Background: an optimization exercise with open tools, aiming at small area, a short achievable clock period and few clock cycles per item. Do not read the settings as production practice.
In this exercise RTL edits were held to simulation tests only and were not proved equivalent to the original.
The series may have gaps, and a smaller design here may also do less where the tests do not look.

Run 1, signal wires on met1:
Scale bar: 200 um. Supply wires on this layer in grey.
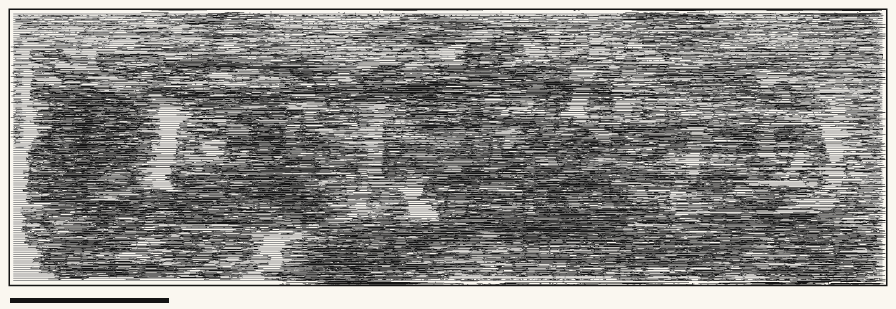
Run 1, M2 wires:
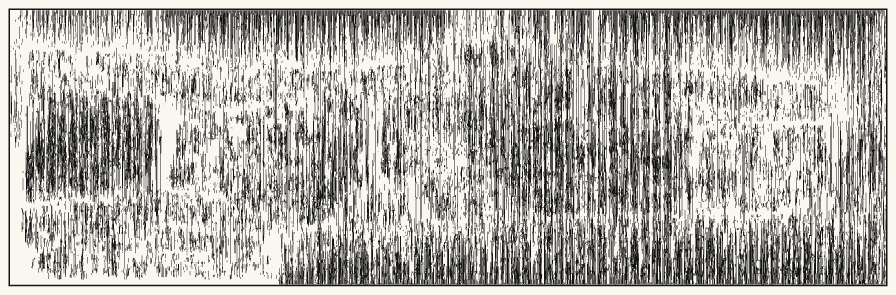
Run 1, the metal 3 layer:
Scale bar: 200 um.
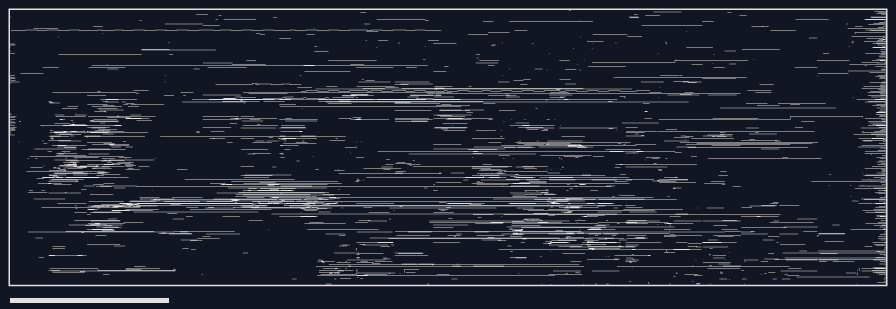
**design/flow/design.v**
```verilog
module fp16_add_comb (
  input  wire [15:0] a_i,
  input  wire [15:0] b_i,
  output wire [15:0] sum_o
);
  wire        a_sign = a_i[15];
  wire [4:0]  a_exp  = a_i[14:10];
  wire [9:0]  a_mant = a_i[9:0];
  wire        b_sign = b_i[15];
  wire [4:0]  b_exp  = b_i[14:10];
  wire [9:0]  b_mant = b_i[9:0];
  wire a_is_zero = (a_exp == 5'd0);
  wire b_is_zero = (b_exp == 5'd0);
  wire a_max     = (a_exp == 5'd31);
  wire b_max     = (b_exp == 5'd31);
  wire a_is_inf  = a_max && (a_mant == 10'd0);
  wire b_is_inf  = b_max && (b_mant == 10'd0);
  wire a_is_nan  = a_max && (a_mant != 10'd0);
  wire b_is_nan  = b_max && (b_mant != 10'd0);
  wire eff_sub   = a_sign ^ b_sign;
  wire [5:0] dab = {1'b0, a_exp} - {1'b0, b_exp};
  wire [5:0] dba = {1'b0, b_exp} - {1'b0, a_exp};
  wire       a_exp_ge = ~dab[5];
  wire [4:0] d = a_exp_ge ? dab[4:0] : dba[4:0];
  wire [4:0]  lg_exp  = a_exp_ge ? a_exp : b_exp;
  wire [10:0] lg_full = a_exp_ge ? {1'b1, a_mant} : {1'b1, b_mant};
  wire [10:0] sm_full = a_exp_ge ? {1'b1, b_mant} : {1'b1, a_mant};
  wire        lg_sign_e = a_exp_ge ? a_sign : b_sign;
  wire [12:0] sm_w = {sm_full, 2'b00};
  wire [12:0] sm_al = (d > 5'd13) ? 13'd0 : (sm_w >> d);
  reg sticky;
  integer s;
  always @(*) begin
    sticky = 1'b0;
    for (s = 0; s < 13; s = s + 1)
      if (s < d) sticky = sticky | sm_w[s];
  end
  wire [13:0] lg_w = {1'b0, lg_full, 2'b00};
  wire [13:0] f_sum = eff_sub ? (lg_w - {1'b0, sm_al}) : (lg_w + {1'b0, sm_al});
  wire f_ovf = f_sum[13];              
  wire f_top = f_sum[12];              
  reg [9:0] f_trunc;
  reg       f_guard, f_round, f_stk;
  reg [5:0] f_exp;                    
  always @(*) begin
    if (f_ovf) begin
      f_trunc = f_sum[12:3];
      f_guard = f_sum[2];
      f_round = f_sum[1];
      f_stk   = (sticky | f_sum[0]) & ~eff_sub;
    end else if (f_top) begin
      f_trunc = f_sum[11:2];
      f_guard = f_sum[1];
      f_round = f_sum[0];
      f_stk   = sticky & ~eff_sub;
    end else begin
      f_trunc = {f_sum[10:1]};
      f_guard = f_sum[0];
      f_round = 1'b0;
      f_stk   = 1'b0;
    end
  end
  wire [5:0] lg_exp_p1 = {1'b0, lg_exp} + 6'd1;
  wire [5:0] lg_exp_m1 = {1'b0, lg_exp} - 6'd1;
  always @(*) begin
    if (f_ovf)      f_exp = lg_exp_p1;
    else if (f_top) f_exp = {1'b0, lg_exp};
    else            f_exp = lg_exp_m1;
  end
  wire        f_rup  = f_guard & (f_round | f_stk | f_trunc[0]);
  wire [10:0] f_rnd  = {1'b0, f_trunc} + {10'd0, f_rup};
  wire [5:0]  f_exp2 = f_exp + {5'd0, f_rnd[10]};
  wire        f_oflow = (f_exp2 >= 6'd31);
  wire        f_uflow = (f_exp2 == 6'd0);
  wire [14:0] f_res = {f_exp2[4:0], f_rnd[9:0]};
  wire [11:0] n_lg  = {lg_full, 1'b0};
  wire [11:0] n_sm  = d[0] ? {1'b0, sm_full} : {sm_full, 1'b0};
  wire [12:0] n_d1  = {1'b0, n_lg} - {1'b0, n_sm};
  wire [12:0] n_d2  = {1'b0, n_sm} - {1'b0, n_lg};
  wire        n_neg = n_d1[12];       
  wire [11:0] n_mag = n_neg ? n_d2[11:0] : n_d1[11:0];
  wire        n_zero = (n_mag == 12'd0);
  reg [3:0] n_lz;
  integer t;
  always @(*) begin
    n_lz = 4'd12;
    for (t = 0; t < 12; t = t + 1)
      if (n_mag[t]) n_lz = 4'd11 - t[3:0];
  end
  wire [11:0] n_norm = n_mag << n_lz;
  wire signed [6:0] n_exp_s = $signed({2'b0, lg_exp}) - $signed({3'b0, n_lz});
  wire        n_uflow = (n_exp_s <= 7'sd0);
  wire [14:0] n_res = {n_exp_s[4:0], n_norm[10:1]};
  wire        near = eff_sub & ((d == 5'd0) | ((d == 5'd1) & (n_lz >= 4'd2)));
  wire        res_sign = near ? (n_neg ? ~lg_sign_e : lg_sign_e) : lg_sign_e;
  reg [15:0] result;
  always @(*) begin
    if (a_is_nan || b_is_nan) begin
      result = 16'h7E00;
    end else if (a_is_inf && b_is_inf && eff_sub) begin
      result = 16'h7E00;
    end else if (a_is_inf || b_is_inf) begin
      result = a_is_inf ? {a_sign, 5'd31, 10'd0} : {b_sign, 5'd31, 10'd0};
    end else if (a_is_zero && b_is_zero) begin
      result = {a_sign & b_sign, 15'd0};
    end else if (a_is_zero) begin
      result = b_i;
    end else if (b_is_zero) begin
      result = a_i;
    end else if (near) begin
      if (n_zero)       result = 16'd0;
      else if (n_uflow) result = {res_sign, 15'd0};
      else              result = {res_sign, n_res};
    end else begin
      if (f_uflow)      result = {res_sign, 15'd0};
      else if (f_oflow) result = {res_sign, 5'd31, 10'd0};
      else              result = {res_sign, f_res};
    end
  end
  assign sum_o = result;
endmodule
module fp16_mul_comb (
  input  wire [15:0] a_i,
  input  wire [15:0] b_i,
  output wire [15:0] prod_o
);
  wire        a_sign = a_i[15];
  wire [4:0]  a_exp  = a_i[14:10];
  wire [9:0]  a_mant = a_i[9:0];
  wire        b_sign = b_i[15];
  wire [4:0]  b_exp  = b_i[14:10];
  wire [9:0]  b_mant = b_i[9:0];
  wire res_sign = a_sign ^ b_sign;
  wire a_is_zero = (a_exp == 5'd0);
  wire b_is_zero = (b_exp == 5'd0);
  wire a_is_inf  = (a_exp == 5'd31) && (a_mant == 10'd0);
  wire b_is_inf  = (b_exp == 5'd31) && (b_mant == 10'd0);
  wire a_is_nan  = (a_exp == 5'd31) && (a_mant != 10'd0);
  wire b_is_nan  = (b_exp == 5'd31) && (b_mant != 10'd0);
  wire [10:0] a_full = {1'b1, a_mant};
  wire [10:0] b_full = {1'b1, b_mant};
  wire s1, c2, s3, c4, s5, c6, s7, c8, s9, c10, s11, c12, s13, c14, s15, c16, s17, c18, s19, c20, s21, c22, s23, c24, s25, c26, s27, c28, s29, c30, s31, c32, s33, c34, s35, c36, s37, c38, s39, c40, s41, c42, s43, c44, s45, c46, s47, c48, s49, c50, s51, c52, s53, c54, s55, c56, s57, c58, s59, c60, s61, c62, s63, c64, s65, c66, s67, c68, s69, c70, s71, c72, s73, c74, s75, c76, s77, c78, s79, c80, s81, c82, s83, c84, s85, c86, s87, c88, s89, c90, s91, c92, s93, c94, s95, c96, s97, c98, s99, c100, s101, c102, s103, c104, s105, c106, s107, c108, s109, c110, s111, c112, s113, c114, s115, c116, s117, c118, s119, c120, s121, c122, s123, c124, s125, c126, s127, c128, s129, c130, s131, c132, s133, c134, s135, c136, s137, c138, s139, c140, s141, c142, s143, c144, s145, c146, s147, c148, s149, c150, s151, c152, s153, c154, s155, c156, s157, c158, s159, c160, s161, c162, s163, c164, s165, c166, s167, c168, s169, c170, s171, c172, s173, c174, s175, c176, s177, c178, s179, c180;
  assign s1 = (a_full[0] & b_full[9]) ^ (a_full[1] & b_full[8]);
  assign c2 = (a_full[0] & b_full[9]) & (a_full[1] & b_full[8]);
  assign s3 = (a_full[0] & b_full[10]) ^ (a_full[1] & b_full[9]) ^ (a_full[2] & b_full[8]);
  assign c4 = ((a_full[0] & b_full[10]) & (a_full[1] & b_full[9])) | ((a_full[0] & b_full[10]) & (a_full[2] & b_full[8])) | ((a_full[1] & b_full[9]) & (a_full[2] & b_full[8]));
  assign s5 = (a_full[3] & b_full[7]) ^ (a_full[4] & b_full[6]);
  assign c6 = (a_full[3] & b_full[7]) & (a_full[4] & b_full[6]);
  assign s7 = (a_full[1] & b_full[10]) ^ (a_full[2] & b_full[9]) ^ (a_full[3] & b_full[8]);
  assign c8 = ((a_full[1] & b_full[10]) & (a_full[2] & b_full[9])) | ((a_full[1] & b_full[10]) & (a_full[3] & b_full[8])) | ((a_full[2] & b_full[9]) & (a_full[3] & b_full[8]));
  assign s9 = (a_full[4] & b_full[7]) ^ (a_full[5] & b_full[6]);
  assign c10 = (a_full[4] & b_full[7]) & (a_full[5] & b_full[6]);
  assign s11 = (a_full[2] & b_full[10]) ^ (a_full[3] & b_full[9]) ^ (a_full[4] & b_full[8]);
  assign c12 = ((a_full[2] & b_full[10]) & (a_full[3] & b_full[9])) | ((a_full[2] & b_full[10]) & (a_full[4] & b_full[8])) | ((a_full[3] & b_full[9]) & (a_full[4] & b_full[8]));
  assign s13 = (a_full[0] & b_full[6]) ^ (a_full[1] & b_full[5]);
  assign c14 = (a_full[0] & b_full[6]) & (a_full[1] & b_full[5]);
  assign s15 = (a_full[0] & b_full[7]) ^ (a_full[1] & b_full[6]) ^ (a_full[2] & b_full[5]);
  assign c16 = ((a_full[0] & b_full[7]) & (a_full[1] & b_full[6])) | ((a_full[0] & b_full[7]) & (a_full[2] & b_full[5])) | ((a_full[1] & b_full[6]) & (a_full[2] & b_full[5]));
  assign s17 = (a_full[3] & b_full[4]) ^ (a_full[4] & b_full[3]);
  assign c18 = (a_full[3] & b_full[4]) & (a_full[4] & b_full[3]);
  assign s19 = (a_full[0] & b_full[8]) ^ (a_full[1] & b_full[7]) ^ (a_full[2] & b_full[6]);
  assign c20 = ((a_full[0] & b_full[8]) & (a_full[1] & b_full[7])) | ((a_full[0] & b_full[8]) & (a_full[2] & b_full[6])) | ((a_full[1] & b_full[7]) & (a_full[2] & b_full[6]));
  assign s21 = (a_full[3] & b_full[5]) ^ (a_full[4] & b_full[4]) ^ (a_full[5] & b_full[3]);
  assign c22 = ((a_full[3] & b_full[5]) & (a_full[4] & b_full[4])) | ((a_full[3] & b_full[5]) & (a_full[5] & b_full[3])) | ((a_full[4] & b_full[4]) & (a_full[5] & b_full[3]));
  assign s23 = (a_full[6] & b_full[2]) ^ (a_full[7] & b_full[1]);
  assign c24 = (a_full[6] & b_full[2]) & (a_full[7] & b_full[1]);
  assign s25 = s1 ^ (a_full[2] & b_full[7]) ^ (a_full[3] & b_full[6]);
  assign c26 = (s1 & (a_full[2] & b_full[7])) | (s1 & (a_full[3] & b_full[6])) | ((a_full[2] & b_full[7]) & (a_full[3] & b_full[6]));
  assign s27 = (a_full[4] & b_full[5]) ^ (a_full[5] & b_full[4]) ^ (a_full[6] & b_full[3]);
  assign c28 = ((a_full[4] & b_full[5]) & (a_full[5] & b_full[4])) | ((a_full[4] & b_full[5]) & (a_full[6] & b_full[3])) | ((a_full[5] & b_full[4]) & (a_full[6] & b_full[3]));
  assign s29 = (a_full[7] & b_full[2]) ^ (a_full[8] & b_full[1]) ^ (a_full[9] & b_full[0]);
  assign c30 = ((a_full[7] & b_full[2]) & (a_full[8] & b_full[1])) | ((a_full[7] & b_full[2]) & (a_full[9] & b_full[0])) | ((a_full[8] & b_full[1]) & (a_full[9] & b_full[0]));
  assign s31 = s3 ^ s5 ^ (a_full[5] & b_full[5]);
  assign c32 = (s3 & s5) | (s3 & (a_full[5] & b_full[5])) | (s5 & (a_full[5] & b_full[5]));
  assign s33 = (a_full[6] & b_full[4]) ^ (a_full[7] & b_full[3]) ^ (a_full[8] & b_full[2]);
  assign c34 = ((a_full[6] & b_full[4]) & (a_full[7] & b_full[3])) | ((a_full[6] & b_full[4]) & (a_full[8] & b_full[2])) | ((a_full[7] & b_full[3]) & (a_full[8] & b_full[2]));
  assign s35 = (a_full[9] & b_full[1]) ^ (a_full[10] & b_full[0]) ^ c2;
  assign c36 = ((a_full[9] & b_full[1]) & (a_full[10] & b_full[0])) | ((a_full[9] & b_full[1]) & c2) | ((a_full[10] & b_full[0]) & c2);
  assign s37 = s7 ^ s9 ^ (a_full[6] & b_full[5]);
  assign c38 = (s7 & s9) | (s7 & (a_full[6] & b_full[5])) | (s9 & (a_full[6] & b_full[5]));
  assign s39 = (a_full[7] & b_full[4]) ^ (a_full[8] & b_full[3]) ^ (a_full[9] & b_full[2]);
  assign c40 = ((a_full[7] & b_full[4]) & (a_full[8] & b_full[3])) | ((a_full[7] & b_full[4]) & (a_full[9] & b_full[2])) | ((a_full[8] & b_full[3]) & (a_full[9] & b_full[2]));
  assign s41 = (a_full[10] & b_full[1]) ^ c4 ^ c6;
  assign c42 = ((a_full[10] & b_full[1]) & c4) | ((a_full[10] & b_full[1]) & c6) | (c4 & c6);
  assign s43 = s11 ^ (a_full[5] & b_full[7]) ^ (a_full[6] & b_full[6]);
  assign c44 = (s11 & (a_full[5] & b_full[7])) | (s11 & (a_full[6] & b_full[6])) | ((a_full[5] & b_full[7]) & (a_full[6] & b_full[6]));
  assign s45 = (a_full[7] & b_full[5]) ^ (a_full[8] & b_full[4]) ^ (a_full[9] & b_full[3]);
  assign c46 = ((a_full[7] & b_full[5]) & (a_full[8] & b_full[4])) | ((a_full[7] & b_full[5]) & (a_full[9] & b_full[3])) | ((a_full[8] & b_full[4]) & (a_full[9] & b_full[3]));
  assign s47 = (a_full[10] & b_full[2]) ^ c8 ^ c10;
  assign c48 = ((a_full[10] & b_full[2]) & c8) | ((a_full[10] & b_full[2]) & c10) | (c8 & c10);
  assign s49 = (a_full[3] & b_full[10]) ^ (a_full[4] & b_full[9]) ^ (a_full[5] & b_full[8]);
  assign c50 = ((a_full[3] & b_full[10]) & (a_full[4] & b_full[9])) | ((a_full[3] & b_full[10]) & (a_full[5] & b_full[8])) | ((a_full[4] & b_full[9]) & (a_full[5] & b_full[8]));
  assign s51 = (a_full[6] & b_full[7]) ^ (a_full[7] & b_full[6]) ^ (a_full[8] & b_full[5]);
  assign c52 = ((a_full[6] & b_full[7]) & (a_full[7] & b_full[6])) | ((a_full[6] & b_full[7]) & (a_full[8] & b_full[5])) | ((a_full[7] & b_full[6]) & (a_full[8] & b_full[5]));
  assign s53 = (a_full[9] & b_full[4]) ^ (a_full[10] & b_full[3]) ^ c12;
  assign c54 = ((a_full[9] & b_full[4]) & (a_full[10] & b_full[3])) | ((a_full[9] & b_full[4]) & c12) | ((a_full[10] & b_full[3]) & c12);
  assign s55 = (a_full[4] & b_full[10]) ^ (a_full[5] & b_full[9]) ^ (a_full[6] & b_full[8]);
  assign c56 = ((a_full[4] & b_full[10]) & (a_full[5] & b_full[9])) | ((a_full[4] & b_full[10]) & (a_full[6] & b_full[8])) | ((a_full[5] & b_full[9]) & (a_full[6] & b_full[8]));
  assign s57 = (a_full[7] & b_full[7]) ^ (a_full[8] & b_full[6]) ^ (a_full[9] & b_full[5]);
  assign c58 = ((a_full[7] & b_full[7]) & (a_full[8] & b_full[6])) | ((a_full[7] & b_full[7]) & (a_full[9] & b_full[5])) | ((a_full[8] & b_full[6]) & (a_full[9] & b_full[5]));
  assign s59 = (a_full[5] & b_full[10]) ^ (a_full[6] & b_full[9]) ^ (a_full[7] & b_full[8]);
  assign c60 = ((a_full[5] & b_full[10]) & (a_full[6] & b_full[9])) | ((a_full[5] & b_full[10]) & (a_full[7] & b_full[8])) | ((a_full[6] & b_full[9]) & (a_full[7] & b_full[8]));
  assign s61 = (a_full[0] & b_full[4]) ^ (a_full[1] & b_full[3]);
  assign c62 = (a_full[0] & b_full[4]) & (a_full[1] & b_full[3]);
  assign s63 = (a_full[0] & b_full[5]) ^ (a_full[1] & b_full[4]) ^ (a_full[2] & b_full[3]);
  assign c64 = ((a_full[0] & b_full[5]) & (a_full[1] & b_full[4])) | ((a_full[0] & b_full[5]) & (a_full[2] & b_full[3])) | ((a_full[1] & b_full[4]) & (a_full[2] & b_full[3]));
  assign s65 = (a_full[3] & b_full[2]) ^ (a_full[4] & b_full[1]);
  assign c66 = (a_full[3] & b_full[2]) & (a_full[4] & b_full[1]);
  assign s67 = s13 ^ (a_full[2] & b_full[4]) ^ (a_full[3] & b_full[3]);
  assign c68 = (s13 & (a_full[2] & b_full[4])) | (s13 & (a_full[3] & b_full[3])) | ((a_full[2] & b_full[4]) & (a_full[3] & b_full[3]));
  assign s69 = (a_full[4] & b_full[2]) ^ (a_full[5] & b_full[1]) ^ (a_full[6] & b_full[0]);
  assign c70 = ((a_full[4] & b_full[2]) & (a_full[5] & b_full[1])) | ((a_full[4] & b_full[2]) & (a_full[6] & b_full[0])) | ((a_full[5] & b_full[1]) & (a_full[6] & b_full[0]));
  assign s71 = s15 ^ s17 ^ (a_full[5] & b_full[2]);
  assign c72 = (s15 & s17) | (s15 & (a_full[5] & b_full[2])) | (s17 & (a_full[5] & b_full[2]));
  assign s73 = (a_full[6] & b_full[1]) ^ (a_full[7] & b_full[0]) ^ c14;
  assign c74 = ((a_full[6] & b_full[1]) & (a_full[7] & b_full[0])) | ((a_full[6] & b_full[1]) & c14) | ((a_full[7] & b_full[0]) & c14);
  assign s75 = s19 ^ s21 ^ s23;
  assign c76 = (s19 & s21) | (s19 & s23) | (s21 & s23);
  assign s77 = (a_full[8] & b_full[0]) ^ c16 ^ c18;
  assign c78 = ((a_full[8] & b_full[0]) & c16) | ((a_full[8] & b_full[0]) & c18) | (c16 & c18);
  assign s79 = s25 ^ s27 ^ s29;
  assign c80 = (s25 & s27) | (s25 & s29) | (s27 & s29);
  assign s81 = c20 ^ c22 ^ c24;
  assign c82 = (c20 & c22) | (c20 & c24) | (c22 & c24);
  assign s83 = s31 ^ s33 ^ s35;
  assign c84 = (s31 & s33) | (s31 & s35) | (s33 & s35);
  assign s85 = c26 ^ c28 ^ c30;
  assign c86 = (c26 & c28) | (c26 & c30) | (c28 & c30);
  assign s87 = s37 ^ s39 ^ s41;
  assign c88 = (s37 & s39) | (s37 & s41) | (s39 & s41);
  assign s89 = c32 ^ c34 ^ c36;
  assign c90 = (c32 & c34) | (c32 & c36) | (c34 & c36);
  assign s91 = s43 ^ s45 ^ s47;
  assign c92 = (s43 & s45) | (s43 & s47) | (s45 & s47);
  assign s93 = c38 ^ c40 ^ c42;
  assign c94 = (c38 & c40) | (c38 & c42) | (c40 & c42);
  assign s95 = s49 ^ s51 ^ s53;
  assign c96 = (s49 & s51) | (s49 & s53) | (s51 & s53);
  assign s97 = c44 ^ c46 ^ c48;
  assign c98 = (c44 & c46) | (c44 & c48) | (c46 & c48);
  assign s99 = s55 ^ s57 ^ (a_full[10] & b_full[4]);
  assign c100 = (s55 & s57) | (s55 & (a_full[10] & b_full[4])) | (s57 & (a_full[10] & b_full[4]));
  assign s101 = c50 ^ c52 ^ c54;
  assign c102 = (c50 & c52) | (c50 & c54) | (c52 & c54);
  assign s103 = s59 ^ (a_full[8] & b_full[7]) ^ (a_full[9] & b_full[6]);
  assign c104 = (s59 & (a_full[8] & b_full[7])) | (s59 & (a_full[9] & b_full[6])) | ((a_full[8] & b_full[7]) & (a_full[9] & b_full[6]));
  assign s105 = (a_full[10] & b_full[5]) ^ c56 ^ c58;
  assign c106 = ((a_full[10] & b_full[5]) & c56) | ((a_full[10] & b_full[5]) & c58) | (c56 & c58);
  assign s107 = (a_full[6] & b_full[10]) ^ (a_full[7] & b_full[9]) ^ (a_full[8] & b_full[8]);
  assign c108 = ((a_full[6] & b_full[10]) & (a_full[7] & b_full[9])) | ((a_full[6] & b_full[10]) & (a_full[8] & b_full[8])) | ((a_full[7] & b_full[9]) & (a_full[8] & b_full[8]));
  assign s109 = (a_full[9] & b_full[7]) ^ (a_full[10] & b_full[6]) ^ c60;
  assign c110 = ((a_full[9] & b_full[7]) & (a_full[10] & b_full[6])) | ((a_full[9] & b_full[7]) & c60) | ((a_full[10] & b_full[6]) & c60);
  assign s111 = (a_full[7] & b_full[10]) ^ (a_full[8] & b_full[9]) ^ (a_full[9] & b_full[8]);
  assign c112 = ((a_full[7] & b_full[10]) & (a_full[8] & b_full[9])) | ((a_full[7] & b_full[10]) & (a_full[9] & b_full[8])) | ((a_full[8] & b_full[9]) & (a_full[9] & b_full[8]));
  assign s113 = (a_full[0] & b_full[3]) ^ (a_full[1] & b_full[2]);
  assign c114 = (a_full[0] & b_full[3]) & (a_full[1] & b_full[2]);
  assign s115 = s61 ^ (a_full[2] & b_full[2]) ^ (a_full[3] & b_full[1]);
  assign c116 = (s61 & (a_full[2] & b_full[2])) | (s61 & (a_full[3] & b_full[1])) | ((a_full[2] & b_full[2]) & (a_full[3] & b_full[1]));
  assign s117 = s63 ^ s65 ^ (a_full[5] & b_full[0]);
  assign c118 = (s63 & s65) | (s63 & (a_full[5] & b_full[0])) | (s65 & (a_full[5] & b_full[0]));
  assign s119 = s67 ^ s69 ^ c64;
  assign c120 = (s67 & s69) | (s67 & c64) | (s69 & c64);
  assign s121 = s71 ^ s73 ^ c68;
  assign c122 = (s71 & s73) | (s71 & c68) | (s73 & c68);
  assign s123 = s75 ^ s77 ^ c72;
  assign c124 = (s75 & s77) | (s75 & c72) | (s77 & c72);
  assign s125 = s79 ^ s81 ^ c76;
  assign c126 = (s79 & s81) | (s79 & c76) | (s81 & c76);
  assign s127 = s83 ^ s85 ^ c80;
  assign c128 = (s83 & s85) | (s83 & c80) | (s85 & c80);
  assign s129 = s87 ^ s89 ^ c84;
  assign c130 = (s87 & s89) | (s87 & c84) | (s89 & c84);
  assign s131 = s91 ^ s93 ^ c88;
  assign c132 = (s91 & s93) | (s91 & c88) | (s93 & c88);
  assign s133 = s95 ^ s97 ^ c92;
  assign c134 = (s95 & s97) | (s95 & c92) | (s97 & c92);
  assign s135 = s99 ^ s101 ^ c96;
  assign c136 = (s99 & s101) | (s99 & c96) | (s101 & c96);
  assign s137 = s103 ^ s105 ^ c100;
  assign c138 = (s103 & s105) | (s103 & c100) | (s105 & c100);
  assign s139 = s107 ^ s109 ^ c104;
  assign c140 = (s107 & s109) | (s107 & c104) | (s109 & c104);
  assign s141 = s111 ^ (a_full[10] & b_full[7]) ^ c108;
  assign c142 = (s111 & (a_full[10] & b_full[7])) | (s111 & c108) | ((a_full[10] & b_full[7]) & c108);
  assign s143 = (a_full[8] & b_full[10]) ^ (a_full[9] & b_full[9]) ^ (a_full[10] & b_full[8]);
  assign c144 = ((a_full[8] & b_full[10]) & (a_full[9] & b_full[9])) | ((a_full[8] & b_full[10]) & (a_full[10] & b_full[8])) | ((a_full[9] & b_full[9]) & (a_full[10] & b_full[8]));
  assign s145 = (a_full[0] & b_full[2]) ^ (a_full[1] & b_full[1]);
  assign c146 = (a_full[0] & b_full[2]) & (a_full[1] & b_full[1]);
  assign s147 = s113 ^ (a_full[2] & b_full[1]) ^ (a_full[3] & b_full[0]);
  assign c148 = (s113 & (a_full[2] & b_full[1])) | (s113 & (a_full[3] & b_full[0])) | ((a_full[2] & b_full[1]) & (a_full[3] & b_full[0]));
  assign s149 = s115 ^ (a_full[4] & b_full[0]) ^ c114;
  assign c150 = (s115 & (a_full[4] & b_full[0])) | (s115 & c114) | ((a_full[4] & b_full[0]) & c114);
  assign s151 = s117 ^ c62 ^ c116;
  assign c152 = (s117 & c62) | (s117 & c116) | (c62 & c116);
  assign s153 = s119 ^ c66 ^ c118;
  assign c154 = (s119 & c66) | (s119 & c118) | (c66 & c118);
  assign s155 = s121 ^ c70 ^ c120;
  assign c156 = (s121 & c70) | (s121 & c120) | (c70 & c120);
  assign s157 = s123 ^ c74 ^ c122;
  assign c158 = (s123 & c74) | (s123 & c122) | (c74 & c122);
  assign s159 = s125 ^ c78 ^ c124;
  assign c160 = (s125 & c78) | (s125 & c124) | (c78 & c124);
  assign s161 = s127 ^ c82 ^ c126;
  assign c162 = (s127 & c82) | (s127 & c126) | (c82 & c126);
  assign s163 = s129 ^ c86 ^ c128;
  assign c164 = (s129 & c86) | (s129 & c128) | (c86 & c128);
  assign s165 = s131 ^ c90 ^ c130;
  assign c166 = (s131 & c90) | (s131 & c130) | (c90 & c130);
  assign s167 = s133 ^ c94 ^ c132;
  assign c168 = (s133 & c94) | (s133 & c132) | (c94 & c132);
  assign s169 = s135 ^ c98 ^ c134;
  assign c170 = (s135 & c98) | (s135 & c134) | (c98 & c134);
  assign s171 = s137 ^ c102 ^ c136;
  assign c172 = (s137 & c102) | (s137 & c136) | (c102 & c136);
  assign s173 = s139 ^ c106 ^ c138;
  assign c174 = (s139 & c106) | (s139 & c138) | (c106 & c138);
  assign s175 = s141 ^ c110 ^ c140;
  assign c176 = (s141 & c110) | (s141 & c140) | (c110 & c140);
  assign s177 = s143 ^ c112 ^ c142;
  assign c178 = (s143 & c112) | (s143 & c142) | (c112 & c142);
  assign s179 = (a_full[9] & b_full[10]) ^ (a_full[10] & b_full[9]) ^ c144;
  assign c180 = ((a_full[9] & b_full[10]) & (a_full[10] & b_full[9])) | ((a_full[9] & b_full[10]) & c144) | ((a_full[10] & b_full[9]) & c144);
  wire [21:0] row0 = {1'b0, (a_full[10] & b_full[10]), s179, s177, s175, s173, s171, s169, s167, s165, s163, s161, s159, s157, s155, s153, s151, s149, s147, s145, (a_full[0] & b_full[1]), (a_full[0] & b_full[0])};
  wire [21:0] row1 = {1'b0, c180, c178, c176, c174, c172, c170, c168, c166, c164, c162, c160, c158, c156, c154, c152, c150, c148, c146, (a_full[2] & b_full[0]), (a_full[1] & b_full[0]), 1'b0};
  wire [21:0] mant_prod = row0 + row1;
  wire signed [7:0] exp_raw = $signed({1'b0, a_exp}) + $signed({1'b0, b_exp}) - 8'sd15;
  wire       ns = mant_prod[21];
  wire       rup1 = mant_prod[10] & (mant_prod[9] | (|mant_prod[8:0]) | mant_prod[11]);
  wire       rup0 = mant_prod[9]  & (mant_prod[8] | (|mant_prod[7:0]) | mant_prod[10]);
  wire [10:0] rnd1 = {1'b0, mant_prod[20:11]} + {10'd0, rup1};
  wire [10:0] rnd0 = {1'b0, mant_prod[19:10]} + {10'd0, rup0};
  wire signed [7:0] fe0 = exp_raw;
  wire signed [7:0] fe1 = exp_raw + 8'sd1;
  wire signed [7:0] fe2 = exp_raw + 8'sd2;
  wire rs2 = ns & rnd1[10];
  wire rs1 = ns ? ~rnd1[10] : rnd0[10];
  wire [4:0] fexp = rs2 ? fe2[4:0] : rs1 ? fe1[4:0] : fe0[4:0];
  wire uflow = rs2 ? (fe2 <= 8'sd0) : rs1 ? (fe1 <= 8'sd0) : (fe0 <= 8'sd0);
  wire oflow = rs2 ? (fe2 >= 8'sd31) : rs1 ? (fe1 >= 8'sd31) : (fe0 >= 8'sd31);
  wire [9:0] fman = ns ? rnd1[9:0] : rnd0[9:0];
  wire [15:0] normal_result = {res_sign, fexp, fman};
  wire [15:0] inf_result    = {res_sign, 5'd31, 10'd0};
  wire [15:0] nan_result    = 16'h7E00;
  wire [15:0] zero_result   = {res_sign, 15'd0};
  reg [15:0] result;
  always @(*) begin
    if (a_is_nan || b_is_nan) begin
      result = nan_result;
    end else if ((a_is_inf && b_is_zero) || (b_is_inf && a_is_zero)) begin
      result = nan_result;
    end else if (a_is_inf || b_is_inf) begin
      result = inf_result;
    end else if (a_is_zero || b_is_zero) begin
      result = zero_result;
    end else if (uflow) begin
      result = zero_result;
    end else if (oflow) begin
      result = inf_result;
    end else begin
      result = normal_result;
    end
  end
  assign prod_o = result;
endmodule
module fp16_from_int8 (
  input  wire [7:0]  val_i,
  output reg  [15:0] fp16_o
);
  always @(*) begin
    case (val_i)
      8'd0: fp16_o = 16'h0000;
      8'd1: fp16_o = 16'h3c00;
      8'd2: fp16_o = 16'h4000;
      8'd3: fp16_o = 16'h4200;
      8'd4: fp16_o = 16'h4400;
      8'd5: fp16_o = 16'h4500;
      8'd6: fp16_o = 16'h4600;
      8'd7: fp16_o = 16'h4700;
      8'd8: fp16_o = 16'h4800;
      8'd9: fp16_o = 16'h4880;
      8'd10: fp16_o = 16'h4900;
      8'd11: fp16_o = 16'h4980;
      8'd12: fp16_o = 16'h4a00;
      8'd13: fp16_o = 16'h4a80;
      8'd14: fp16_o = 16'h4b00;
      8'd15: fp16_o = 16'h4b80;
      8'd16: fp16_o = 16'h4c00;
      8'd17: fp16_o = 16'h4c40;
      8'd18: fp16_o = 16'h4c80;
      8'd19: fp16_o = 16'h4cc0;
      8'd20: fp16_o = 16'h4d00;
      8'd21: fp16_o = 16'h4d40;
      8'd22: fp16_o = 16'h4d80;
      8'd23: fp16_o = 16'h4dc0;
      8'd24: fp16_o = 16'h4e00;
      8'd25: fp16_o = 16'h4e40;
      8'd26: fp16_o = 16'h4e80;
      8'd27: fp16_o = 16'h4ec0;
      8'd28: fp16_o = 16'h4f00;
      8'd29: fp16_o = 16'h4f40;
      8'd30: fp16_o = 16'h4f80;
      8'd31: fp16_o = 16'h4fc0;
      8'd32: fp16_o = 16'h5000;
      8'd33: fp16_o = 16'h5020;
      8'd34: fp16_o = 16'h5040;
      8'd35: fp16_o = 16'h5060;
      8'd36: fp16_o = 16'h5080;
      8'd37: fp16_o = 16'h50a0;
      8'd38: fp16_o = 16'h50c0;
      8'd39: fp16_o = 16'h50e0;
      8'd40: fp16_o = 16'h5100;
      8'd41: fp16_o = 16'h5120;
      8'd42: fp16_o = 16'h5140;
      8'd43: fp16_o = 16'h5160;
      8'd44: fp16_o = 16'h5180;
      8'd45: fp16_o = 16'h51a0;
      8'd46: fp16_o = 16'h51c0;
      8'd47: fp16_o = 16'h51e0;
      8'd48: fp16_o = 16'h5200;
      8'd49: fp16_o = 16'h5220;
      8'd50: fp16_o = 16'h5240;
      8'd51: fp16_o = 16'h5260;
      8'd52: fp16_o = 16'h5280;
      8'd53: fp16_o = 16'h52a0;
      8'd54: fp16_o = 16'h52c0;
      8'd55: fp16_o = 16'h52e0;
      8'd56: fp16_o = 16'h5300;
      8'd57: fp16_o = 16'h5320;
      8'd58: fp16_o = 16'h5340;
      8'd59: fp16_o = 16'h5360;
      8'd60: fp16_o = 16'h5380;
      8'd61: fp16_o = 16'h53a0;
      8'd62: fp16_o = 16'h53c0;
      8'd63: fp16_o = 16'h53e0;
      8'd64: fp16_o = 16'h5400;
      8'd65: fp16_o = 16'h5410;
      8'd66: fp16_o = 16'h5420;
      8'd67: fp16_o = 16'h5430;
      8'd68: fp16_o = 16'h5440;
      8'd69: fp16_o = 16'h5450;
      8'd70: fp16_o = 16'h5460;
      8'd71: fp16_o = 16'h5470;
      8'd72: fp16_o = 16'h5480;
      8'd73: fp16_o = 16'h5490;
      8'd74: fp16_o = 16'h54a0;
      8'd75: fp16_o = 16'h54b0;
      8'd76: fp16_o = 16'h54c0;
      8'd77: fp16_o = 16'h54d0;
      8'd78: fp16_o = 16'h54e0;
      8'd79: fp16_o = 16'h54f0;
      8'd80: fp16_o = 16'h5500;
      8'd81: fp16_o = 16'h5510;
      8'd82: fp16_o = 16'h5520;
      8'd83: fp16_o = 16'h5530;
      8'd84: fp16_o = 16'h5540;
      8'd85: fp16_o = 16'h5550;
      8'd86: fp16_o = 16'h5560;
      8'd87: fp16_o = 16'h5570;
      8'd88: fp16_o = 16'h5580;
      8'd89: fp16_o = 16'h5590;
      8'd90: fp16_o = 16'h55a0;
      8'd91: fp16_o = 16'h55b0;
      8'd92: fp16_o = 16'h55c0;
      8'd93: fp16_o = 16'h55d0;
      8'd94: fp16_o = 16'h55e0;
      8'd95: fp16_o = 16'h55f0;
      8'd96: fp16_o = 16'h5600;
      8'd97: fp16_o = 16'h5610;
      8'd98: fp16_o = 16'h5620;
      8'd99: fp16_o = 16'h5630;
      8'd100: fp16_o = 16'h5640;
      8'd101: fp16_o = 16'h5650;
      8'd102: fp16_o = 16'h5660;
      8'd103: fp16_o = 16'h5670;
      8'd104: fp16_o = 16'h5680;
      8'd105: fp16_o = 16'h5690;
      8'd106: fp16_o = 16'h56a0;
      8'd107: fp16_o = 16'h56b0;
      8'd108: fp16_o = 16'h56c0;
      8'd109: fp16_o = 16'h56d0;
      8'd110: fp16_o = 16'h56e0;
      8'd111: fp16_o = 16'h56f0;
      8'd112: fp16_o = 16'h5700;
      8'd113: fp16_o = 16'h5710;
      8'd114: fp16_o = 16'h5720;
      8'd115: fp16_o = 16'h5730;
      8'd116: fp16_o = 16'h5740;
      8'd117: fp16_o = 16'h5750;
      8'd118: fp16_o = 16'h5760;
      8'd119: fp16_o = 16'h5770;
      8'd120: fp16_o = 16'h5780;
      8'd121: fp16_o = 16'h5790;
      8'd122: fp16_o = 16'h57a0;
      8'd123: fp16_o = 16'h57b0;
      8'd124: fp16_o = 16'h57c0;
      8'd125: fp16_o = 16'h57d0;
      8'd126: fp16_o = 16'h57e0;
      8'd127: fp16_o = 16'h57f0;
      8'd128: fp16_o = 16'hd800;
      8'd129: fp16_o = 16'hd7f0;
      8'd130: fp16_o = 16'hd7e0;
      8'd131: fp16_o = 16'hd7d0;
      8'd132: fp16_o = 16'hd7c0;
      8'd133: fp16_o = 16'hd7b0;
      8'd134: fp16_o = 16'hd7a0;
      8'd135: fp16_o = 16'hd790;
      8'd136: fp16_o = 16'hd780;
      8'd137: fp16_o = 16'hd770;
      8'd138: fp16_o = 16'hd760;
      8'd139: fp16_o = 16'hd750;
      8'd140: fp16_o = 16'hd740;
      8'd141: fp16_o = 16'hd730;
      8'd142: fp16_o = 16'hd720;
      8'd143: fp16_o = 16'hd710;
      8'd144: fp16_o = 16'hd700;
      8'd145: fp16_o = 16'hd6f0;
      8'd146: fp16_o = 16'hd6e0;
      8'd147: fp16_o = 16'hd6d0;
      8'd148: fp16_o = 16'hd6c0;
      8'd149: fp16_o = 16'hd6b0;
      8'd150: fp16_o = 16'hd6a0;
      8'd151: fp16_o = 16'hd690;
      8'd152: fp16_o = 16'hd680;
      8'd153: fp16_o = 16'hd670;
      8'd154: fp16_o = 16'hd660;
      8'd155: fp16_o = 16'hd650;
      8'd156: fp16_o = 16'hd640;
      8'd157: fp16_o = 16'hd630;
      8'd158: fp16_o = 16'hd620;
      8'd159: fp16_o = 16'hd610;
      8'd160: fp16_o = 16'hd600;
      8'd161: fp16_o = 16'hd5f0;
      8'd162: fp16_o = 16'hd5e0;
      8'd163: fp16_o = 16'hd5d0;
      8'd164: fp16_o = 16'hd5c0;
      8'd165: fp16_o = 16'hd5b0;
      8'd166: fp16_o = 16'hd5a0;
      8'd167: fp16_o = 16'hd590;
      8'd168: fp16_o = 16'hd580;
      8'd169: fp16_o = 16'hd570;
      8'd170: fp16_o = 16'hd560;
      8'd171: fp16_o = 16'hd550;
      8'd172: fp16_o = 16'hd540;
      8'd173: fp16_o = 16'hd530;
      8'd174: fp16_o = 16'hd520;
      8'd175: fp16_o = 16'hd510;
      8'd176: fp16_o = 16'hd500;
      8'd177: fp16_o = 16'hd4f0;
      8'd178: fp16_o = 16'hd4e0;
      8'd179: fp16_o = 16'hd4d0;
      8'd180: fp16_o = 16'hd4c0;
      8'd181: fp16_o = 16'hd4b0;
      8'd182: fp16_o = 16'hd4a0;
      8'd183: fp16_o = 16'hd490;
      8'd184: fp16_o = 16'hd480;
      8'd185: fp16_o = 16'hd470;
      8'd186: fp16_o = 16'hd460;
      8'd187: fp16_o = 16'hd450;
      8'd188: fp16_o = 16'hd440;
      8'd189: fp16_o = 16'hd430;
      8'd190: fp16_o = 16'hd420;
      8'd191: fp16_o = 16'hd410;
      8'd192: fp16_o = 16'hd400;
      8'd193: fp16_o = 16'hd3e0;
      8'd194: fp16_o = 16'hd3c0;
      8'd195: fp16_o = 16'hd3a0;
      8'd196: fp16_o = 16'hd380;
      8'd197: fp16_o = 16'hd360;
      8'd198: fp16_o = 16'hd340;
      8'd199: fp16_o = 16'hd320;
      8'd200: fp16_o = 16'hd300;
      8'd201: fp16_o = 16'hd2e0;
      8'd202: fp16_o = 16'hd2c0;
      8'd203: fp16_o = 16'hd2a0;
      8'd204: fp16_o = 16'hd280;
      8'd205: fp16_o = 16'hd260;
      8'd206: fp16_o = 16'hd240;
      8'd207: fp16_o = 16'hd220;
      8'd208: fp16_o = 16'hd200;
      8'd209: fp16_o = 16'hd1e0;
      8'd210: fp16_o = 16'hd1c0;
      8'd211: fp16_o = 16'hd1a0;
      8'd212: fp16_o = 16'hd180;
      8'd213: fp16_o = 16'hd160;
      8'd214: fp16_o = 16'hd140;
      8'd215: fp16_o = 16'hd120;
      8'd216: fp16_o = 16'hd100;
      8'd217: fp16_o = 16'hd0e0;
      8'd218: fp16_o = 16'hd0c0;
      8'd219: fp16_o = 16'hd0a0;
      8'd220: fp16_o = 16'hd080;
      8'd221: fp16_o = 16'hd060;
      8'd222: fp16_o = 16'hd040;
      8'd223: fp16_o = 16'hd020;
      8'd224: fp16_o = 16'hd000;
      8'd225: fp16_o = 16'hcfc0;
      8'd226: fp16_o = 16'hcf80;
      8'd227: fp16_o = 16'hcf40;
      8'd228: fp16_o = 16'hcf00;
      8'd229: fp16_o = 16'hcec0;
      8'd230: fp16_o = 16'hce80;
      8'd231: fp16_o = 16'hce40;
      8'd232: fp16_o = 16'hce00;
      8'd233: fp16_o = 16'hcdc0;
      8'd234: fp16_o = 16'hcd80;
      8'd235: fp16_o = 16'hcd40;
      8'd236: fp16_o = 16'hcd00;
      8'd237: fp16_o = 16'hccc0;
      8'd238: fp16_o = 16'hcc80;
      8'd239: fp16_o = 16'hcc40;
      8'd240: fp16_o = 16'hcc00;
      8'd241: fp16_o = 16'hcb80;
      8'd242: fp16_o = 16'hcb00;
      8'd243: fp16_o = 16'hca80;
      8'd244: fp16_o = 16'hca00;
      8'd245: fp16_o = 16'hc980;
      8'd246: fp16_o = 16'hc900;
      8'd247: fp16_o = 16'hc880;
      8'd248: fp16_o = 16'hc800;
      8'd249: fp16_o = 16'hc700;
      8'd250: fp16_o = 16'hc600;
      8'd251: fp16_o = 16'hc500;
      8'd252: fp16_o = 16'hc400;
      8'd253: fp16_o = 16'hc200;
      8'd254: fp16_o = 16'hc000;
      8'd255: fp16_o = 16'hbc00;
      default: fp16_o = 16'h0000;
    endcase
  end
endmodule
module fp16_rsqrt_comb (
  input  wire [15:0] val_i,
  output reg  [15:0] result_o
);
  wire [4:0] e = val_i[14:10];
  wire [9:0] f = val_i[9:0];
  wire is_zero = (e == 5'd0);
  wire is_inf  = (e == 5'd31);
  wire parity = ~e[0];
  reg [15:0] lut_mem [0:511];
  initial $readmemh("inv_sqrt_lut.hex", lut_mem);
  wire [15:0] lut_out = lut_mem[{parity, f[9:2]}];
  wire k_is_15 = lut_out[15];
  wire signed [6:0] base = $signed({2'b0, 5'd15}) -
                            $signed({2'b0, e}) +
                            $signed({6'd0, parity});
  wire signed [6:0] half_base = base >>> 1;
  wire signed [6:0] out_e_s = half_base + (k_is_15 ? 7'sd15 : 7'sd14);
  wire [9:0] raw_frac   = lut_out[13:4];
  wire       guard       = lut_out[3];
  wire       round_bit   = lut_out[2];
  wire       sticky      = |lut_out[1:0];
  wire       round_up    = guard & (round_bit | sticky | raw_frac[0]);
  wire [10:0] rounded    = {1'b0, raw_frac} + {10'd0, round_up};
  wire        round_ovf  = rounded[10];
  wire [9:0] out_frac = k_is_15   ? 10'd0 :
                         round_ovf ? 10'd0 : rounded[9:0];
  wire signed [6:0] out_e_adj = round_ovf ? (out_e_s + 7'sd1) : out_e_s;
  always @(*) begin
    if (is_zero) begin
      result_o = 16'h7C00;
    end else if (is_inf) begin
      result_o = 16'h0000;
    end else if (out_e_adj <= 7'sd0) begin
      result_o = 16'h0000;
    end else if (out_e_adj >= 7'sd31) begin
      result_o = 16'h7C00;
    end else begin
      result_o = {1'b0, out_e_adj[4:0], out_frac};
    end
  end
endmodule
module layernorm #(
  parameter DIM = 64
) (
  input  wire        clk_i,
  input  wire        rst_i,
  input  wire        start_i,
  input  wire [DIM*16-1:0] x_i,
  output reg  [5:0]  w_sel_o,
  output reg  [6:0]  w_addr_o,
  input  wire [7:0]  w_data_i,
  input  wire [5:0]  gamma_sel_i,
  input  wire [15:0] gamma_scale_i,
  input  wire [15:0] beta_scale_i,
  output reg  [DIM*16-1:0] y_o,
  output reg               done_o,
  output reg               busy_o
);
  localparam [4:0]  INV_N_EXP = 5'd15 - $clog2(DIM);
  localparam [15:0] INV_N = {1'b0, INV_N_EXP, 10'd0};
  reg  [7:0]  k;
  reg  [4:0]  jsel;
  reg         sum_ph;     
  reg         d_ph;       
  reg         norm_ph;    
  reg         gam_ph;     
  reg  [15:0] xr_a, xr_b;
  reg  [15:0] acc;
  reg  [15:0] d_r;
  reg  [15:0] sq_a, sq_b;
  reg  [15:0] neg_mean;
  reg  [15:0] inv_std;
  reg  [15:0] scale_r;
  reg  [7:0]  wd_r;
  wire [15:0] x_a = x_i[jsel*32      +: 16];
  wire [15:0] x_b = x_i[jsel*32 + 16 +: 16];
  wire [15:0] d_a, d_b;
  fp16_add_comb u_sub_a (.a_i(xr_a), .b_i(neg_mean), .sum_o(d_a));
  fp16_add_comb u_sub_b (.a_i(xr_b), .b_i(neg_mean), .sum_o(d_b));
  wire [15:0] deq_fp16;
  fp16_from_int8 u_deq (.val_i(wd_r), .fp16_o(deq_fp16));
  wire [15:0] gamma_tap = y_o[15:0];
  wire [15:0] m_g, m_a, m_b;
  fp16_mul_comb u_mul_g (.a_i(norm_ph ? d_r : deq_fp16), .b_i(norm_ph ? inv_std : scale_r), .prod_o(m_g));
  fp16_mul_comb u_mul_a (.a_i(norm_ph ? m_g : d_a), .b_i(norm_ph ? gamma_tap : d_a), .prod_o(m_a));
  fp16_mul_comb u_mul_b (.a_i(norm_ph ? deq_fp16 : d_b), .b_i(norm_ph ? scale_r : d_b), .prod_o(m_b));
  wire [15:0] p_a = sum_ph ? xr_a : sq_a;
  wire [15:0] p_b = sum_ph ? xr_b : sq_b;
  wire [15:0] c1, c2;
  fp16_add_comb u_add1 (.a_i(acc), .b_i(p_a), .sum_o(c1));
  fp16_add_comb u_add2 (.a_i(c1), .b_i(p_b), .sum_o(c2));
  wire [15:0] mean_w;
  fp16_mul_comb u_mean (.a_i(c2), .b_i(INV_N), .prod_o(mean_w));
  wire [15:0] var_w;
  fp16_mul_comb u_var (.a_i(acc), .b_i(INV_N), .prod_o(var_w));
  wire [15:0] rsq;
  fp16_rsqrt_comb u_rsqrt (.val_i(var_w), .result_o(rsq));
  always @(posedge clk_i) begin
    y_o <= {(gam_ph ? m_g : c2), y_o[DIM*16-1:16]};
  end
  always @(posedge clk_i) begin
    xr_a <= x_a;
    xr_b <= x_b;
    wd_r <= w_data_i;
    if (k == 8'd0 || k == 8'd32 || k == 8'd33) acc <= 16'd0;
    else if (d_ph) acc <= 16'h8000;
    else acc <= c2;
    d_r <= k[0] ? d_b : d_a;
    if (k == 8'd32) neg_mean <= {~mean_w[15], mean_w[14:0]};
    if (k == 8'd66) inv_std <= rsq;
    sq_a <= m_a;
    sq_b <= m_b;
    if (k == 8'd0) scale_r <= gamma_scale_i;
    else if (k == 8'd66) scale_r <= beta_scale_i;
  end
  always @(posedge clk_i) begin
    if (rst_i) begin
      k       <= 8'd0;
      done_o  <= 1'b0;
      busy_o  <= 1'b0;
    end else begin
      done_o <= 1'b0;
      if (k == 8'd0) begin
        if (start_i) begin
          k      <= 8'd1;
          busy_o <= 1'b1;
        end
      end else if (k == 8'd131) begin
        k      <= 8'd0;
        done_o <= 1'b1;
        busy_o <= 1'b0;
      end else begin
        k <= k + 8'd1;
      end
    end
  end
  always @(posedge clk_i) begin
    if (rst_i) begin
      jsel    <= 5'd0;
      d_ph    <= 1'b0;
      sum_ph  <= 1'b1;
      norm_ph <= 1'b0;
      gam_ph  <= 1'b1;
      w_sel_o <= 6'd0;
      w_addr_o <= 7'd0;
    end else begin
      if (k == 8'd0 || k == 8'd131) begin
        jsel    <= start_i && k == 8'd0 ? 5'd1 : 5'd0;
        d_ph    <= 1'b0;
        sum_ph  <= 1'b1;
        norm_ph <= 1'b0;
        gam_ph  <= 1'b1;
        w_sel_o <= gamma_sel_i;
        w_addr_o <= 7'd0;
      end else begin
        if (k < 8'd63) jsel <= k[4:0] + 5'd1;
        else jsel <= k[5:1];           
        sum_ph  <= (k + 8'd1) <= 8'd32;
        d_ph    <= (k + 8'd1) >= 8'd66;
        norm_ph <= (k + 8'd1) >= 8'd67;
        gam_ph  <= (k + 8'd1) <= 8'd66;
        w_addr_o <= {1'b0, k[5:0]};
        if (k == 8'd64) w_sel_o <= w_sel_o + 6'd1;
      end
    end
  end
endmodule
```
**design/flow/inv_sqrt_lut.hex**
```
8000
7fc0
7f81
7f42
7f03
7ec5
7e87
7e49
7e0c
7dcf
7d92
7d56
7d1a
7cde
7ca3
7c68
7c2e
7bf3
7bb9
7b80
7b46
7b0d
7ad5
7a9c
7a64
7a2c
79f5
79be
7987
7950
791a
78e4
78ae
7878
7843
780e
77da
77a5
7771
773d
770a
76d6
76a3
7670
763e
760b
75d9
75a8
7576
7545
7514
74e3
74b2
7482
7452
7422
73f2
73c3
7393
7364
7336
7307
72d9
72aa
727d
724f
7221
71f4
71c7
719a
716e
7141
7115
70e9
70bd
7091
7066
703b
7010
6fe5
6fba
6f90
6f66
6f3b
6f12
6ee8
6ebe
6e95
6e6c
6e43
6e1a
6df1
6dc9
6da0
6d78
6d50
6d29
6d01
6cda
6cb2
6c8b
6c64
6c3d
6c17
6bf0
6bca
6ba4
6b7e
6b58
6b32
6b0d
6ae8
6ac2
6a9d
6a78
6a54
6a2f
6a0b
69e6
69c2
699e
697a
6956
6933
690f
68ec
68c9
68a6
6883
6860
683e
681b
67f9
67d6
67b4
6792
6771
674f
672d
670c
66ea
66c9
66a8
6687
6666
6646
6625
6605
65e4
65c4
65a4
6584
6564
6544
6525
6505
64e6
64c7
64a7
6488
6469
644a
642c
640d
63ef
63d0
63b2
6394
6376
6358
633a
631c
62fe
62e1
62c3
62a6
6289
626c
624f
6232
6215
61f8
61db
61bf
61a2
6186
616a
614e
6132
6116
60fa
60de
60c2
60a7
608b
6070
6054
6039
601e
6003
5fe8
5fcd
5fb2
5f98
5f7d
5f63
5f48
5f2e
5f13
5ef9
5edf
5ec5
5eab
5e91
5e78
5e5e
5e44
5e2b
5e11
5df8
5ddf
5dc5
5dac
5d93
5d7a
5d61
5d49
5d30
5d17
5cff
5ce6
5cce
5cb5
5c9d
5c85
5c6d
5c55
5c3d
5c25
5c0d
5bf5
5bde
5bc6
5bae
5b97
5b7f
5b68
5b51
5b3a
5b23
5b0b
5af4
5ade
5ac7
5ab0
5a99
5a82
5a55
5a28
59fc
59d0
59a3
5978
594c
5921
58f6
58cb
58a0
5876
584c
5822
57f8
57cf
57a5
577c
5754
572b
5703
56db
56b3
568b
5664
563d
5615
55ef
55c8
55a2
557b
5555
5530
550a
54e4
54bf
549a
5475
5451
542c
5408
53e4
53c0
539c
5378
5355
5332
530f
52ec
52c9
52a7
5284
5262
5240
521e
51fc
51db
51b9
5198
5177
5156
5135
5115
50f4
50d4
50b4
5094
5074
5054
5035
5015
4ff6
4fd7
4fb8
4f99
4f7a
4f5c
4f3d
4f1f
4f01
4ee3
4ec5
4ea7
4e8a
4e6c
4e4f
4e31
4e14
4df7
4dda
4dbe
4da1
4d85
4d68
4d4c
4d30
4d14
4cf8
4cdc
4cc1
4ca5
4c8a
4c6e
4c53
4c38
4c1d
4c02
4be7
4bcd
4bb2
4b98
4b7e
4b63
4b49
4b2f
4b15
4afc
4ae2
4ac8
4aaf
4a95
4a7c
4a63
4a4a
4a31
4a18
49ff
49e7
49ce
49b6
499d
4985
496d
4955
493d
4925
490d
48f5
48dd
48c6
48ae
4897
4880
4868
4851
483a
4823
480c
47f6
47df
47c8
47b2
479b
4785
476f
4758
4742
472c
4716
4700
46eb
46d5
46bf
46aa
4694
467f
4669
4654
463f
462a
4615
4600
45eb
45d6
45c1
45ad
4598
4583
456f
455b
4546
4532
451e
450a
44f6
44e2
44ce
44ba
44a6
4492
447f
446b
4458
4444
4431
441e
440a
43f7
43e4
43d1
43be
43ab
4398
4385
4373
4360
434d
433b
4328
4316
4303
42f1
42df
42cc
42ba
42a8
4296
4284
4272
4260
424e
423d
422b
4219
4208
41f6
41e5
41d3
41c2
41b1
419f
418e
417d
416c
415b
414a
4139
4128
4117
4106
40f5
40e5
40d4
40c3
40b3
40a2
4092
4082
4071
4061
4051
4040
4030
4020
4010
```
**design/flow/flow/run.sh**
```bash
#!/bin/bash
# The standard layout (standard.sh, unchanged synthesis and SDC), with
#  - every input and output port still buffered, with a plain buf_1 instead
#    of the delay buffer buffer_ports picks by default.
# The clock period and constraints are the design's.
set -euo pipefail
MARGIN=$(cat flow/margin.txt)
bash standard.sh SETUP_SLACK_MARGIN=$MARGIN TNS_END_PERCENT=0 \
  "BUFFER_PORTS_ARGS=-buffer_cell sky130_fd_sc_hd__buf_1" finish > standard.log 2>&1
```
**design/flow/flow/margin.txt**
```
49
```
**design/flow/standard.sh**
```bash
#!/bin/bash
# synth_recipe.tcl (not shown) runs the flow's synth.tcl, then flattens the netlist and writes it again
# the make line also repeats each setting of config.mk as NAME=value (left out here)
make -C /OpenROAD-flow-scripts/flow DESIGN_CONFIG=/design/flow/config.mk WORK_HOME=/design/flow/orfs CLKGATE_MAP_FILE= SYNTH_SCRIPT=/design/flow/synth_recipe.tcl "${@:-finish}"
```
**design/flow/config.mk**
```make
export PLATFORM = sky130hd
export DESIGN_NAME = layernorm
export DESIGN_NICKNAME = layernorm
export VERILOG_FILES = /design/flow/design.v
export SDC_FILE = /design/flow/constraint.sdc
export NUM_CORES = 4
export LEC_CHECK = 0
export ABC_AREA = 1
export CAP_MARGIN = 20
export CELL_PAD_IN_SITES_DETAIL_PLACEMENT = 1
export CELL_PAD_IN_SITES_GLOBAL_PLACEMENT = 2
export CORE_AREA = 4 4 1096 341
export DIE_AREA = 0 0 1100 345
export PLACE_DENSITY = 0.35
export SETUP_SLACK_MARGIN = 3
export SLEW_MARGIN = 20
export SYNTH_MEMORY_MAX_BITS = 16384
```
**design/flow/constraint.sdc**
```tcl
create_clock -name core_clock -period 65.0 [get_ports {clk_i}]
set_input_delay 13.0000 -clock core_clock [delete_from_list [all_inputs] [get_ports {clk_i}]]
set_output_delay 13.0000 -clock core_clock [all_outputs]
set_load 0.01 [all_outputs]
```
==> results.txt, run 1 <==
outcome=no timing/DRC/antenna violations; Non-clock buffers=roughly 2700; # clock sinks=1210; Hold Vio Cnt, Final=0; hold buffer count at CTS=0; final setup vio count=0; Yosys warning count=5; Post-layout nets=15100; GRT overflow=0; CTS max path bufs=4; Largest register FFs=1024; final setup TNS=0 ns; crit path DAT=16.24 ns; DR WL/cell=31.4 um; max-slew violation count=0; Clock transition at path regs=0.08 ns; Seq/Total Area, Yosys=31.5%; commonest non-fill, non-tap cell in the layout=buf_1; RSZ-0062 raised after global routing=true; Syn Nets=12700; root cell of the clock tree=clkbuf_16; fin util=roughly 28%; most frequent cells in the layout=buf_1 (2110), nand2_1 (1668), nor2_1 (1383), inv_1 (1251), dfxtp_1 (1149); Die ar.=between 300000 and 400000 sq um; worst slack at placement=between 40 and 50 ns; layout cell share with drive strength beyond 1=12.9%; antenna diode count=65; Post-DRT Antenna Nets=0; # Max-Cap Violations=0; Placed Instances=17700; largest class=multi-input combinational cells; WP data required=65.77 ns; crit path capture type=flip-flop; row cnt=123; Setup WS post-layout=49.54 ns; Die Ht=345 um; Non-Filler Instances=about 18000; Chip Width=1100 um; sequential cell area share=23.8%; initial antenna violation count=96; final instance area=approximately 100000 sq um; vias per cell=4.92; Core ar.=about 370000 sq um; number of global-route vias before repair=87800; cell count after synthesis=10900; Mean Syn Cell Area=7.16 sq um; Slowest cell on crit path=fa_1; GPL Wtd Cong=0.950; HPWL after DPL=488000 um; Reg area=about 25000 sq um; number of synthesized register bits=1210; # IOs=2112; Primary FF master, synth=dfxtp_1; Post-DP Area=92400 sq um; Synth top area share=29.7%; GRT Total Usage=28.9%; worst-margin pin slew=1.33 ns; CTS Buf Count=105; number of flops mapped to enable cells by yosys=47; WHS=0.309 ns; Setup CP Type=flip-flop to flip-flop; Reg with most FFs=y_o; Fillers=~45000; Max-Slew Margin vs Limit=10.8%; H-tree depth=3; Max Clk Rate=64.7 MHz
Testbench counts for the RTL of run 1, summed over its fixed seeds: cycles 33,800, items 256.
Notes on 'signal wires on met1' above:
The wires run mostly horizontal. The longest straight run is 257 um. The layer carries 295 mm of wire. 14165 nets have wire on it. The layer holds 51% of the routed length.
via count of the routed design: 90600
GRT met1 Usage: 45.2%
final wirelength: 579000 um

Notes on 'M2 wires' above:
The wires run mostly vertical. 13171 nets have wire on it. The longest straight run is 231 um. The layer holds 40% of the routed length. The layer carries 230 mm of wire.
GR Layer Usage met2: 40.6%

Notes on 'the metal 3 layer' above:
The layer holds 7.8% of the routed length. The longest straight run is 596 um. The layer carries 45.3 mm of wire.
met3 GRT Util: 6.73%

## run 1: layer usage
layer / GRT usage, % / routed length, um / vias up
met5: 0 / 683 / -
met3: 6.73 / 45300 / 322
met2: 40.6 / 230000 / 2942
met1: 45.2 / 295000 / 46000
met4: 2.95 / 6840 / 20
li1: - / - / 41300
## run 1: final timing paths
path / slack (ns) / cells past startpoint / start / to
max: 49.54 / 96 / neg_mean[11]$_SDFFCE_PP1P_ / sq_b[5]$_SDFF_PP0_
min reg2reg: 0.31 / 0 / y_o[83]$_DFF_P_ / y_o[67]$_DFF_P_
max reg2reg: 49.54 / 96 / neg_mean[11]$_SDFFCE_PP1P_ / sq_b[5]$_SDFF_PP0_
min: 0.31 / 0 / y_o[83]$_DFF_P_ / y_o[67]$_DFF_P_
## run 1: kinds of logic after synthesis
| kind of cell | synth area share (%) |
|---|---|
| compound gates | 20.0 |
| xor+xnor | 2.54 |
| fa+ha+maj | 14.0 |
| buf+inv | 9.04 |
| flops | 31.5 |
| mux | 0.192 |
| other cells | 0.00479 |
| simple gates | 22.7 |
==> run 2, diff against run 1 <==
--- a/design/flow/flow/run.sh
+++ b/design/flow/flow/run.sh
@@ -5,5 +5,5 @@
 # The clock period and constraints are the design's.
 set -euo pipefail
 MARGIN=$(cat flow/margin.txt)
-bash standard.sh SETUP_SLACK_MARGIN=$MARGIN TNS_END_PERCENT=0 \
+bash standard.sh SETUP_SLACK_MARGIN=$MARGIN \
   "BUFFER_PORTS_ARGS=-buffer_cell sky130_fd_sc_hd__buf_1" finish > standard.log 2>&1
--- a/design/flow/config.mk
+++ b/design/flow/config.mk
@@ -7,8 +7,8 @@
 export LEC_CHECK = 0
 export ABC_AREA = 1
 export CAP_MARGIN = 20
-export CELL_PAD_IN_SITES_DETAIL_PLACEMENT = 1
-export CELL_PAD_IN_SITES_GLOBAL_PLACEMENT = 2
+export CELL_PAD_IN_SITES_DETAIL_PLACEMENT = 0
+export CELL_PAD_IN_SITES_GLOBAL_PLACEMENT = 0
 export CORE_AREA = 4 4 1096 341
 export DIE_AREA = 0 0 1100 345
 export PLACE_DENSITY = 0.35
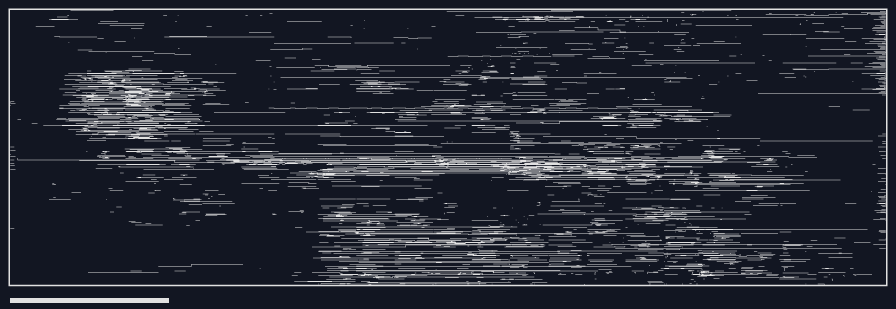
Run 2: the metal 3 layer
Scale bar: 200 um.
The longest straight run is 510 um. 1523 nets have wire on it. The layer carries 56.7 mm of wire.
met3 GRT Util: 7.69%
final wirelength: 554000 um
via count of the routed design: 91300

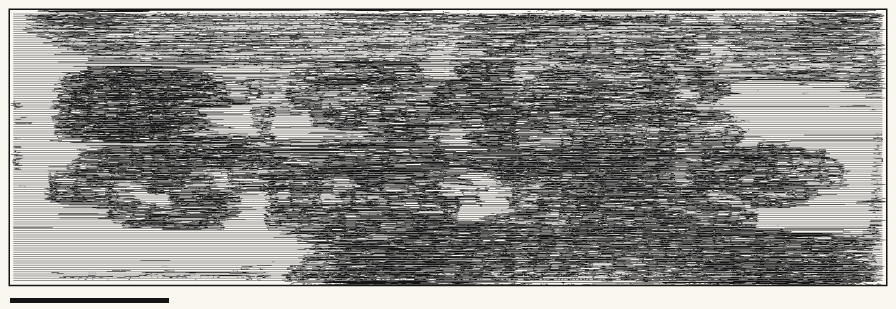
Run 2: signal wires on met1
Scale bar: 200 um. Supply wires on this layer in grey.
GRT met1 Usage: 44.3%

==> results.txt, run 2 <==
outcome=no timing/DRC/antenna violations; fin util=28.3%; DRC violations left=0; H-tree depth=3; crit path launch type=flip-flop; Max-Slew Margin vs Limit=6.51%; commonest non-fill, non-tap cell in the layout=buf_1; CTS max path bufs=4; crit path to=sq_b[3]$_SDFF_PP0_; Max Clk Rate=64.5 MHz; Post-layout nets=15100; Chip Width=roughly 1100 um; crit path capture type=flip-flop; met2 wire length=201000 um; Post-synth ARST share=0%; Syn Nets=12700; cell count after synthesis=10900; WP data required=65.84 ns; RSZ-0062 raised after global routing=false; reg2reg end=sq_b[3]$_SDFF_PP0_; most frequent CP cell=nand2_2; number of global-route vias before repair=82500; Synth top area share=29.7%; final instance area=103000 sq um; crit path DAT=approximately 16 ns; number of flops mapped to enable cells by yosys=between 40 and 50; number of synthesized register bits=about 1200; worst reg2reg path depth=89; Post-DP Area=92200 sq um; Adder-Cell Fraction of Synth Area=between 10 and 15%; R2R setup slack=49.49 ns; # clock sinks=1210; worst hold stages=0; Seq/Total Area, Yosys=around a third; DR WL/cell=between 30 and 40 um; GRT Total Usage=27.4%; DR WL met3=56700 um; Resized cells post-CTS=about 360; worst-margin pin slew=1.39 ns; max-slew violation count=0; Simple-Gate Fraction of Synth Area=22.7%; Synth Area in Compound Gates=20.0%; Initial DRC Count=11700; Clock transition at path regs=around 0.08 ns; Reg with most FFs=y_o; Critical Path Fanout Max=12; worst slack at placement=~44 ns; Primary FF master, synth=dfxtp_1; busiest grt layer=met1; WHS=between 0.2 and 0.3 ns; initial antenna violation count=104; top sig layer=met5; Mean Syn Cell Area=7.16 sq um; largest net degree at the start of global routing=around 150; Setup CP Type=flip-flop to flip-flop; layout cell share with drive strength beyond 1=12.2%; Placed Instances=17700; Core ar.=365000 sq um; final setup vio count=0; Setup WS post-layout=49.49 ns; Die Ht=345 um; Non-Filler Instances=18400; CTS Buf Count=108; root cell of the clock tree=clkbuf_16; # Max-Cap Violations=0; Met1 Wirelength=282000 um; DR pass1 iterations=6; GR Layer Usage met2=between 30% and 40%; CTS tree=built; Final Critical Period=15.51 ns; Synth area leaders=dfxtp_1 (30%), nand2_1 (8.6%), o21ai_0 (8.2%); Largest register FFs=1024; Yosys warning count=5; mux contribution to synthesized area=less than 1%; Die ar.=380000 sq um; most frequent cells in the layout=buf_1 (2110), nand2_1 (1679), nor2_1 (1385), inv_1 (1263), dfxtp_1 (1149); Post-DRT Antenna Nets=0; Hold Path Class=flip-flop to flip-flop; Slowest cell on crit path=fa_1; GRT overflow=0; vias per cell=approximately 5.0; final setup TNS=0 ns; Synth Area in XOR/XNOR=between 2 and 3%; worst r2r src=neg_mean[10]$_SDFFCE_PP1P_; hold buffer count at CTS=0; Crit. Startpoint=neg_mean[10]$_SDFFCE_PP1P_; HPWL after DPL=466000 um; row cnt=123; # IOs=2112; largest family of logic cells by synthesized area=simple AND/OR/NAND/NOR gates; GPL Wtd Cong=1.01; Hold Vio Cnt, Final=0
## run 2: cell counts after synthesis
Identical to the previous run, type by type.
## run 2: critical path: cells and delay by family, from the launching register on
kind / cells / cell delay (ns)
AOI/OAI and AO/OA: 19 / 2.78
buffers and inverters: 20 / 2.48
and+or+nand+nor: 38 / 5.37
adders and majority gates: 11 / 4.02
xor gates and xnor gates: 1 / 0.19
DFF: 1 / 0.50
## run 2: how the worst min path moves through the flow
stage,end,start
2_1_floorplan,y_o[0]$_DFF_P_,y_o[16]$_DFF_P_
3_3_place_gp,y_o[495]$_DFF_P_,y_o[511]$_DFF_P_
3_5_place_dp,y_o[463]$_DFF_P_,y_o[479]$_DFF_P_
4_1_cts,y_o[211]$_DFF_P_,y_o[227]$_DFF_P_
5_1_grt,y_o[754]$_DFF_P_,y_o[770]$_DFF_P_
6_report,y_o[754]$_DFF_P_,y_o[770]$_DFF_P_
## run 2: cell type report
class	count	area (sq um)
clock inverters	52	664
repair buffers	2688	13000
inverters	1394	5420
clock buffers	145	3030
diodes	56	140
repair inverters	2	15.0
flip-flops and latches	1210	24700
multi-input cells	7883	50300
well taps	4937	6180
fillers	40900	262000
==> run 3, diff against run 2 <==
--- a/design/flow/config.mk
+++ b/design/flow/config.mk
@@ -11,7 +11,7 @@
 export CELL_PAD_IN_SITES_GLOBAL_PLACEMENT = 0
 export CORE_AREA = 4 4 1096 341
 export DIE_AREA = 0 0 1100 345
-export PLACE_DENSITY = 0.35
+export PLACE_DENSITY = 0.45
 export SETUP_SLACK_MARGIN = 3
 export SLEW_MARGIN = 20
 export SYNTH_MEMORY_MAX_BITS = 16384
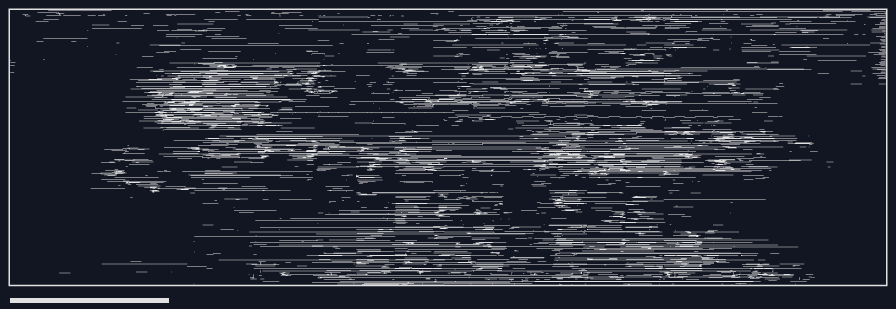
Run 3: the metal 3 layer
Scale bar: 200 um.
The longest straight run is 528 um. The layer carries 70.5 mm of wire. The layer holds 12% of the routed length. 1838 nets have wire on it.
final wirelength: 582000 um
met3 GRT Util: 10.1%
via count of the routed design: 93400

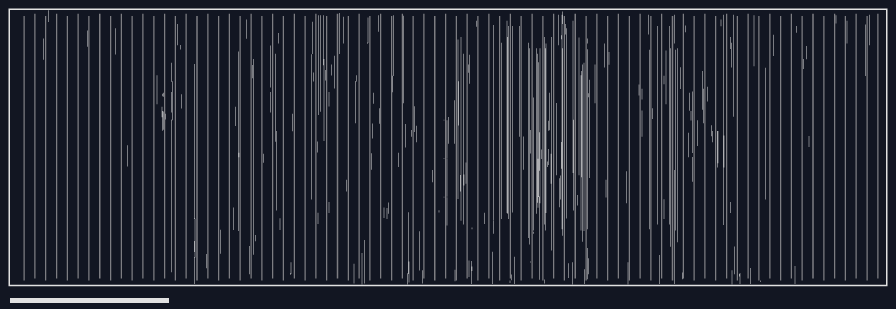
Run 3: metal 4
Scale bar: 200 um. Supply wires on this layer in grey.
179 nets have wire on it. The layer carries 15500 um of wire. The layer holds 2.7% of the routed length. The longest straight run is 269 um.

==> results.txt, run 3 <==
outcome=no timing/DRC/antenna violations; top-count cell post-synth=nand2_1; crit path capture type=flip-flop; final setup TNS=0 ns; Reg area=24700 sq um; Post-synth ARST share=0%; fraction of area in multi-input gates=49.0%; worst hold stages=0; worst-margin pin slew=1.38 ns; DR WL/cell=31.8 um; DR WL met3=70500 um; busiest grt layer=met1; WP data required=approximately 66 ns; root cell of the clock tree=clkbuf_16; Post-layout nets=15000; Seq/Total Area, Yosys=31.5%; Clock transition at path regs=about 0.080 ns; CTS tree=built; final instance area=102000 sq um; initial antenna violation count=104; Clock buffer cells=130; area of the multi-input gates=about 50000 sq um; number of synthesized register bits=about 1200; HPWL after DPL=493000 um; Non-clock buffers=2620; number of flops mapped to enable cells by yosys=47; Hold Path Class=flip-flop to flip-flop; GR Layer Usage met2=a little over a third; cell count after synthesis=10900; Post-DP Area=slightly above 90000 sq um; crit path launch type=flip-flop; Primary FF master, synth=dfxtp_1; GRT met1 Usage=a little under half; Syn Nets=12700; Chip Width=~1100 um; DRC violations left=0; commonest non-fill, non-tap cell in the layout=buf_1; layout cell share with drive strength beyond 1=11.4%; Reg with most FFs=y_o; Buf/Inv on CP=20; number of global-route vias before repair=83000; Hold Vio Cnt, Final=0; vias per cell=5.10; sequential cell area share=24.2%; Crit. Startpoint=neg_mean[14]$_SDFFCE_PP1P_; num sequential=1210; Post-DRT Antenna Nets=0; Max-Slew Margin vs Limit=7.22%; # IOs=~2100; met2 wire length=208000 um; # Taps=about 4900; largest net degree at the start of global routing=between 100 and 150; Resized cells post-CTS=346; crit path DAT=16.21 ns; most frequent cells in the layout=buf_1 (2110), nand2_1 (1684), nor2_1 (1390), inv_1 (1272), dfxtp_1 (1148); R2R setup slack=49.51 ns; Max Clk Rate=64.5 MHz; Core ar.=365000 sq um; Non-Filler Instances=~18000; GRT Total Usage=28.8%; Critical Path Fanout Max=7; buffering overhead=11.9%; H-tree depth=3; Clock-cell share=under 10%; Slowest cell on crit path=fa_1; largest class=multi-input combinational cells; Initial DRC Count=12900; Synth top area share=29.7%; CTS Buf Count=102; reg2reg end=sq_b[1]$_SDFF_PP0_; DR pass1 iterations=6; Die ar.=380000 sq um; Die Ht=roughly 350 um; Top delay family on crit path=simple AND/OR/NAND/NOR gates; worst reg2reg path depth=approximately 90; top sig layer=met5; Mean Syn Cell Area=7.16 sq um; max-slew violation count=0; final setup vio count=0; Largest register FFs=1024; Placed Instances=17700; WHS=0.304 ns; GRT overflow=0; worst r2r src=neg_mean[14]$_SDFFCE_PP1P_; min-delay src=y_o[26]$_DFF_P_; Fillers=40800; Setup CP Type=flip-flop to flip-flop; RSZ-0062 raised after global routing=true; comb_multi_in=approximately 7900; CTS max path bufs=4; worst slack at placement=44.11 ns; Logic inverters=1397; # Max-Cap Violations=0
[run 3: cell types whose count changed in the layout (fill, tap and decap cells not counted), moves of 6 or more]
cell	change
inv_1	+9
nand2_2	-8
ha_1	+10
buf_6	-7
clkinv_2	+7
diode_2	+18
o21ai_0	+8
clkbuf_16	-9
buf_4	-41
inv_2	-11
o21ai_1	-6
inv_6	-8
ha_2	-6
buf_12	-19
[run 3: worst register-to-register path: cells and delay by family, from the launching register on]
| family | cells | cell delay, ns |
|---|---|---|
| XOR/XNOR | 3 | 0.57 |
| buffers and inverters | 20 | 2.02 |
| AO/OA/AOI/OAI | 19 | 3.06 |
| adder cells (fa/ha/maj) | 12 | 4.19 |
| flip-flops | 1 | 0.51 |
| AND/OR/NAND/NOR | 38 | 4.99 |
[run 3: logic make-up (layout without fill, tap and decap cells)]
group	Yosys count	in the layout	synth area share (%)
buf+inv	1854	4201	9.04
simple gates	4251	4262	22.7
compound gates	2665	2665	20.0
flops	1210	1210	31.5
xor+xnor	227	227	2.54
other cells	1	75	0.00479
fa+ha+maj	712	712	14.0
mux	15	15	0.192
## Run 4: large edit since run 3, in outline
design/flow/design.v: 798 -> 1317 lines; modules unchanged: 3
  fp16_rsqrt_comb: edited, 42 -> 547 lines
  layernorm: edited, 126 -> 124 lines
  fp16_scale_inv_n: new, 16 lines
==> module fp16_scale_inv_n as of run 4 <==
module fp16_scale_inv_n #(
  parameter SH = 6
) (
  input  wire [15:0] a_i,
  output reg  [15:0] prod_o
);
  wire [4:0] a_exp = a_i[14:10];
  always @(*) begin
    if (a_exp == 5'd31)
      prod_o = (a_i[9:0] != 10'd0) ? 16'h7E00 : {a_i[15], 5'd31, 10'd0};
    else if (a_exp <= SH)
      prod_o = {a_i[15], 15'd0};
    else
      prod_o = {a_i[15], a_exp - SH[4:0], a_i[9:0]};
  end
endmodule
==> module layernorm as of run 4 <==
module layernorm #(
  parameter DIM = 64
) (
  input  wire        clk_i,
  input  wire        rst_i,
  input  wire        start_i,
  input  wire [DIM*16-1:0] x_i,
  output reg  [5:0]  w_sel_o,
  output reg  [6:0]  w_addr_o,
  input  wire [7:0]  w_data_i,
  input  wire [5:0]  gamma_sel_i,
  input  wire [15:0] gamma_scale_i,
  input  wire [15:0] beta_scale_i,
  output reg  [DIM*16-1:0] y_o,
  output reg               done_o,
  output reg               busy_o
);
  reg  [7:0]  k;
  reg  [4:0]  jsel;
  reg         sum_ph;     
  reg         d_ph;       
  reg         norm_ph;    
  reg         gam_ph;     
  reg  [15:0] xr_a, xr_b;
  reg  [15:0] acc;
  reg  [15:0] d_r;
  reg  [15:0] sq_a, sq_b;
  reg  [15:0] neg_mean;
  reg  [15:0] inv_std;
  reg  [15:0] scale_r;
  reg  [7:0]  wd_r;
  wire [15:0] x_a = x_i[jsel*32      +: 16];
  wire [15:0] x_b = x_i[jsel*32 + 16 +: 16];
  wire [15:0] d_a, d_b;
  fp16_add_comb u_sub_a (.a_i(xr_a), .b_i(neg_mean), .sum_o(d_a));
  fp16_add_comb u_sub_b (.a_i(xr_b), .b_i(neg_mean), .sum_o(d_b));
  wire [15:0] deq_fp16;
  fp16_from_int8 u_deq (.val_i(wd_r), .fp16_o(deq_fp16));
  wire [15:0] gamma_tap = y_o[15:0];
  wire [15:0] m_g, m_a, m_b;
  fp16_mul_comb u_mul_g (.a_i(norm_ph ? d_r : deq_fp16), .b_i(norm_ph ? inv_std : scale_r), .prod_o(m_g));
  fp16_mul_comb u_mul_a (.a_i(norm_ph ? m_g : d_a), .b_i(norm_ph ? gamma_tap : d_a), .prod_o(m_a));
  fp16_mul_comb u_mul_b (.a_i(norm_ph ? deq_fp16 : d_b), .b_i(norm_ph ? scale_r : d_b), .prod_o(m_b));
  wire [15:0] p_a = sum_ph ? xr_a : sq_a;
  wire [15:0] p_b = sum_ph ? xr_b : sq_b;
  wire [15:0] c1, c2;
  fp16_add_comb u_add1 (.a_i(acc), .b_i(p_a), .sum_o(c1));
  fp16_add_comb u_add2 (.a_i(c1), .b_i(p_b), .sum_o(c2));
  wire [15:0] mean_w;
  fp16_scale_inv_n #(.SH($clog2(DIM))) u_mean (.a_i(c2), .prod_o(mean_w));
  wire [15:0] var_w;
  fp16_scale_inv_n #(.SH($clog2(DIM))) u_var (.a_i(acc), .prod_o(var_w));
  wire [15:0] rsq;
  fp16_rsqrt_comb u_rsqrt (.val_i(var_w), .result_o(rsq));
  always @(posedge clk_i) begin
    y_o <= {(gam_ph ? m_g : c2), y_o[DIM*16-1:16]};
  end
  always @(posedge clk_i) begin
    xr_a <= x_a;
    xr_b <= x_b;
    wd_r <= w_data_i;
    if (k == 8'd0 || k == 8'd32 || k == 8'd33) acc <= 16'd0;
    else if (d_ph) acc <= 16'h8000;
    else acc <= c2;
    d_r <= k[0] ? d_b : d_a;
    if (k == 8'd32) neg_mean <= {~mean_w[15], mean_w[14:0]};
    if (k == 8'd66) inv_std <= rsq;
    sq_a <= m_a;
    sq_b <= m_b;
    if (k == 8'd0) scale_r <= gamma_scale_i;
    else if (k == 8'd66) scale_r <= beta_scale_i;
  end
  always @(posedge clk_i) begin
    if (rst_i) begin
      k       <= 8'd0;
      done_o  <= 1'b0;
      busy_o  <= 1'b0;
    end else begin
      done_o <= 1'b0;
      if (k == 8'd0) begin
        if (start_i) begin
          k      <= 8'd1;
          busy_o <= 1'b1;
        end
      end else if (k == 8'd131) begin
        k      <= 8'd0;
        done_o <= 1'b1;
        busy_o <= 1'b0;
      end else begin
        k <= k + 8'd1;
      end
    end
  end
  always @(posedge clk_i) begin
    if (rst_i) begin
      jsel    <= 5'd0;
      d_ph    <= 1'b0;
      sum_ph  <= 1'b1;
      norm_ph <= 1'b0;
      gam_ph  <= 1'b1;
      w_sel_o <= 6'd0;
      w_addr_o <= 7'd0;
    end else begin
      if (k == 8'd0 || k == 8'd131) begin
        jsel    <= start_i && k == 8'd0 ? 5'd1 : 5'd0;
        d_ph    <= 1'b0;
        sum_ph  <= 1'b1;
        norm_ph <= 1'b0;
        gam_ph  <= 1'b1;
        w_sel_o <= gamma_sel_i;
        w_addr_o <= 7'd0;
      end else begin
        if (k < 8'd63) jsel <= k[4:0] + 5'd1;
        else jsel <= k[5:1];           
        sum_ph  <= (k + 8'd1) <= 8'd32;
        d_ph    <= (k + 8'd1) >= 8'd66;
        norm_ph <= (k + 8'd1) >= 8'd67;
        gam_ph  <= (k + 8'd1) <= 8'd66;
        w_addr_o <= {1'b0, k[5:0]};
        if (k == 8'd64) w_sel_o <= w_sel_o + 6'd1;
      end
    end
  end
endmodule
==> design/flow/flow/margin.txt (replaced) <==
50
--- a/design/flow/config.mk
+++ b/design/flow/config.mk
@@ -8,9 +8,9 @@
 export ABC_AREA = 1
 export CAP_MARGIN = 20
-export CELL_PAD_IN_SITES_DETAIL_PLACEMENT = 0
-export CELL_PAD_IN_SITES_GLOBAL_PLACEMENT = 0
+export CELL_PAD_IN_SITES_DETAIL_PLACEMENT = 1
+export CELL_PAD_IN_SITES_GLOBAL_PLACEMENT = 2
 export CORE_AREA = 4 4 1096 341
 export DIE_AREA = 0 0 1100 345
-export PLACE_DENSITY = 0.45
+export PLACE_DENSITY = 0.35
 export SETUP_SLACK_MARGIN = 3
 export SLEW_MARGIN = 20
removed: design/flow/inv_sqrt_lut.hex
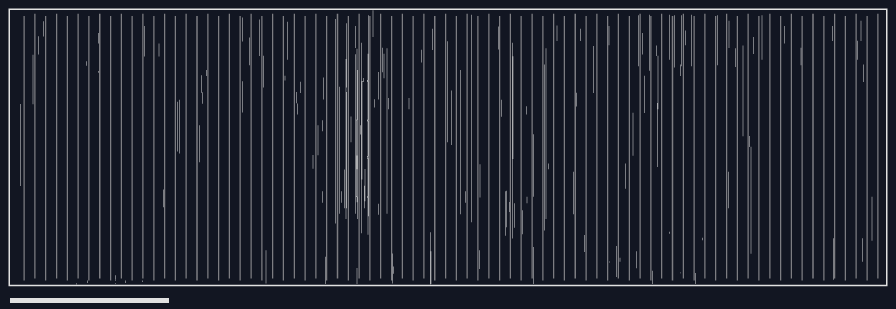
Run 4: metal 4
Scale bar: 200 um. Supply wires on this layer in grey.
via count of the routed design: 89700
final wirelength: 570000 um

==> results.txt, run 4 <==
Met1 Wirelength=304000 um; RSZ-0062 raised after global routing=true; # IOs=around 2100; CTS max path bufs=4; crit path launch type=flip-flop; outcome=no timing/DRC/antenna violations; GRT overflow=0; top sig layer=met5; H-tree depth=3; Yosys warning count=6; Non-Filler Instances=18400; busiest grt layer=met1; Core ar.=365000 sq um; worst slack at placement=42.90 ns; DR WL/cell=30.9 um; Slowest cell on crit path=a32oi_4; crit path capture type=flip-flop; Primary FF master, synth=dfxtp_1; Syn Nets=12400; hold buffer count at CTS=0; fin util=29.4%; Mean Syn Cell Area=7.19 sq um; Die ar.=380000 sq um; final instance area=around 110000 sq um; CTS tree=built; Seq/Total Area, Yosys=32.2%; Chip Width=1100 um; vias per cell=4.87; WP data required=about 66 ns; GPL Wtd Cong=0.928; number of flops mapped to enable cells by yosys=47; Final Critical Period=15.60 ns; HPWL after DPL=475000 um; Largest register FFs=1024; DR pass1 iterations=5; DR WL met3=47600 um; Post-synth ARST share=0%; Die Ht=345 um; area of the multi-input gates=50800 sq um; Placed Instances=17500; top-count cell post-synth=nand2_1; Setup CP Type=flip-flop to flip-flop; Post-DP Area=between 90000 and 100000 sq um; Buf/Inv on CP=25; GRT met1 Usage=46.7%; WHS=0.254 ns; root cell of the clock tree=clkbuf_16; max-slew violation count=0; most frequent cells in the layout=buf_1 (2110), nand2_1 (1657), nor2_1 (1268), inv_1 (1186), dfxtp_1 (1142); Max Clk Rate=64.1 MHz; final setup TNS=0 ns; layout cell share with drive strength beyond 1=17.2%
Testbench counts for the RTL of run 4, summed over its fixed seeds: cycles 33,800, items 256.
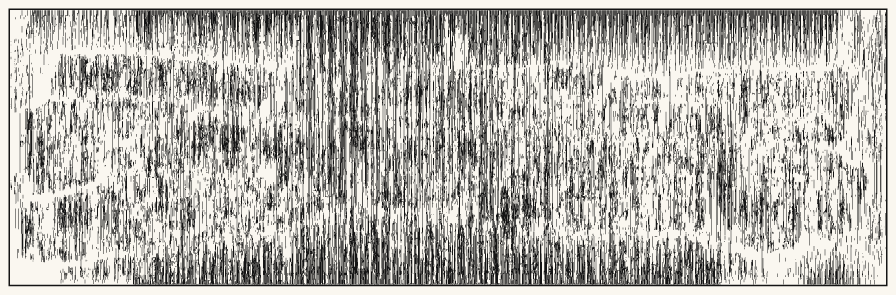
Run 4: M2 wires
13137 nets have wire on it. The wires run mostly vertical. The layer carries 210 mm of wire. The layer holds 37% of the routed length.
GR Layer Usage met2: 36.6%

==> run 4: final timing paths <==
kind	start	endpoint	slack, ns	depth (start not counted)
max	sum_ph$_SDFF_PP1_	neg_mean[2]$_SDFFCE_PP0P_	49.40	95
min	y_o[758]$_DFF_P_	y_o[742]$_DFF_P_	0.25	0
max reg2reg	sum_ph$_SDFF_PP1_	neg_mean[2]$_SDFFCE_PP0P_	49.40	95
min reg2reg	y_o[758]$_DFF_P_	y_o[742]$_DFF_P_	0.25	0
==> run 4: logic make-up after synthesis <==
family | synth area share (%)
simple gates | 22.8
compound gates | 19.3
buf+inv | 9.09
flops | 32.2
fa+ha+maj | 13.9
xor+xnor | 2.53
mux | 0.131
other cells | 0.00489
==> run 4: layout make-up <==
type | count | area share [%]
clock inverters | 54 | 0.655
repair inverters | 2 | 0.0140
flip-flops and latches | 1210 | 23.1
clock buffers | 139 | 2.83
multi-input cells | 7630 | 47.4
inverters | 1375 | 5.07
repair buffers | 3052 | 15.2
well taps | 4937 | 5.76
diodes | 44 | 0.103
==> run 4: timing repair <==
action | CTS | global route
endpoints found under the setup margin | 86 | 78
gates resized for setup | 1038 | 619
pin swaps | 304 | 352
buffers inserted | 543 | 168
cloned | 22 | 4
==> run 5, diff against run 4 <==
==> design/flow/flow/margin.txt (replaced) <==
48.5
--- a/design/flow/config.mk
+++ b/design/flow/config.mk
@@ -6,12 +6,12 @@
 export NUM_CORES = 4
 export LEC_CHECK = 0
 export ABC_AREA = 1
-export CAP_MARGIN = 20
+export CAP_MARGIN = 30
 export CELL_PAD_IN_SITES_DETAIL_PLACEMENT = 1
 export CELL_PAD_IN_SITES_GLOBAL_PLACEMENT = 2
 export CORE_AREA = 4 4 1096 341
 export DIE_AREA = 0 0 1100 345
 export PLACE_DENSITY = 0.35
 export SETUP_SLACK_MARGIN = 3
-export SLEW_MARGIN = 20
+export SLEW_MARGIN = 30
 export SYNTH_MEMORY_MAX_BITS = 16384
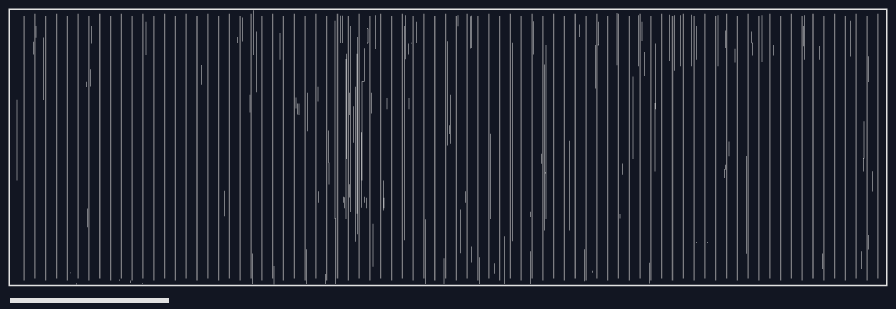
Run 5: metal 4
Scale bar: 200 um. Supply wires on this layer in grey.
via count of the routed design: 87400
final wirelength: 561000 um

==> results.txt, run 5 <==
CTS max path bufs=4; min-delay src=y_o[277]$_DFF_P_; largest class=multi-input combinational cells; R2R setup slack=between 40 and 50 ns; WP data required=65.56 ns; RSZ-0062 raised after global routing=false; Logic inverters=1377; Placed Instances=17500; Crit. Startpoint=xr_a[13]$_DFF_P_; busiest grt layer=met1; crit path capture type=flip-flop; worst hold stages=0; postcts setup bufs=168; Post-DRT Antenna Nets=0; Setup CP Type=flip-flop to flip-flop; GPL Wtd Cong=0.928; hold worst-path end=y_o[261]$_DFF_P_; met2 wire length=205000 um; Final Critical Period=15.78 ns; crit path launch type=flip-flop; Slowest cell on crit path=o21ai_1; row cnt=~120; CTS tree=built; sequential cell area share=24.4%; DRC violations left=0; outcome=no timing/DRC/antenna violations; DR WL met3=53800 um; max-slew violation count=0; vias per cell=4.84; layout cell share with drive strength beyond 1=12.0%; final setup TNS=0 ns; cell count after synthesis=10700; number of synthesized register bits=between 1000 and 1500; Post-synth ARST share=0%; Simple-Gate Fraction of Synth Area=22.8%; Post-DP Area=90900 sq um; WHS=around 0.24 ns; antenna diode count=33; worst reg2reg path depth=92; # Max-Cap Violations=0; crit path DAT=16.35 ns; hold buffer count at CTS=0; DR WL/cell=31.1 um; top-count cell post-synth=nand2_1; HPWL after DPL=475000 um; latest clock arrival within the worst-skew pair=0.95 ns; most frequent cells in the layout=buf_1 (2110), nand2_1 (1762), nor2_1 (1316), inv_1 (1247), dfxtp_1 (1149); final setup vio count=0; commonest non-fill, non-tap cell in the layout=buf_1; Post-layout nets=14800; root cell of the clock tree=clkbuf_16; GRT met1 Usage=around 45%; H-tree depth=3; Synth area leaders=dfxtp_1 (30%), nand2_1 (9.2%), o21ai_0 (7.7%); number of global-route vias before repair=84600; Clock buffer cells=141; GRT overflow=0; DR pass1 iterations=8; worst-margin pin slew=1.24 ns; Max-Slew Margin vs Limit=between 10% and 20%; Synth top area share=30.4%; area of the multi-input gates=between 40000 and 50000 sq um; Fillers=between 40000 and 50000; largest family of logic cells by synthesized area=simple AND/OR/NAND/NOR gates; Chip Width=between 1000 and 1500 um; Primary FF master, synth=dfxtp_1; reg2reg end=neg_mean[2]$_SDFFCE_PP0P_; number of flops mapped to enable cells by yosys=47; worst r2r src=xr_a[13]$_DFF_P_; Syn Nets=12400; Met1 Wirelength=294000 um; num sequential=1210; Synth Area in XOR/XNOR=2.53%; most frequent CP cell=nand2_1; final instance area=102000 sq um; Reg with most FFs=y_o; Clock-cell share=3.63%; Largest register FFs=1024; GRT Total Usage=28.0%; # clock sinks=around 1200; CTS Buf Count=109; Die Ht=approximately 350 um; Hold Vio Cnt, Final=0; Non-clock buffers=between 2000 and 3000; Seq/Total Area, Yosys=between 30% and 40%; Hold Path Class=flip-flop to flip-flop; Non-Filler Instances=18100; Adder-Cell Fraction of Synth Area=13.9%; # Taps=4937; # IOs=2112; Yosys warning count=6; Critical Path Fanout Max=21; Resized cells post-CTS=435; largest net degree at the start of global routing=148; Synth Area in Compound Gates=19.3%; Reg area=24700 sq um; Clock transition at path regs=0.08 ns; GR Layer Usage met2=35.9%; Max Clk Rate=63.4 MHz; comb_multi_in=7629; initial antenna violation count=108; top sig layer=met5; Mean Syn Cell Area=7.19 sq um; Die ar.=roughly 380000 sq um
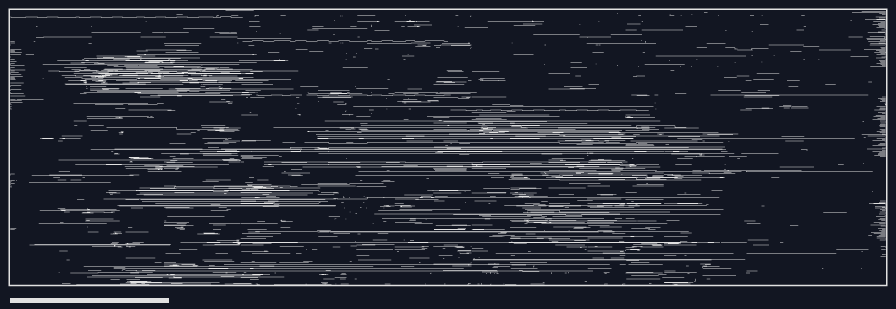
Run 5: the metal 3 layer
Scale bar: 200 um.
The layer holds 9.6% of the routed length. 1180 nets have wire on it.
met3 GRT Util: 9.07%

==> run 5: cell counts after synthesis <==
No cell type changed its count.
==> run 5: critical path: cells and delay by family, from the launching register on <==
family                     cells  cell delay [ns]
and+or+nand+nor               33             4.67
AOI/OAI and AO/OA             25             4.58
buffers and inverters         21             2.87
adders and majority gates      9             2.11
xor gates and xnor gates       4             0.67
DFF                            1             0.39
==> run 5: stage by stage <==
| stage | utilization (%) | worst slack [ns] |
|---|---|---|
| floorplan | - | 50.16 |
| global placement | 24.9 | 43.30 |
| detailed placement | 24.9 | 42.93 |
| CTS | 26.8 | 48.50 |
| global route | 27.8 | 48.28 |
| finish | 27.8 | 49.22 |
==> run 5: logic make-up after synthesis <==
family	count (synthesis)
other	1
buffers and inverters	1822
adder cells (fa/ha/maj)	692
flip-flops	1210
AO/OA/AOI/OAI	2503
AND/OR/NAND/NOR	4197
XOR/XNOR	219
multiplexers	10
Run 5, signal wires on met1:
Scale bar: 200 um. Supply wires on this layer in grey.
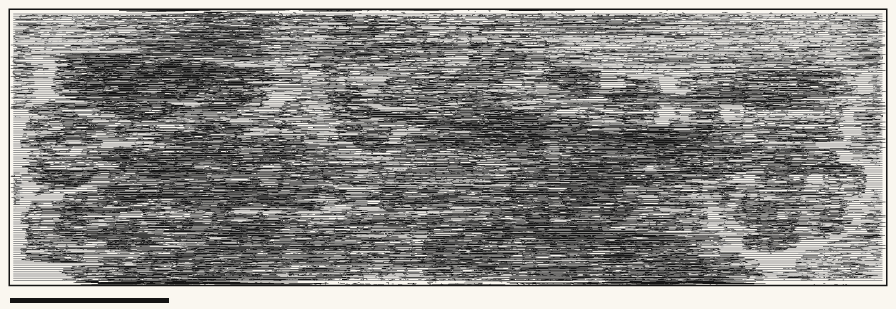

==> run 6, diff against run 5 <==
==> design/flow/flow/margin.txt (replaced) <==
49
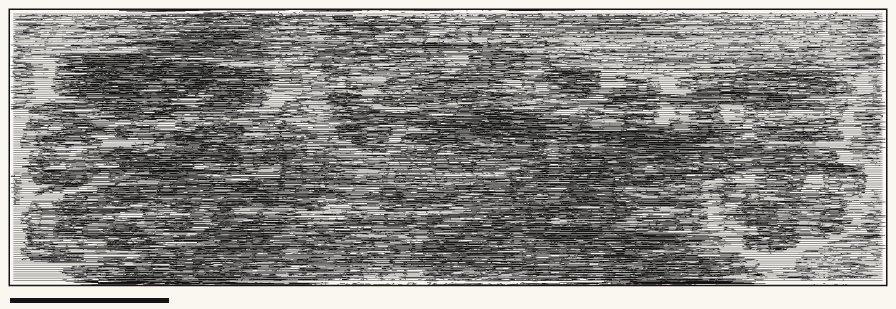
Run 6: signal wires on met1
Scale bar: 200 um. Supply wires on this layer in grey.
via count of the routed design: 87900
GRT met1 Usage: 45.2%
final wirelength: 563000 um

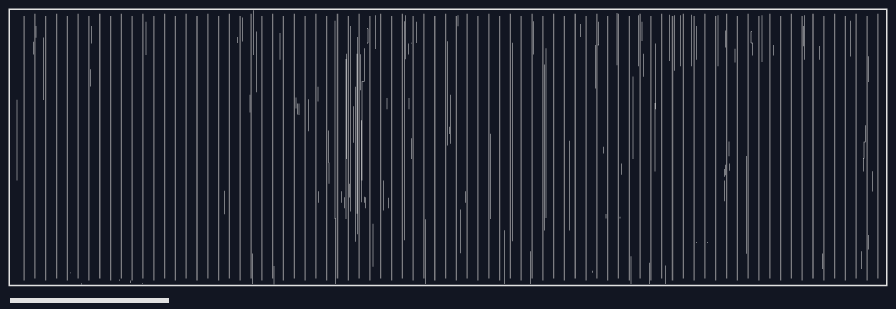
Run 6: metal 4
Scale bar: 200 um. Supply wires on this layer in grey.
The longest straight run is 275 um. The layer holds 1.2% of the routed length. The layer carries 6450 um of wire.

==> results.txt, run 6 <==
outcome=no timing/DRC/antenna violations; stages on the worst setup path=92; sequential cell area share=23.9%; Setup CP Type=flip-flop to flip-flop; GPL Wtd Cong=0.928; Logic inverters=about 1400; worst r2r src=sum_ph$_SDFF_PP1_; Initial DRC Count=8582; crit path launch type=flip-flop; row cnt=123; worst reg2reg path depth=92; Max Clk Rate=63.8 MHz; Core ar.=365000 sq um; final setup vio count=0; Post-synth ARST share=0%; commonest non-fill, non-tap cell in the layout=buf_1; num sequential=approximately 1200; Reg with most FFs=y_o; R2R setup slack=49.33 ns; fraction of area in multi-input gates=47.9%; Fillers=around 45000; # IOs=2112; Buf/Inv on CP=18; hold buffer count at CTS=0; number of flops mapped to enable cells by yosys=47; Placed Instances=17500; Slowest cell on crit path=a32oi_4; WHS=0.247 ns; worst slack at placement=42.93 ns; largest net degree at the start of global routing=148; crit path to=neg_mean[2]$_SDFFCE_PP0P_; buffering overhead=13.4%; Die ar.=380000 sq um; Largest register FFs=roughly 1000; min-delay src=y_o[277]$_DFF_P_; Top delay family on crit path=simple AND/OR/NAND/NOR gates; root cell of the clock tree=clkbuf_16; Yosys warning count=6; largest class=multi-input combinational cells; Hold Path Class=flip-flop to flip-flop; worst-margin pin slew=1.38 ns; CTS tree=built; Seq/Total Area, Yosys=about a third; Non-Filler Instances=18200; latest clock arrival within the worst-skew pair=0.94 ns; Reg area=24700 sq um; number of global-route vias before repair=85200; area of the multi-input gates=49600 sq um; Crit. Startpoint=sum_ph$_SDFF_PP1_; comb_multi_in=around 7600; DRC violations left=0; Final Critical Period=15.67 ns; Synth area leaders=dfxtp_1 (30%), nand2_1 (9.2%), o21ai_0 (7.7%); # Taps=4937; Post-DRT Antenna Nets=0; GRT overflow=0; Critical Path Fanout Max=21; Hold Vio Cnt, Final=0; top-count cell post-synth=nand2_1; Clock-cell share=under 10%; Mean Syn Cell Area=7.19 sq um; HPWL after DPL=475000 um; Non-clock buffers=2787; Die Ht=345 um; Post-layout nets=14900; Clock buffer cells=141; CTS max path bufs=4; Clock transition at path regs=approximately 0.08 ns; initial antenna violation count=112; DR pass1 iterations=6; max-slew violation count=0
## run 6: worst register-to-register path: cells and delay by family (launching register included)
kind / cells / cell delay (ns)
XOR/XNOR: 4 / 0.79
AND/OR/NAND/NOR: 38 / 5.04
buffers and inverters: 18 / 2.49
adder cells (fa/ha/maj): 9 / 2.37
AO/OA/AOI/OAI: 23 / 4.22
flip-flops: 1 / 0.39
## run 6: timing repair
action,in CTS,in global routing
hold endpoints to repair,0,0
endpoints found under the setup margin,78,76
cloned,15,7
setup buffers,234,211
resized for setup,603,625
pin swaps,131,309
## run 6: cell families after synthesis
group / synth area share [%]
simple gates: 22.8
compound gates: 19.3
buf+inv: 9.09
flops: 32.2
fa+ha+maj: 13.9
xor+xnor: 2.53
mux: 0.131
other cells: 0.00489
## run 6: metal layers
metal	track usage, %	vias to the layer above	share of wire, %
met1	45.2	44600	52
met2	36.1	2635	37
met5	0	-	0.023
met3	9.21	280	9.6
li1	-	40300	-
met4	3.08	22	1.1
==> run 7, diff against run 6 <==
==> design/flow/config.mk (replaced) <==
export PLATFORM = sky130hd
export DESIGN_NAME = layernorm
export DESIGN_NICKNAME = layernorm
export VERILOG_FILES = /design/flow/design.v
export SDC_FILE = /design/flow/constraint.sdc
export NUM_CORES = 4
export LEC_CHECK = 0
export ABC_AREA = 1
export CAP_MARGIN = 30
export CELL_PAD_IN_SITES_DETAIL_PLACEMENT = 0
export CELL_PAD_IN_SITES_GLOBAL_PLACEMENT = 0
export CORE_AREA = 4 4 1096 341
export DIE_AREA = 0 0 1100 345
export PLACE_DENSITY = 0.55
export SETUP_SLACK_MARGIN = 3
export SLEW_MARGIN = 30
export SYNTH_MEMORY_MAX_BITS = 16384
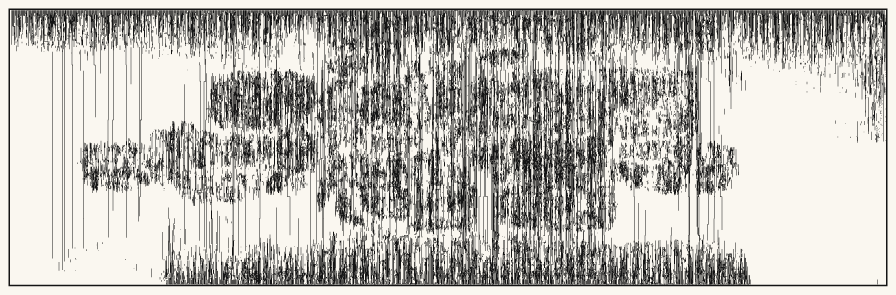
Run 7: M2 wires
The longest straight run is 288 um. The layer holds 36% of the routed length. The wires run mostly vertical. 12672 nets have wire on it.
final wirelength: 529000 um
GR Layer Usage met2: 32.3%
via count of the routed design: 90800

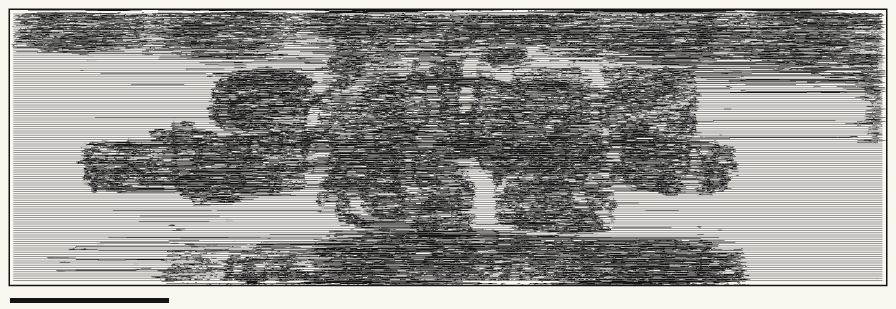
Run 7: signal wires on met1
Scale bar: 200 um. Supply wires on this layer in grey.
The longest straight run is 297 um. 13749 nets have wire on it. The layer holds 46% of the routed length.
GRT met1 Usage: 38.7%

==> results.txt, run 7 <==
CTS Buf Count=around 100; CTS tree=built; number of flops mapped to enable cells by yosys=47; Critical Path Fanout Max=16; outcome=no timing/DRC/antenna violations; hold buffer count at CTS=0; Top delay family on crit path=simple AND/OR/NAND/NOR gates; Synth area leaders=dfxtp_1 (30%), nand2_1 (9.2%), o21ai_0 (7.7%); Die Ht=345 um; Hold Vio Cnt, Final=0; Synth top area share=a little under a third; worst reg2reg path depth=roughly 110; crit path launch type=flip-flop; postcts setup bufs=158; worst hold stages=0; Post-DRT Antenna Nets=0; fin util=27.8%; HPWL after DPL=between 400000 and 500000 um; met3 GRT Util=9.97%; Non-clock buffers=2678; most frequent CP cell=buf_4; final setup vio count=0; # clock sinks=roughly 1200; largest class=multi-input combinational cells; commonest non-fill, non-tap cell in the layout=buf_1; Initial DRC Count=12300; Buf/Inv on CP=32; Fillers=40700; Core ar.=365000 sq um; Die ar.=380000 sq um; Logic inverters=1377; Yosys warning count=6; area of the multi-input gates=between 40000 and 50000 sq um; Final Critical Period=15.68 ns; Clock-cell share=under 10%; crit path DAT=16.28 ns; latest clock arrival within the worst-skew pair=0.90 ns; GRT overflow=0; DR WL met3=67300 um; H-tree depth=3; Reg with most FFs=y_o; layout cell share with drive strength beyond 1=12.4%; row cnt=123; DR WL/cell=29.2 um; Setup WS post-layout=49.32 ns; Seq/Total Area, Yosys=32.2%; comb_multi_in=roughly 7600; WP data required=65.60 ns; Resized cells post-CTS=386; top sig layer=met5; Chip Width=1100 um; Setup CP Type=flip-flop to flip-flop; worst slack at placement=43.20 ns; met2 wire length=roughly 190000 um; Reg area=approximately 25000 sq um; buffering overhead=12.6%; Mean Syn Cell Area=7.19 sq um; Met1 Wirelength=245000 um; Post-DP Area=90500 sq um; CTS max path bufs=4; top-count cell post-synth=nand2_1; Post-synth ARST share=0%; GRT Total Usage=26.0%; Largest register FFs=1024; WHS=0.285 ns; GPL Wtd Cong=approximately 1.1; final setup TNS=0 ns
run 7: cell types whose count changed in the layout (fill, tap and decap cells not counted), moves of 13 or more:
cell and change:
inv_1 +19, a21oi_1 +16, buf_6 -18, buf_4 -76, nand3_1 +13, nor2_1 +24, diode_2 +48, nand2_2 -20
nand2_1 +34, a21oi_2 -13, buf_12 -13, nor2_2 -16
run 7: worst paths after layout:
check                                       start  slack, ns                        end
worst max-delay path            sum_ph$_SDFF_PP1_      49.32  neg_mean[4]$_SDFFCE_PP0P_
worst min-delay path             y_o[206]$_DFF_P_       0.29           y_o[190]$_DFF_P_
worst max register to register  sum_ph$_SDFF_PP1_      49.32  neg_mean[4]$_SDFFCE_PP0P_
worst min register to register   y_o[206]$_DFF_P_       0.29           y_o[190]$_DFF_P_
run 7: logic make-up (layout without fill, tap and decap cells):
kind of cell	Yosys count	in the layout	share of synthesized area, %
simple gates	4197	4209	22.8
buf+inv	1822	4240	9.09
fa+ha+maj	692	692	13.9
mux	10	10	0.131
other cells	1	88	0.00489
xor+xnor	219	219	2.53
compound gates	2503	2504	19.3
flops	1210	1210	32.2
==> run 8, diff against run 7 <==
--- a/design/flow/config.mk
+++ b/design/flow/config.mk
@@ -11,7 +11,7 @@
 export CELL_PAD_IN_SITES_GLOBAL_PLACEMENT = 0
 export CORE_AREA = 4 4 1096 341
 export DIE_AREA = 0 0 1100 345
-export PLACE_DENSITY = 0.55
+export PLACE_DENSITY = 0.45
 export SETUP_SLACK_MARGIN = 3
 export SLEW_MARGIN = 30
 export SYNTH_MEMORY_MAX_BITS = 16384
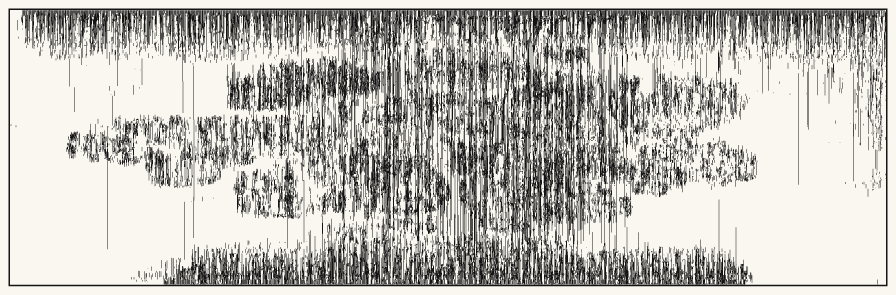
Run 8: M2 wires
via count of the routed design: 89200
GR Layer Usage met2: 30.4%
final wirelength: 505000 um

==> results.txt, run 8 <==
layout cell share with drive strength beyond 1=approximately 12%; worst-margin pin slew=1.25 ns; Synth Area in Compound Gates=19.3%; commonest non-fill, non-tap cell in the layout=buf_1; Chip Width=1100 um; CTS tree=built; Synth area leaders=dfxtp_1 (30%), nand2_1 (9.2%), o21ai_0 (7.7%); Simple-Gate Fraction of Synth Area=22.8%; Primary FF master, synth=dfxtp_1; final instance area=101000 sq um; most frequent CP cell=nand2_2; Adder-Cell Fraction of Synth Area=~14%; fin util=around 28%; Final Critical Period=15.54 ns; worst r2r src=neg_mean[11]$_SDFFCE_PP1P_; root cell of the clock tree=clkbuf_16; vias per cell=around 5.0; Core ar.=roughly 370000 sq um; GRT overflow=0; Slowest cell on crit path=fa_1; max-slew violation count=0; number of flops mapped to enable cells by yosys=47; initial antenna violation count=88; CTS max path bufs=4; hold worst-path end=y_o[245]$_DFF_P_; min-delay src=y_o[261]$_DFF_P_; DR WL/cell=28.1 um; Buf/Inv on CP=20; Yosys warning count=6; top-count cell post-synth=nand2_1; Synth top area share=30.4%; Post-layout nets=14700; Post-DRT Antenna Nets=0; number of global-route vias before repair=79100; number of synthesized register bits=1210; Top delay family on crit path=simple AND/OR/NAND/NOR gates; H-tree depth=3; RSZ-0062 raised after global routing=true; R2R setup slack=49.46 ns; DR pass1 iterations=7; largest net degree at the start of global routing=around 170; Synth Area in XOR/XNOR=2.53%; Clock transition at path regs=roughly 0.09 ns; Critical Path Fanout Max=12; cell count after synthesis=10700; DRC violations left=0; WP data required=65.63 ns; Largest register FFs=1024; worst reg2reg path depth=94; crit path DAT=16.17 ns; Initial DRC Count=roughly 13000; crit path to=sq_a[11]$_SDFF_PP1_; hold buffer count at CTS=0; row cnt=around 120; WHS=0.279 ns; GPL Wtd Cong=1.03; latest clock arrival within the worst-skew pair=0.90 ns; Crit. Startpoint=neg_mean[11]$_SDFFCE_PP1P_; Reg with most FFs=y_o; crit path capture type=flip-flop; outcome=no timing/DRC/antenna violations; Setup WS post-layout=49.46 ns; stages on the worst setup path=94; worst slack at placement=between 40 and 50 ns; largest family of logic cells by synthesized area=simple AND/OR/NAND/NOR gates; crit path launch type=flip-flop; # Max-Cap Violations=0
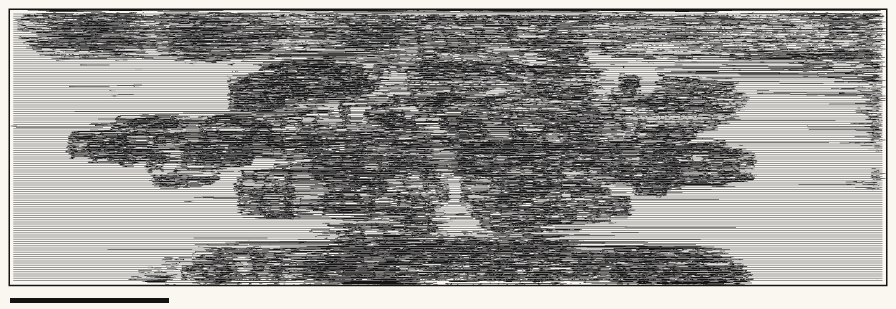
Run 8: signal wires on met1
Scale bar: 200 um. Supply wires on this layer in grey.
13581 nets have wire on it. The layer holds 48% of the routed length. The layer carries 241 mm of wire. The longest straight run is 433 um. The wires run mostly horizontal.
GRT met1 Usage: 37.8%

## run 8: cell counts after synthesis
Identical to the previous run, type by type.
## run 8: layout make-up
type                       instances  area, sq um
fill                           40800       264000
multi-input combinational       7634        48800
sequential                      1210        24700
timing repair buffer            2600        12100
tap                             4937         6180
inverter                        1375         5330
clock buffer                     127         2850
clock inverter                    60          817
antenna                           47          118
timing repair inverter             2         12.5
## run 8: metrics by stage
step	std cells
2_1_floorplan	10700
3_3_place_gp	17400
3_5_place_dp	17400
4_1_cts	17700
5_1_grt	18000
6_report	18000
## run 8: layer usage
metal | up-vias | global-route usage, % | wire [um]
met5 | - | 0 | 221
met4 | 32 | 7.57 | 18900
met3 | 555 | 10.4 | 65500
met2 | 4636 | 30.4 | 180000
met1 | 43900 | 37.8 | 241000
li1 | 40000 | - | -
## run 8: timing repair
item                                    in CTS  in global routing
cloned                                      12                 14
resized for setup                          380                606
pin swaps                                   62                201
buffers inserted                           104                211
endpoints found under the setup margin      78                 76

## Gallery

The metal 3 layer.
Scale bar: 200 um.
panel A
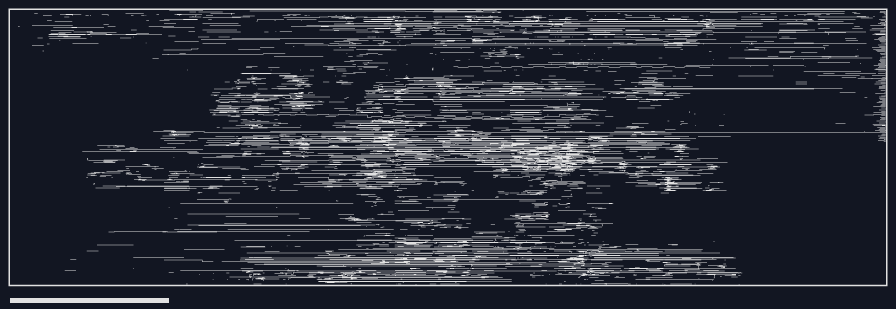
panel B
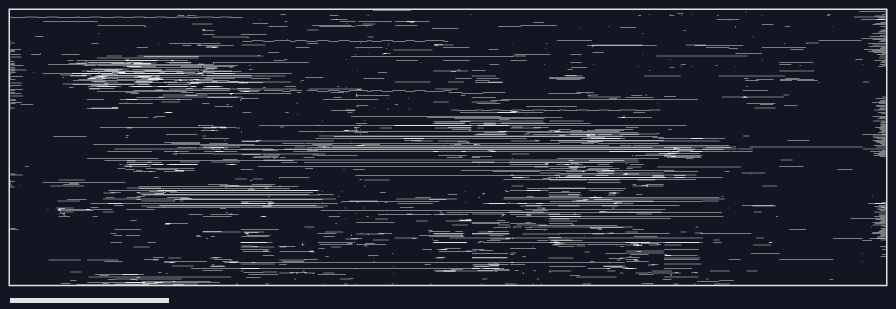
For run 7, see panel A.
For run 4, see panel B.

Key to panel B:
The layer holds 8.4% of the routed length. The longest straight run is 628 um. 1118 nets have wire on it.

==> port drivers added, routing unchanged <==
The results above use ideal ports. As a check the final layouts listed here were re-extracted and re-timed, cells and wires unchanged. Step 1 sets driving cells, clkbuf_16 on the clock port and buf_2 on the other inputs (assumed; they add their load-dependent delay and slew). Step 2, shift: input delay + t, output delay - t, t = (earliest + latest rising clock arrival at the registers) / 2. This alone moves slack from input paths to output paths. Three values: ideal ports, drivers, drivers and shift; two values: the first two.
run | shift t [ns] | slack for setup (ns) | worst slew at a driven data input, ns
run 1 | 0.990 | 49.536 / 49.536 / 48.930 | 0.27
run 2 | 0.972 | 49.487 / 49.487 / 48.985 | 0.31
run 3 | 0.965 | 49.508 / 49.508 / 49.335 | 0.31
run 4 | 0.994 | 49.401 / 49.401 / 49.332 | 0.36
run 5 | 1.006 | 49.217 / 49.217 / 49.217 | 0.34
run 6 | 1.005 | 49.332 / 49.332 / 49.332 | 0.32
run 7 | 0.966 | 49.316 / 49.316 / 49.187 | 0.30
run 8 | 0.992 | 49.462 / 49.462 / 49.462 | 0.25
After both steps setup and hold are still met in every run listed. The setup slack of run 1, which loses most, moves by 0.000 ns with the drivers and by -0.606 ns with both steps.
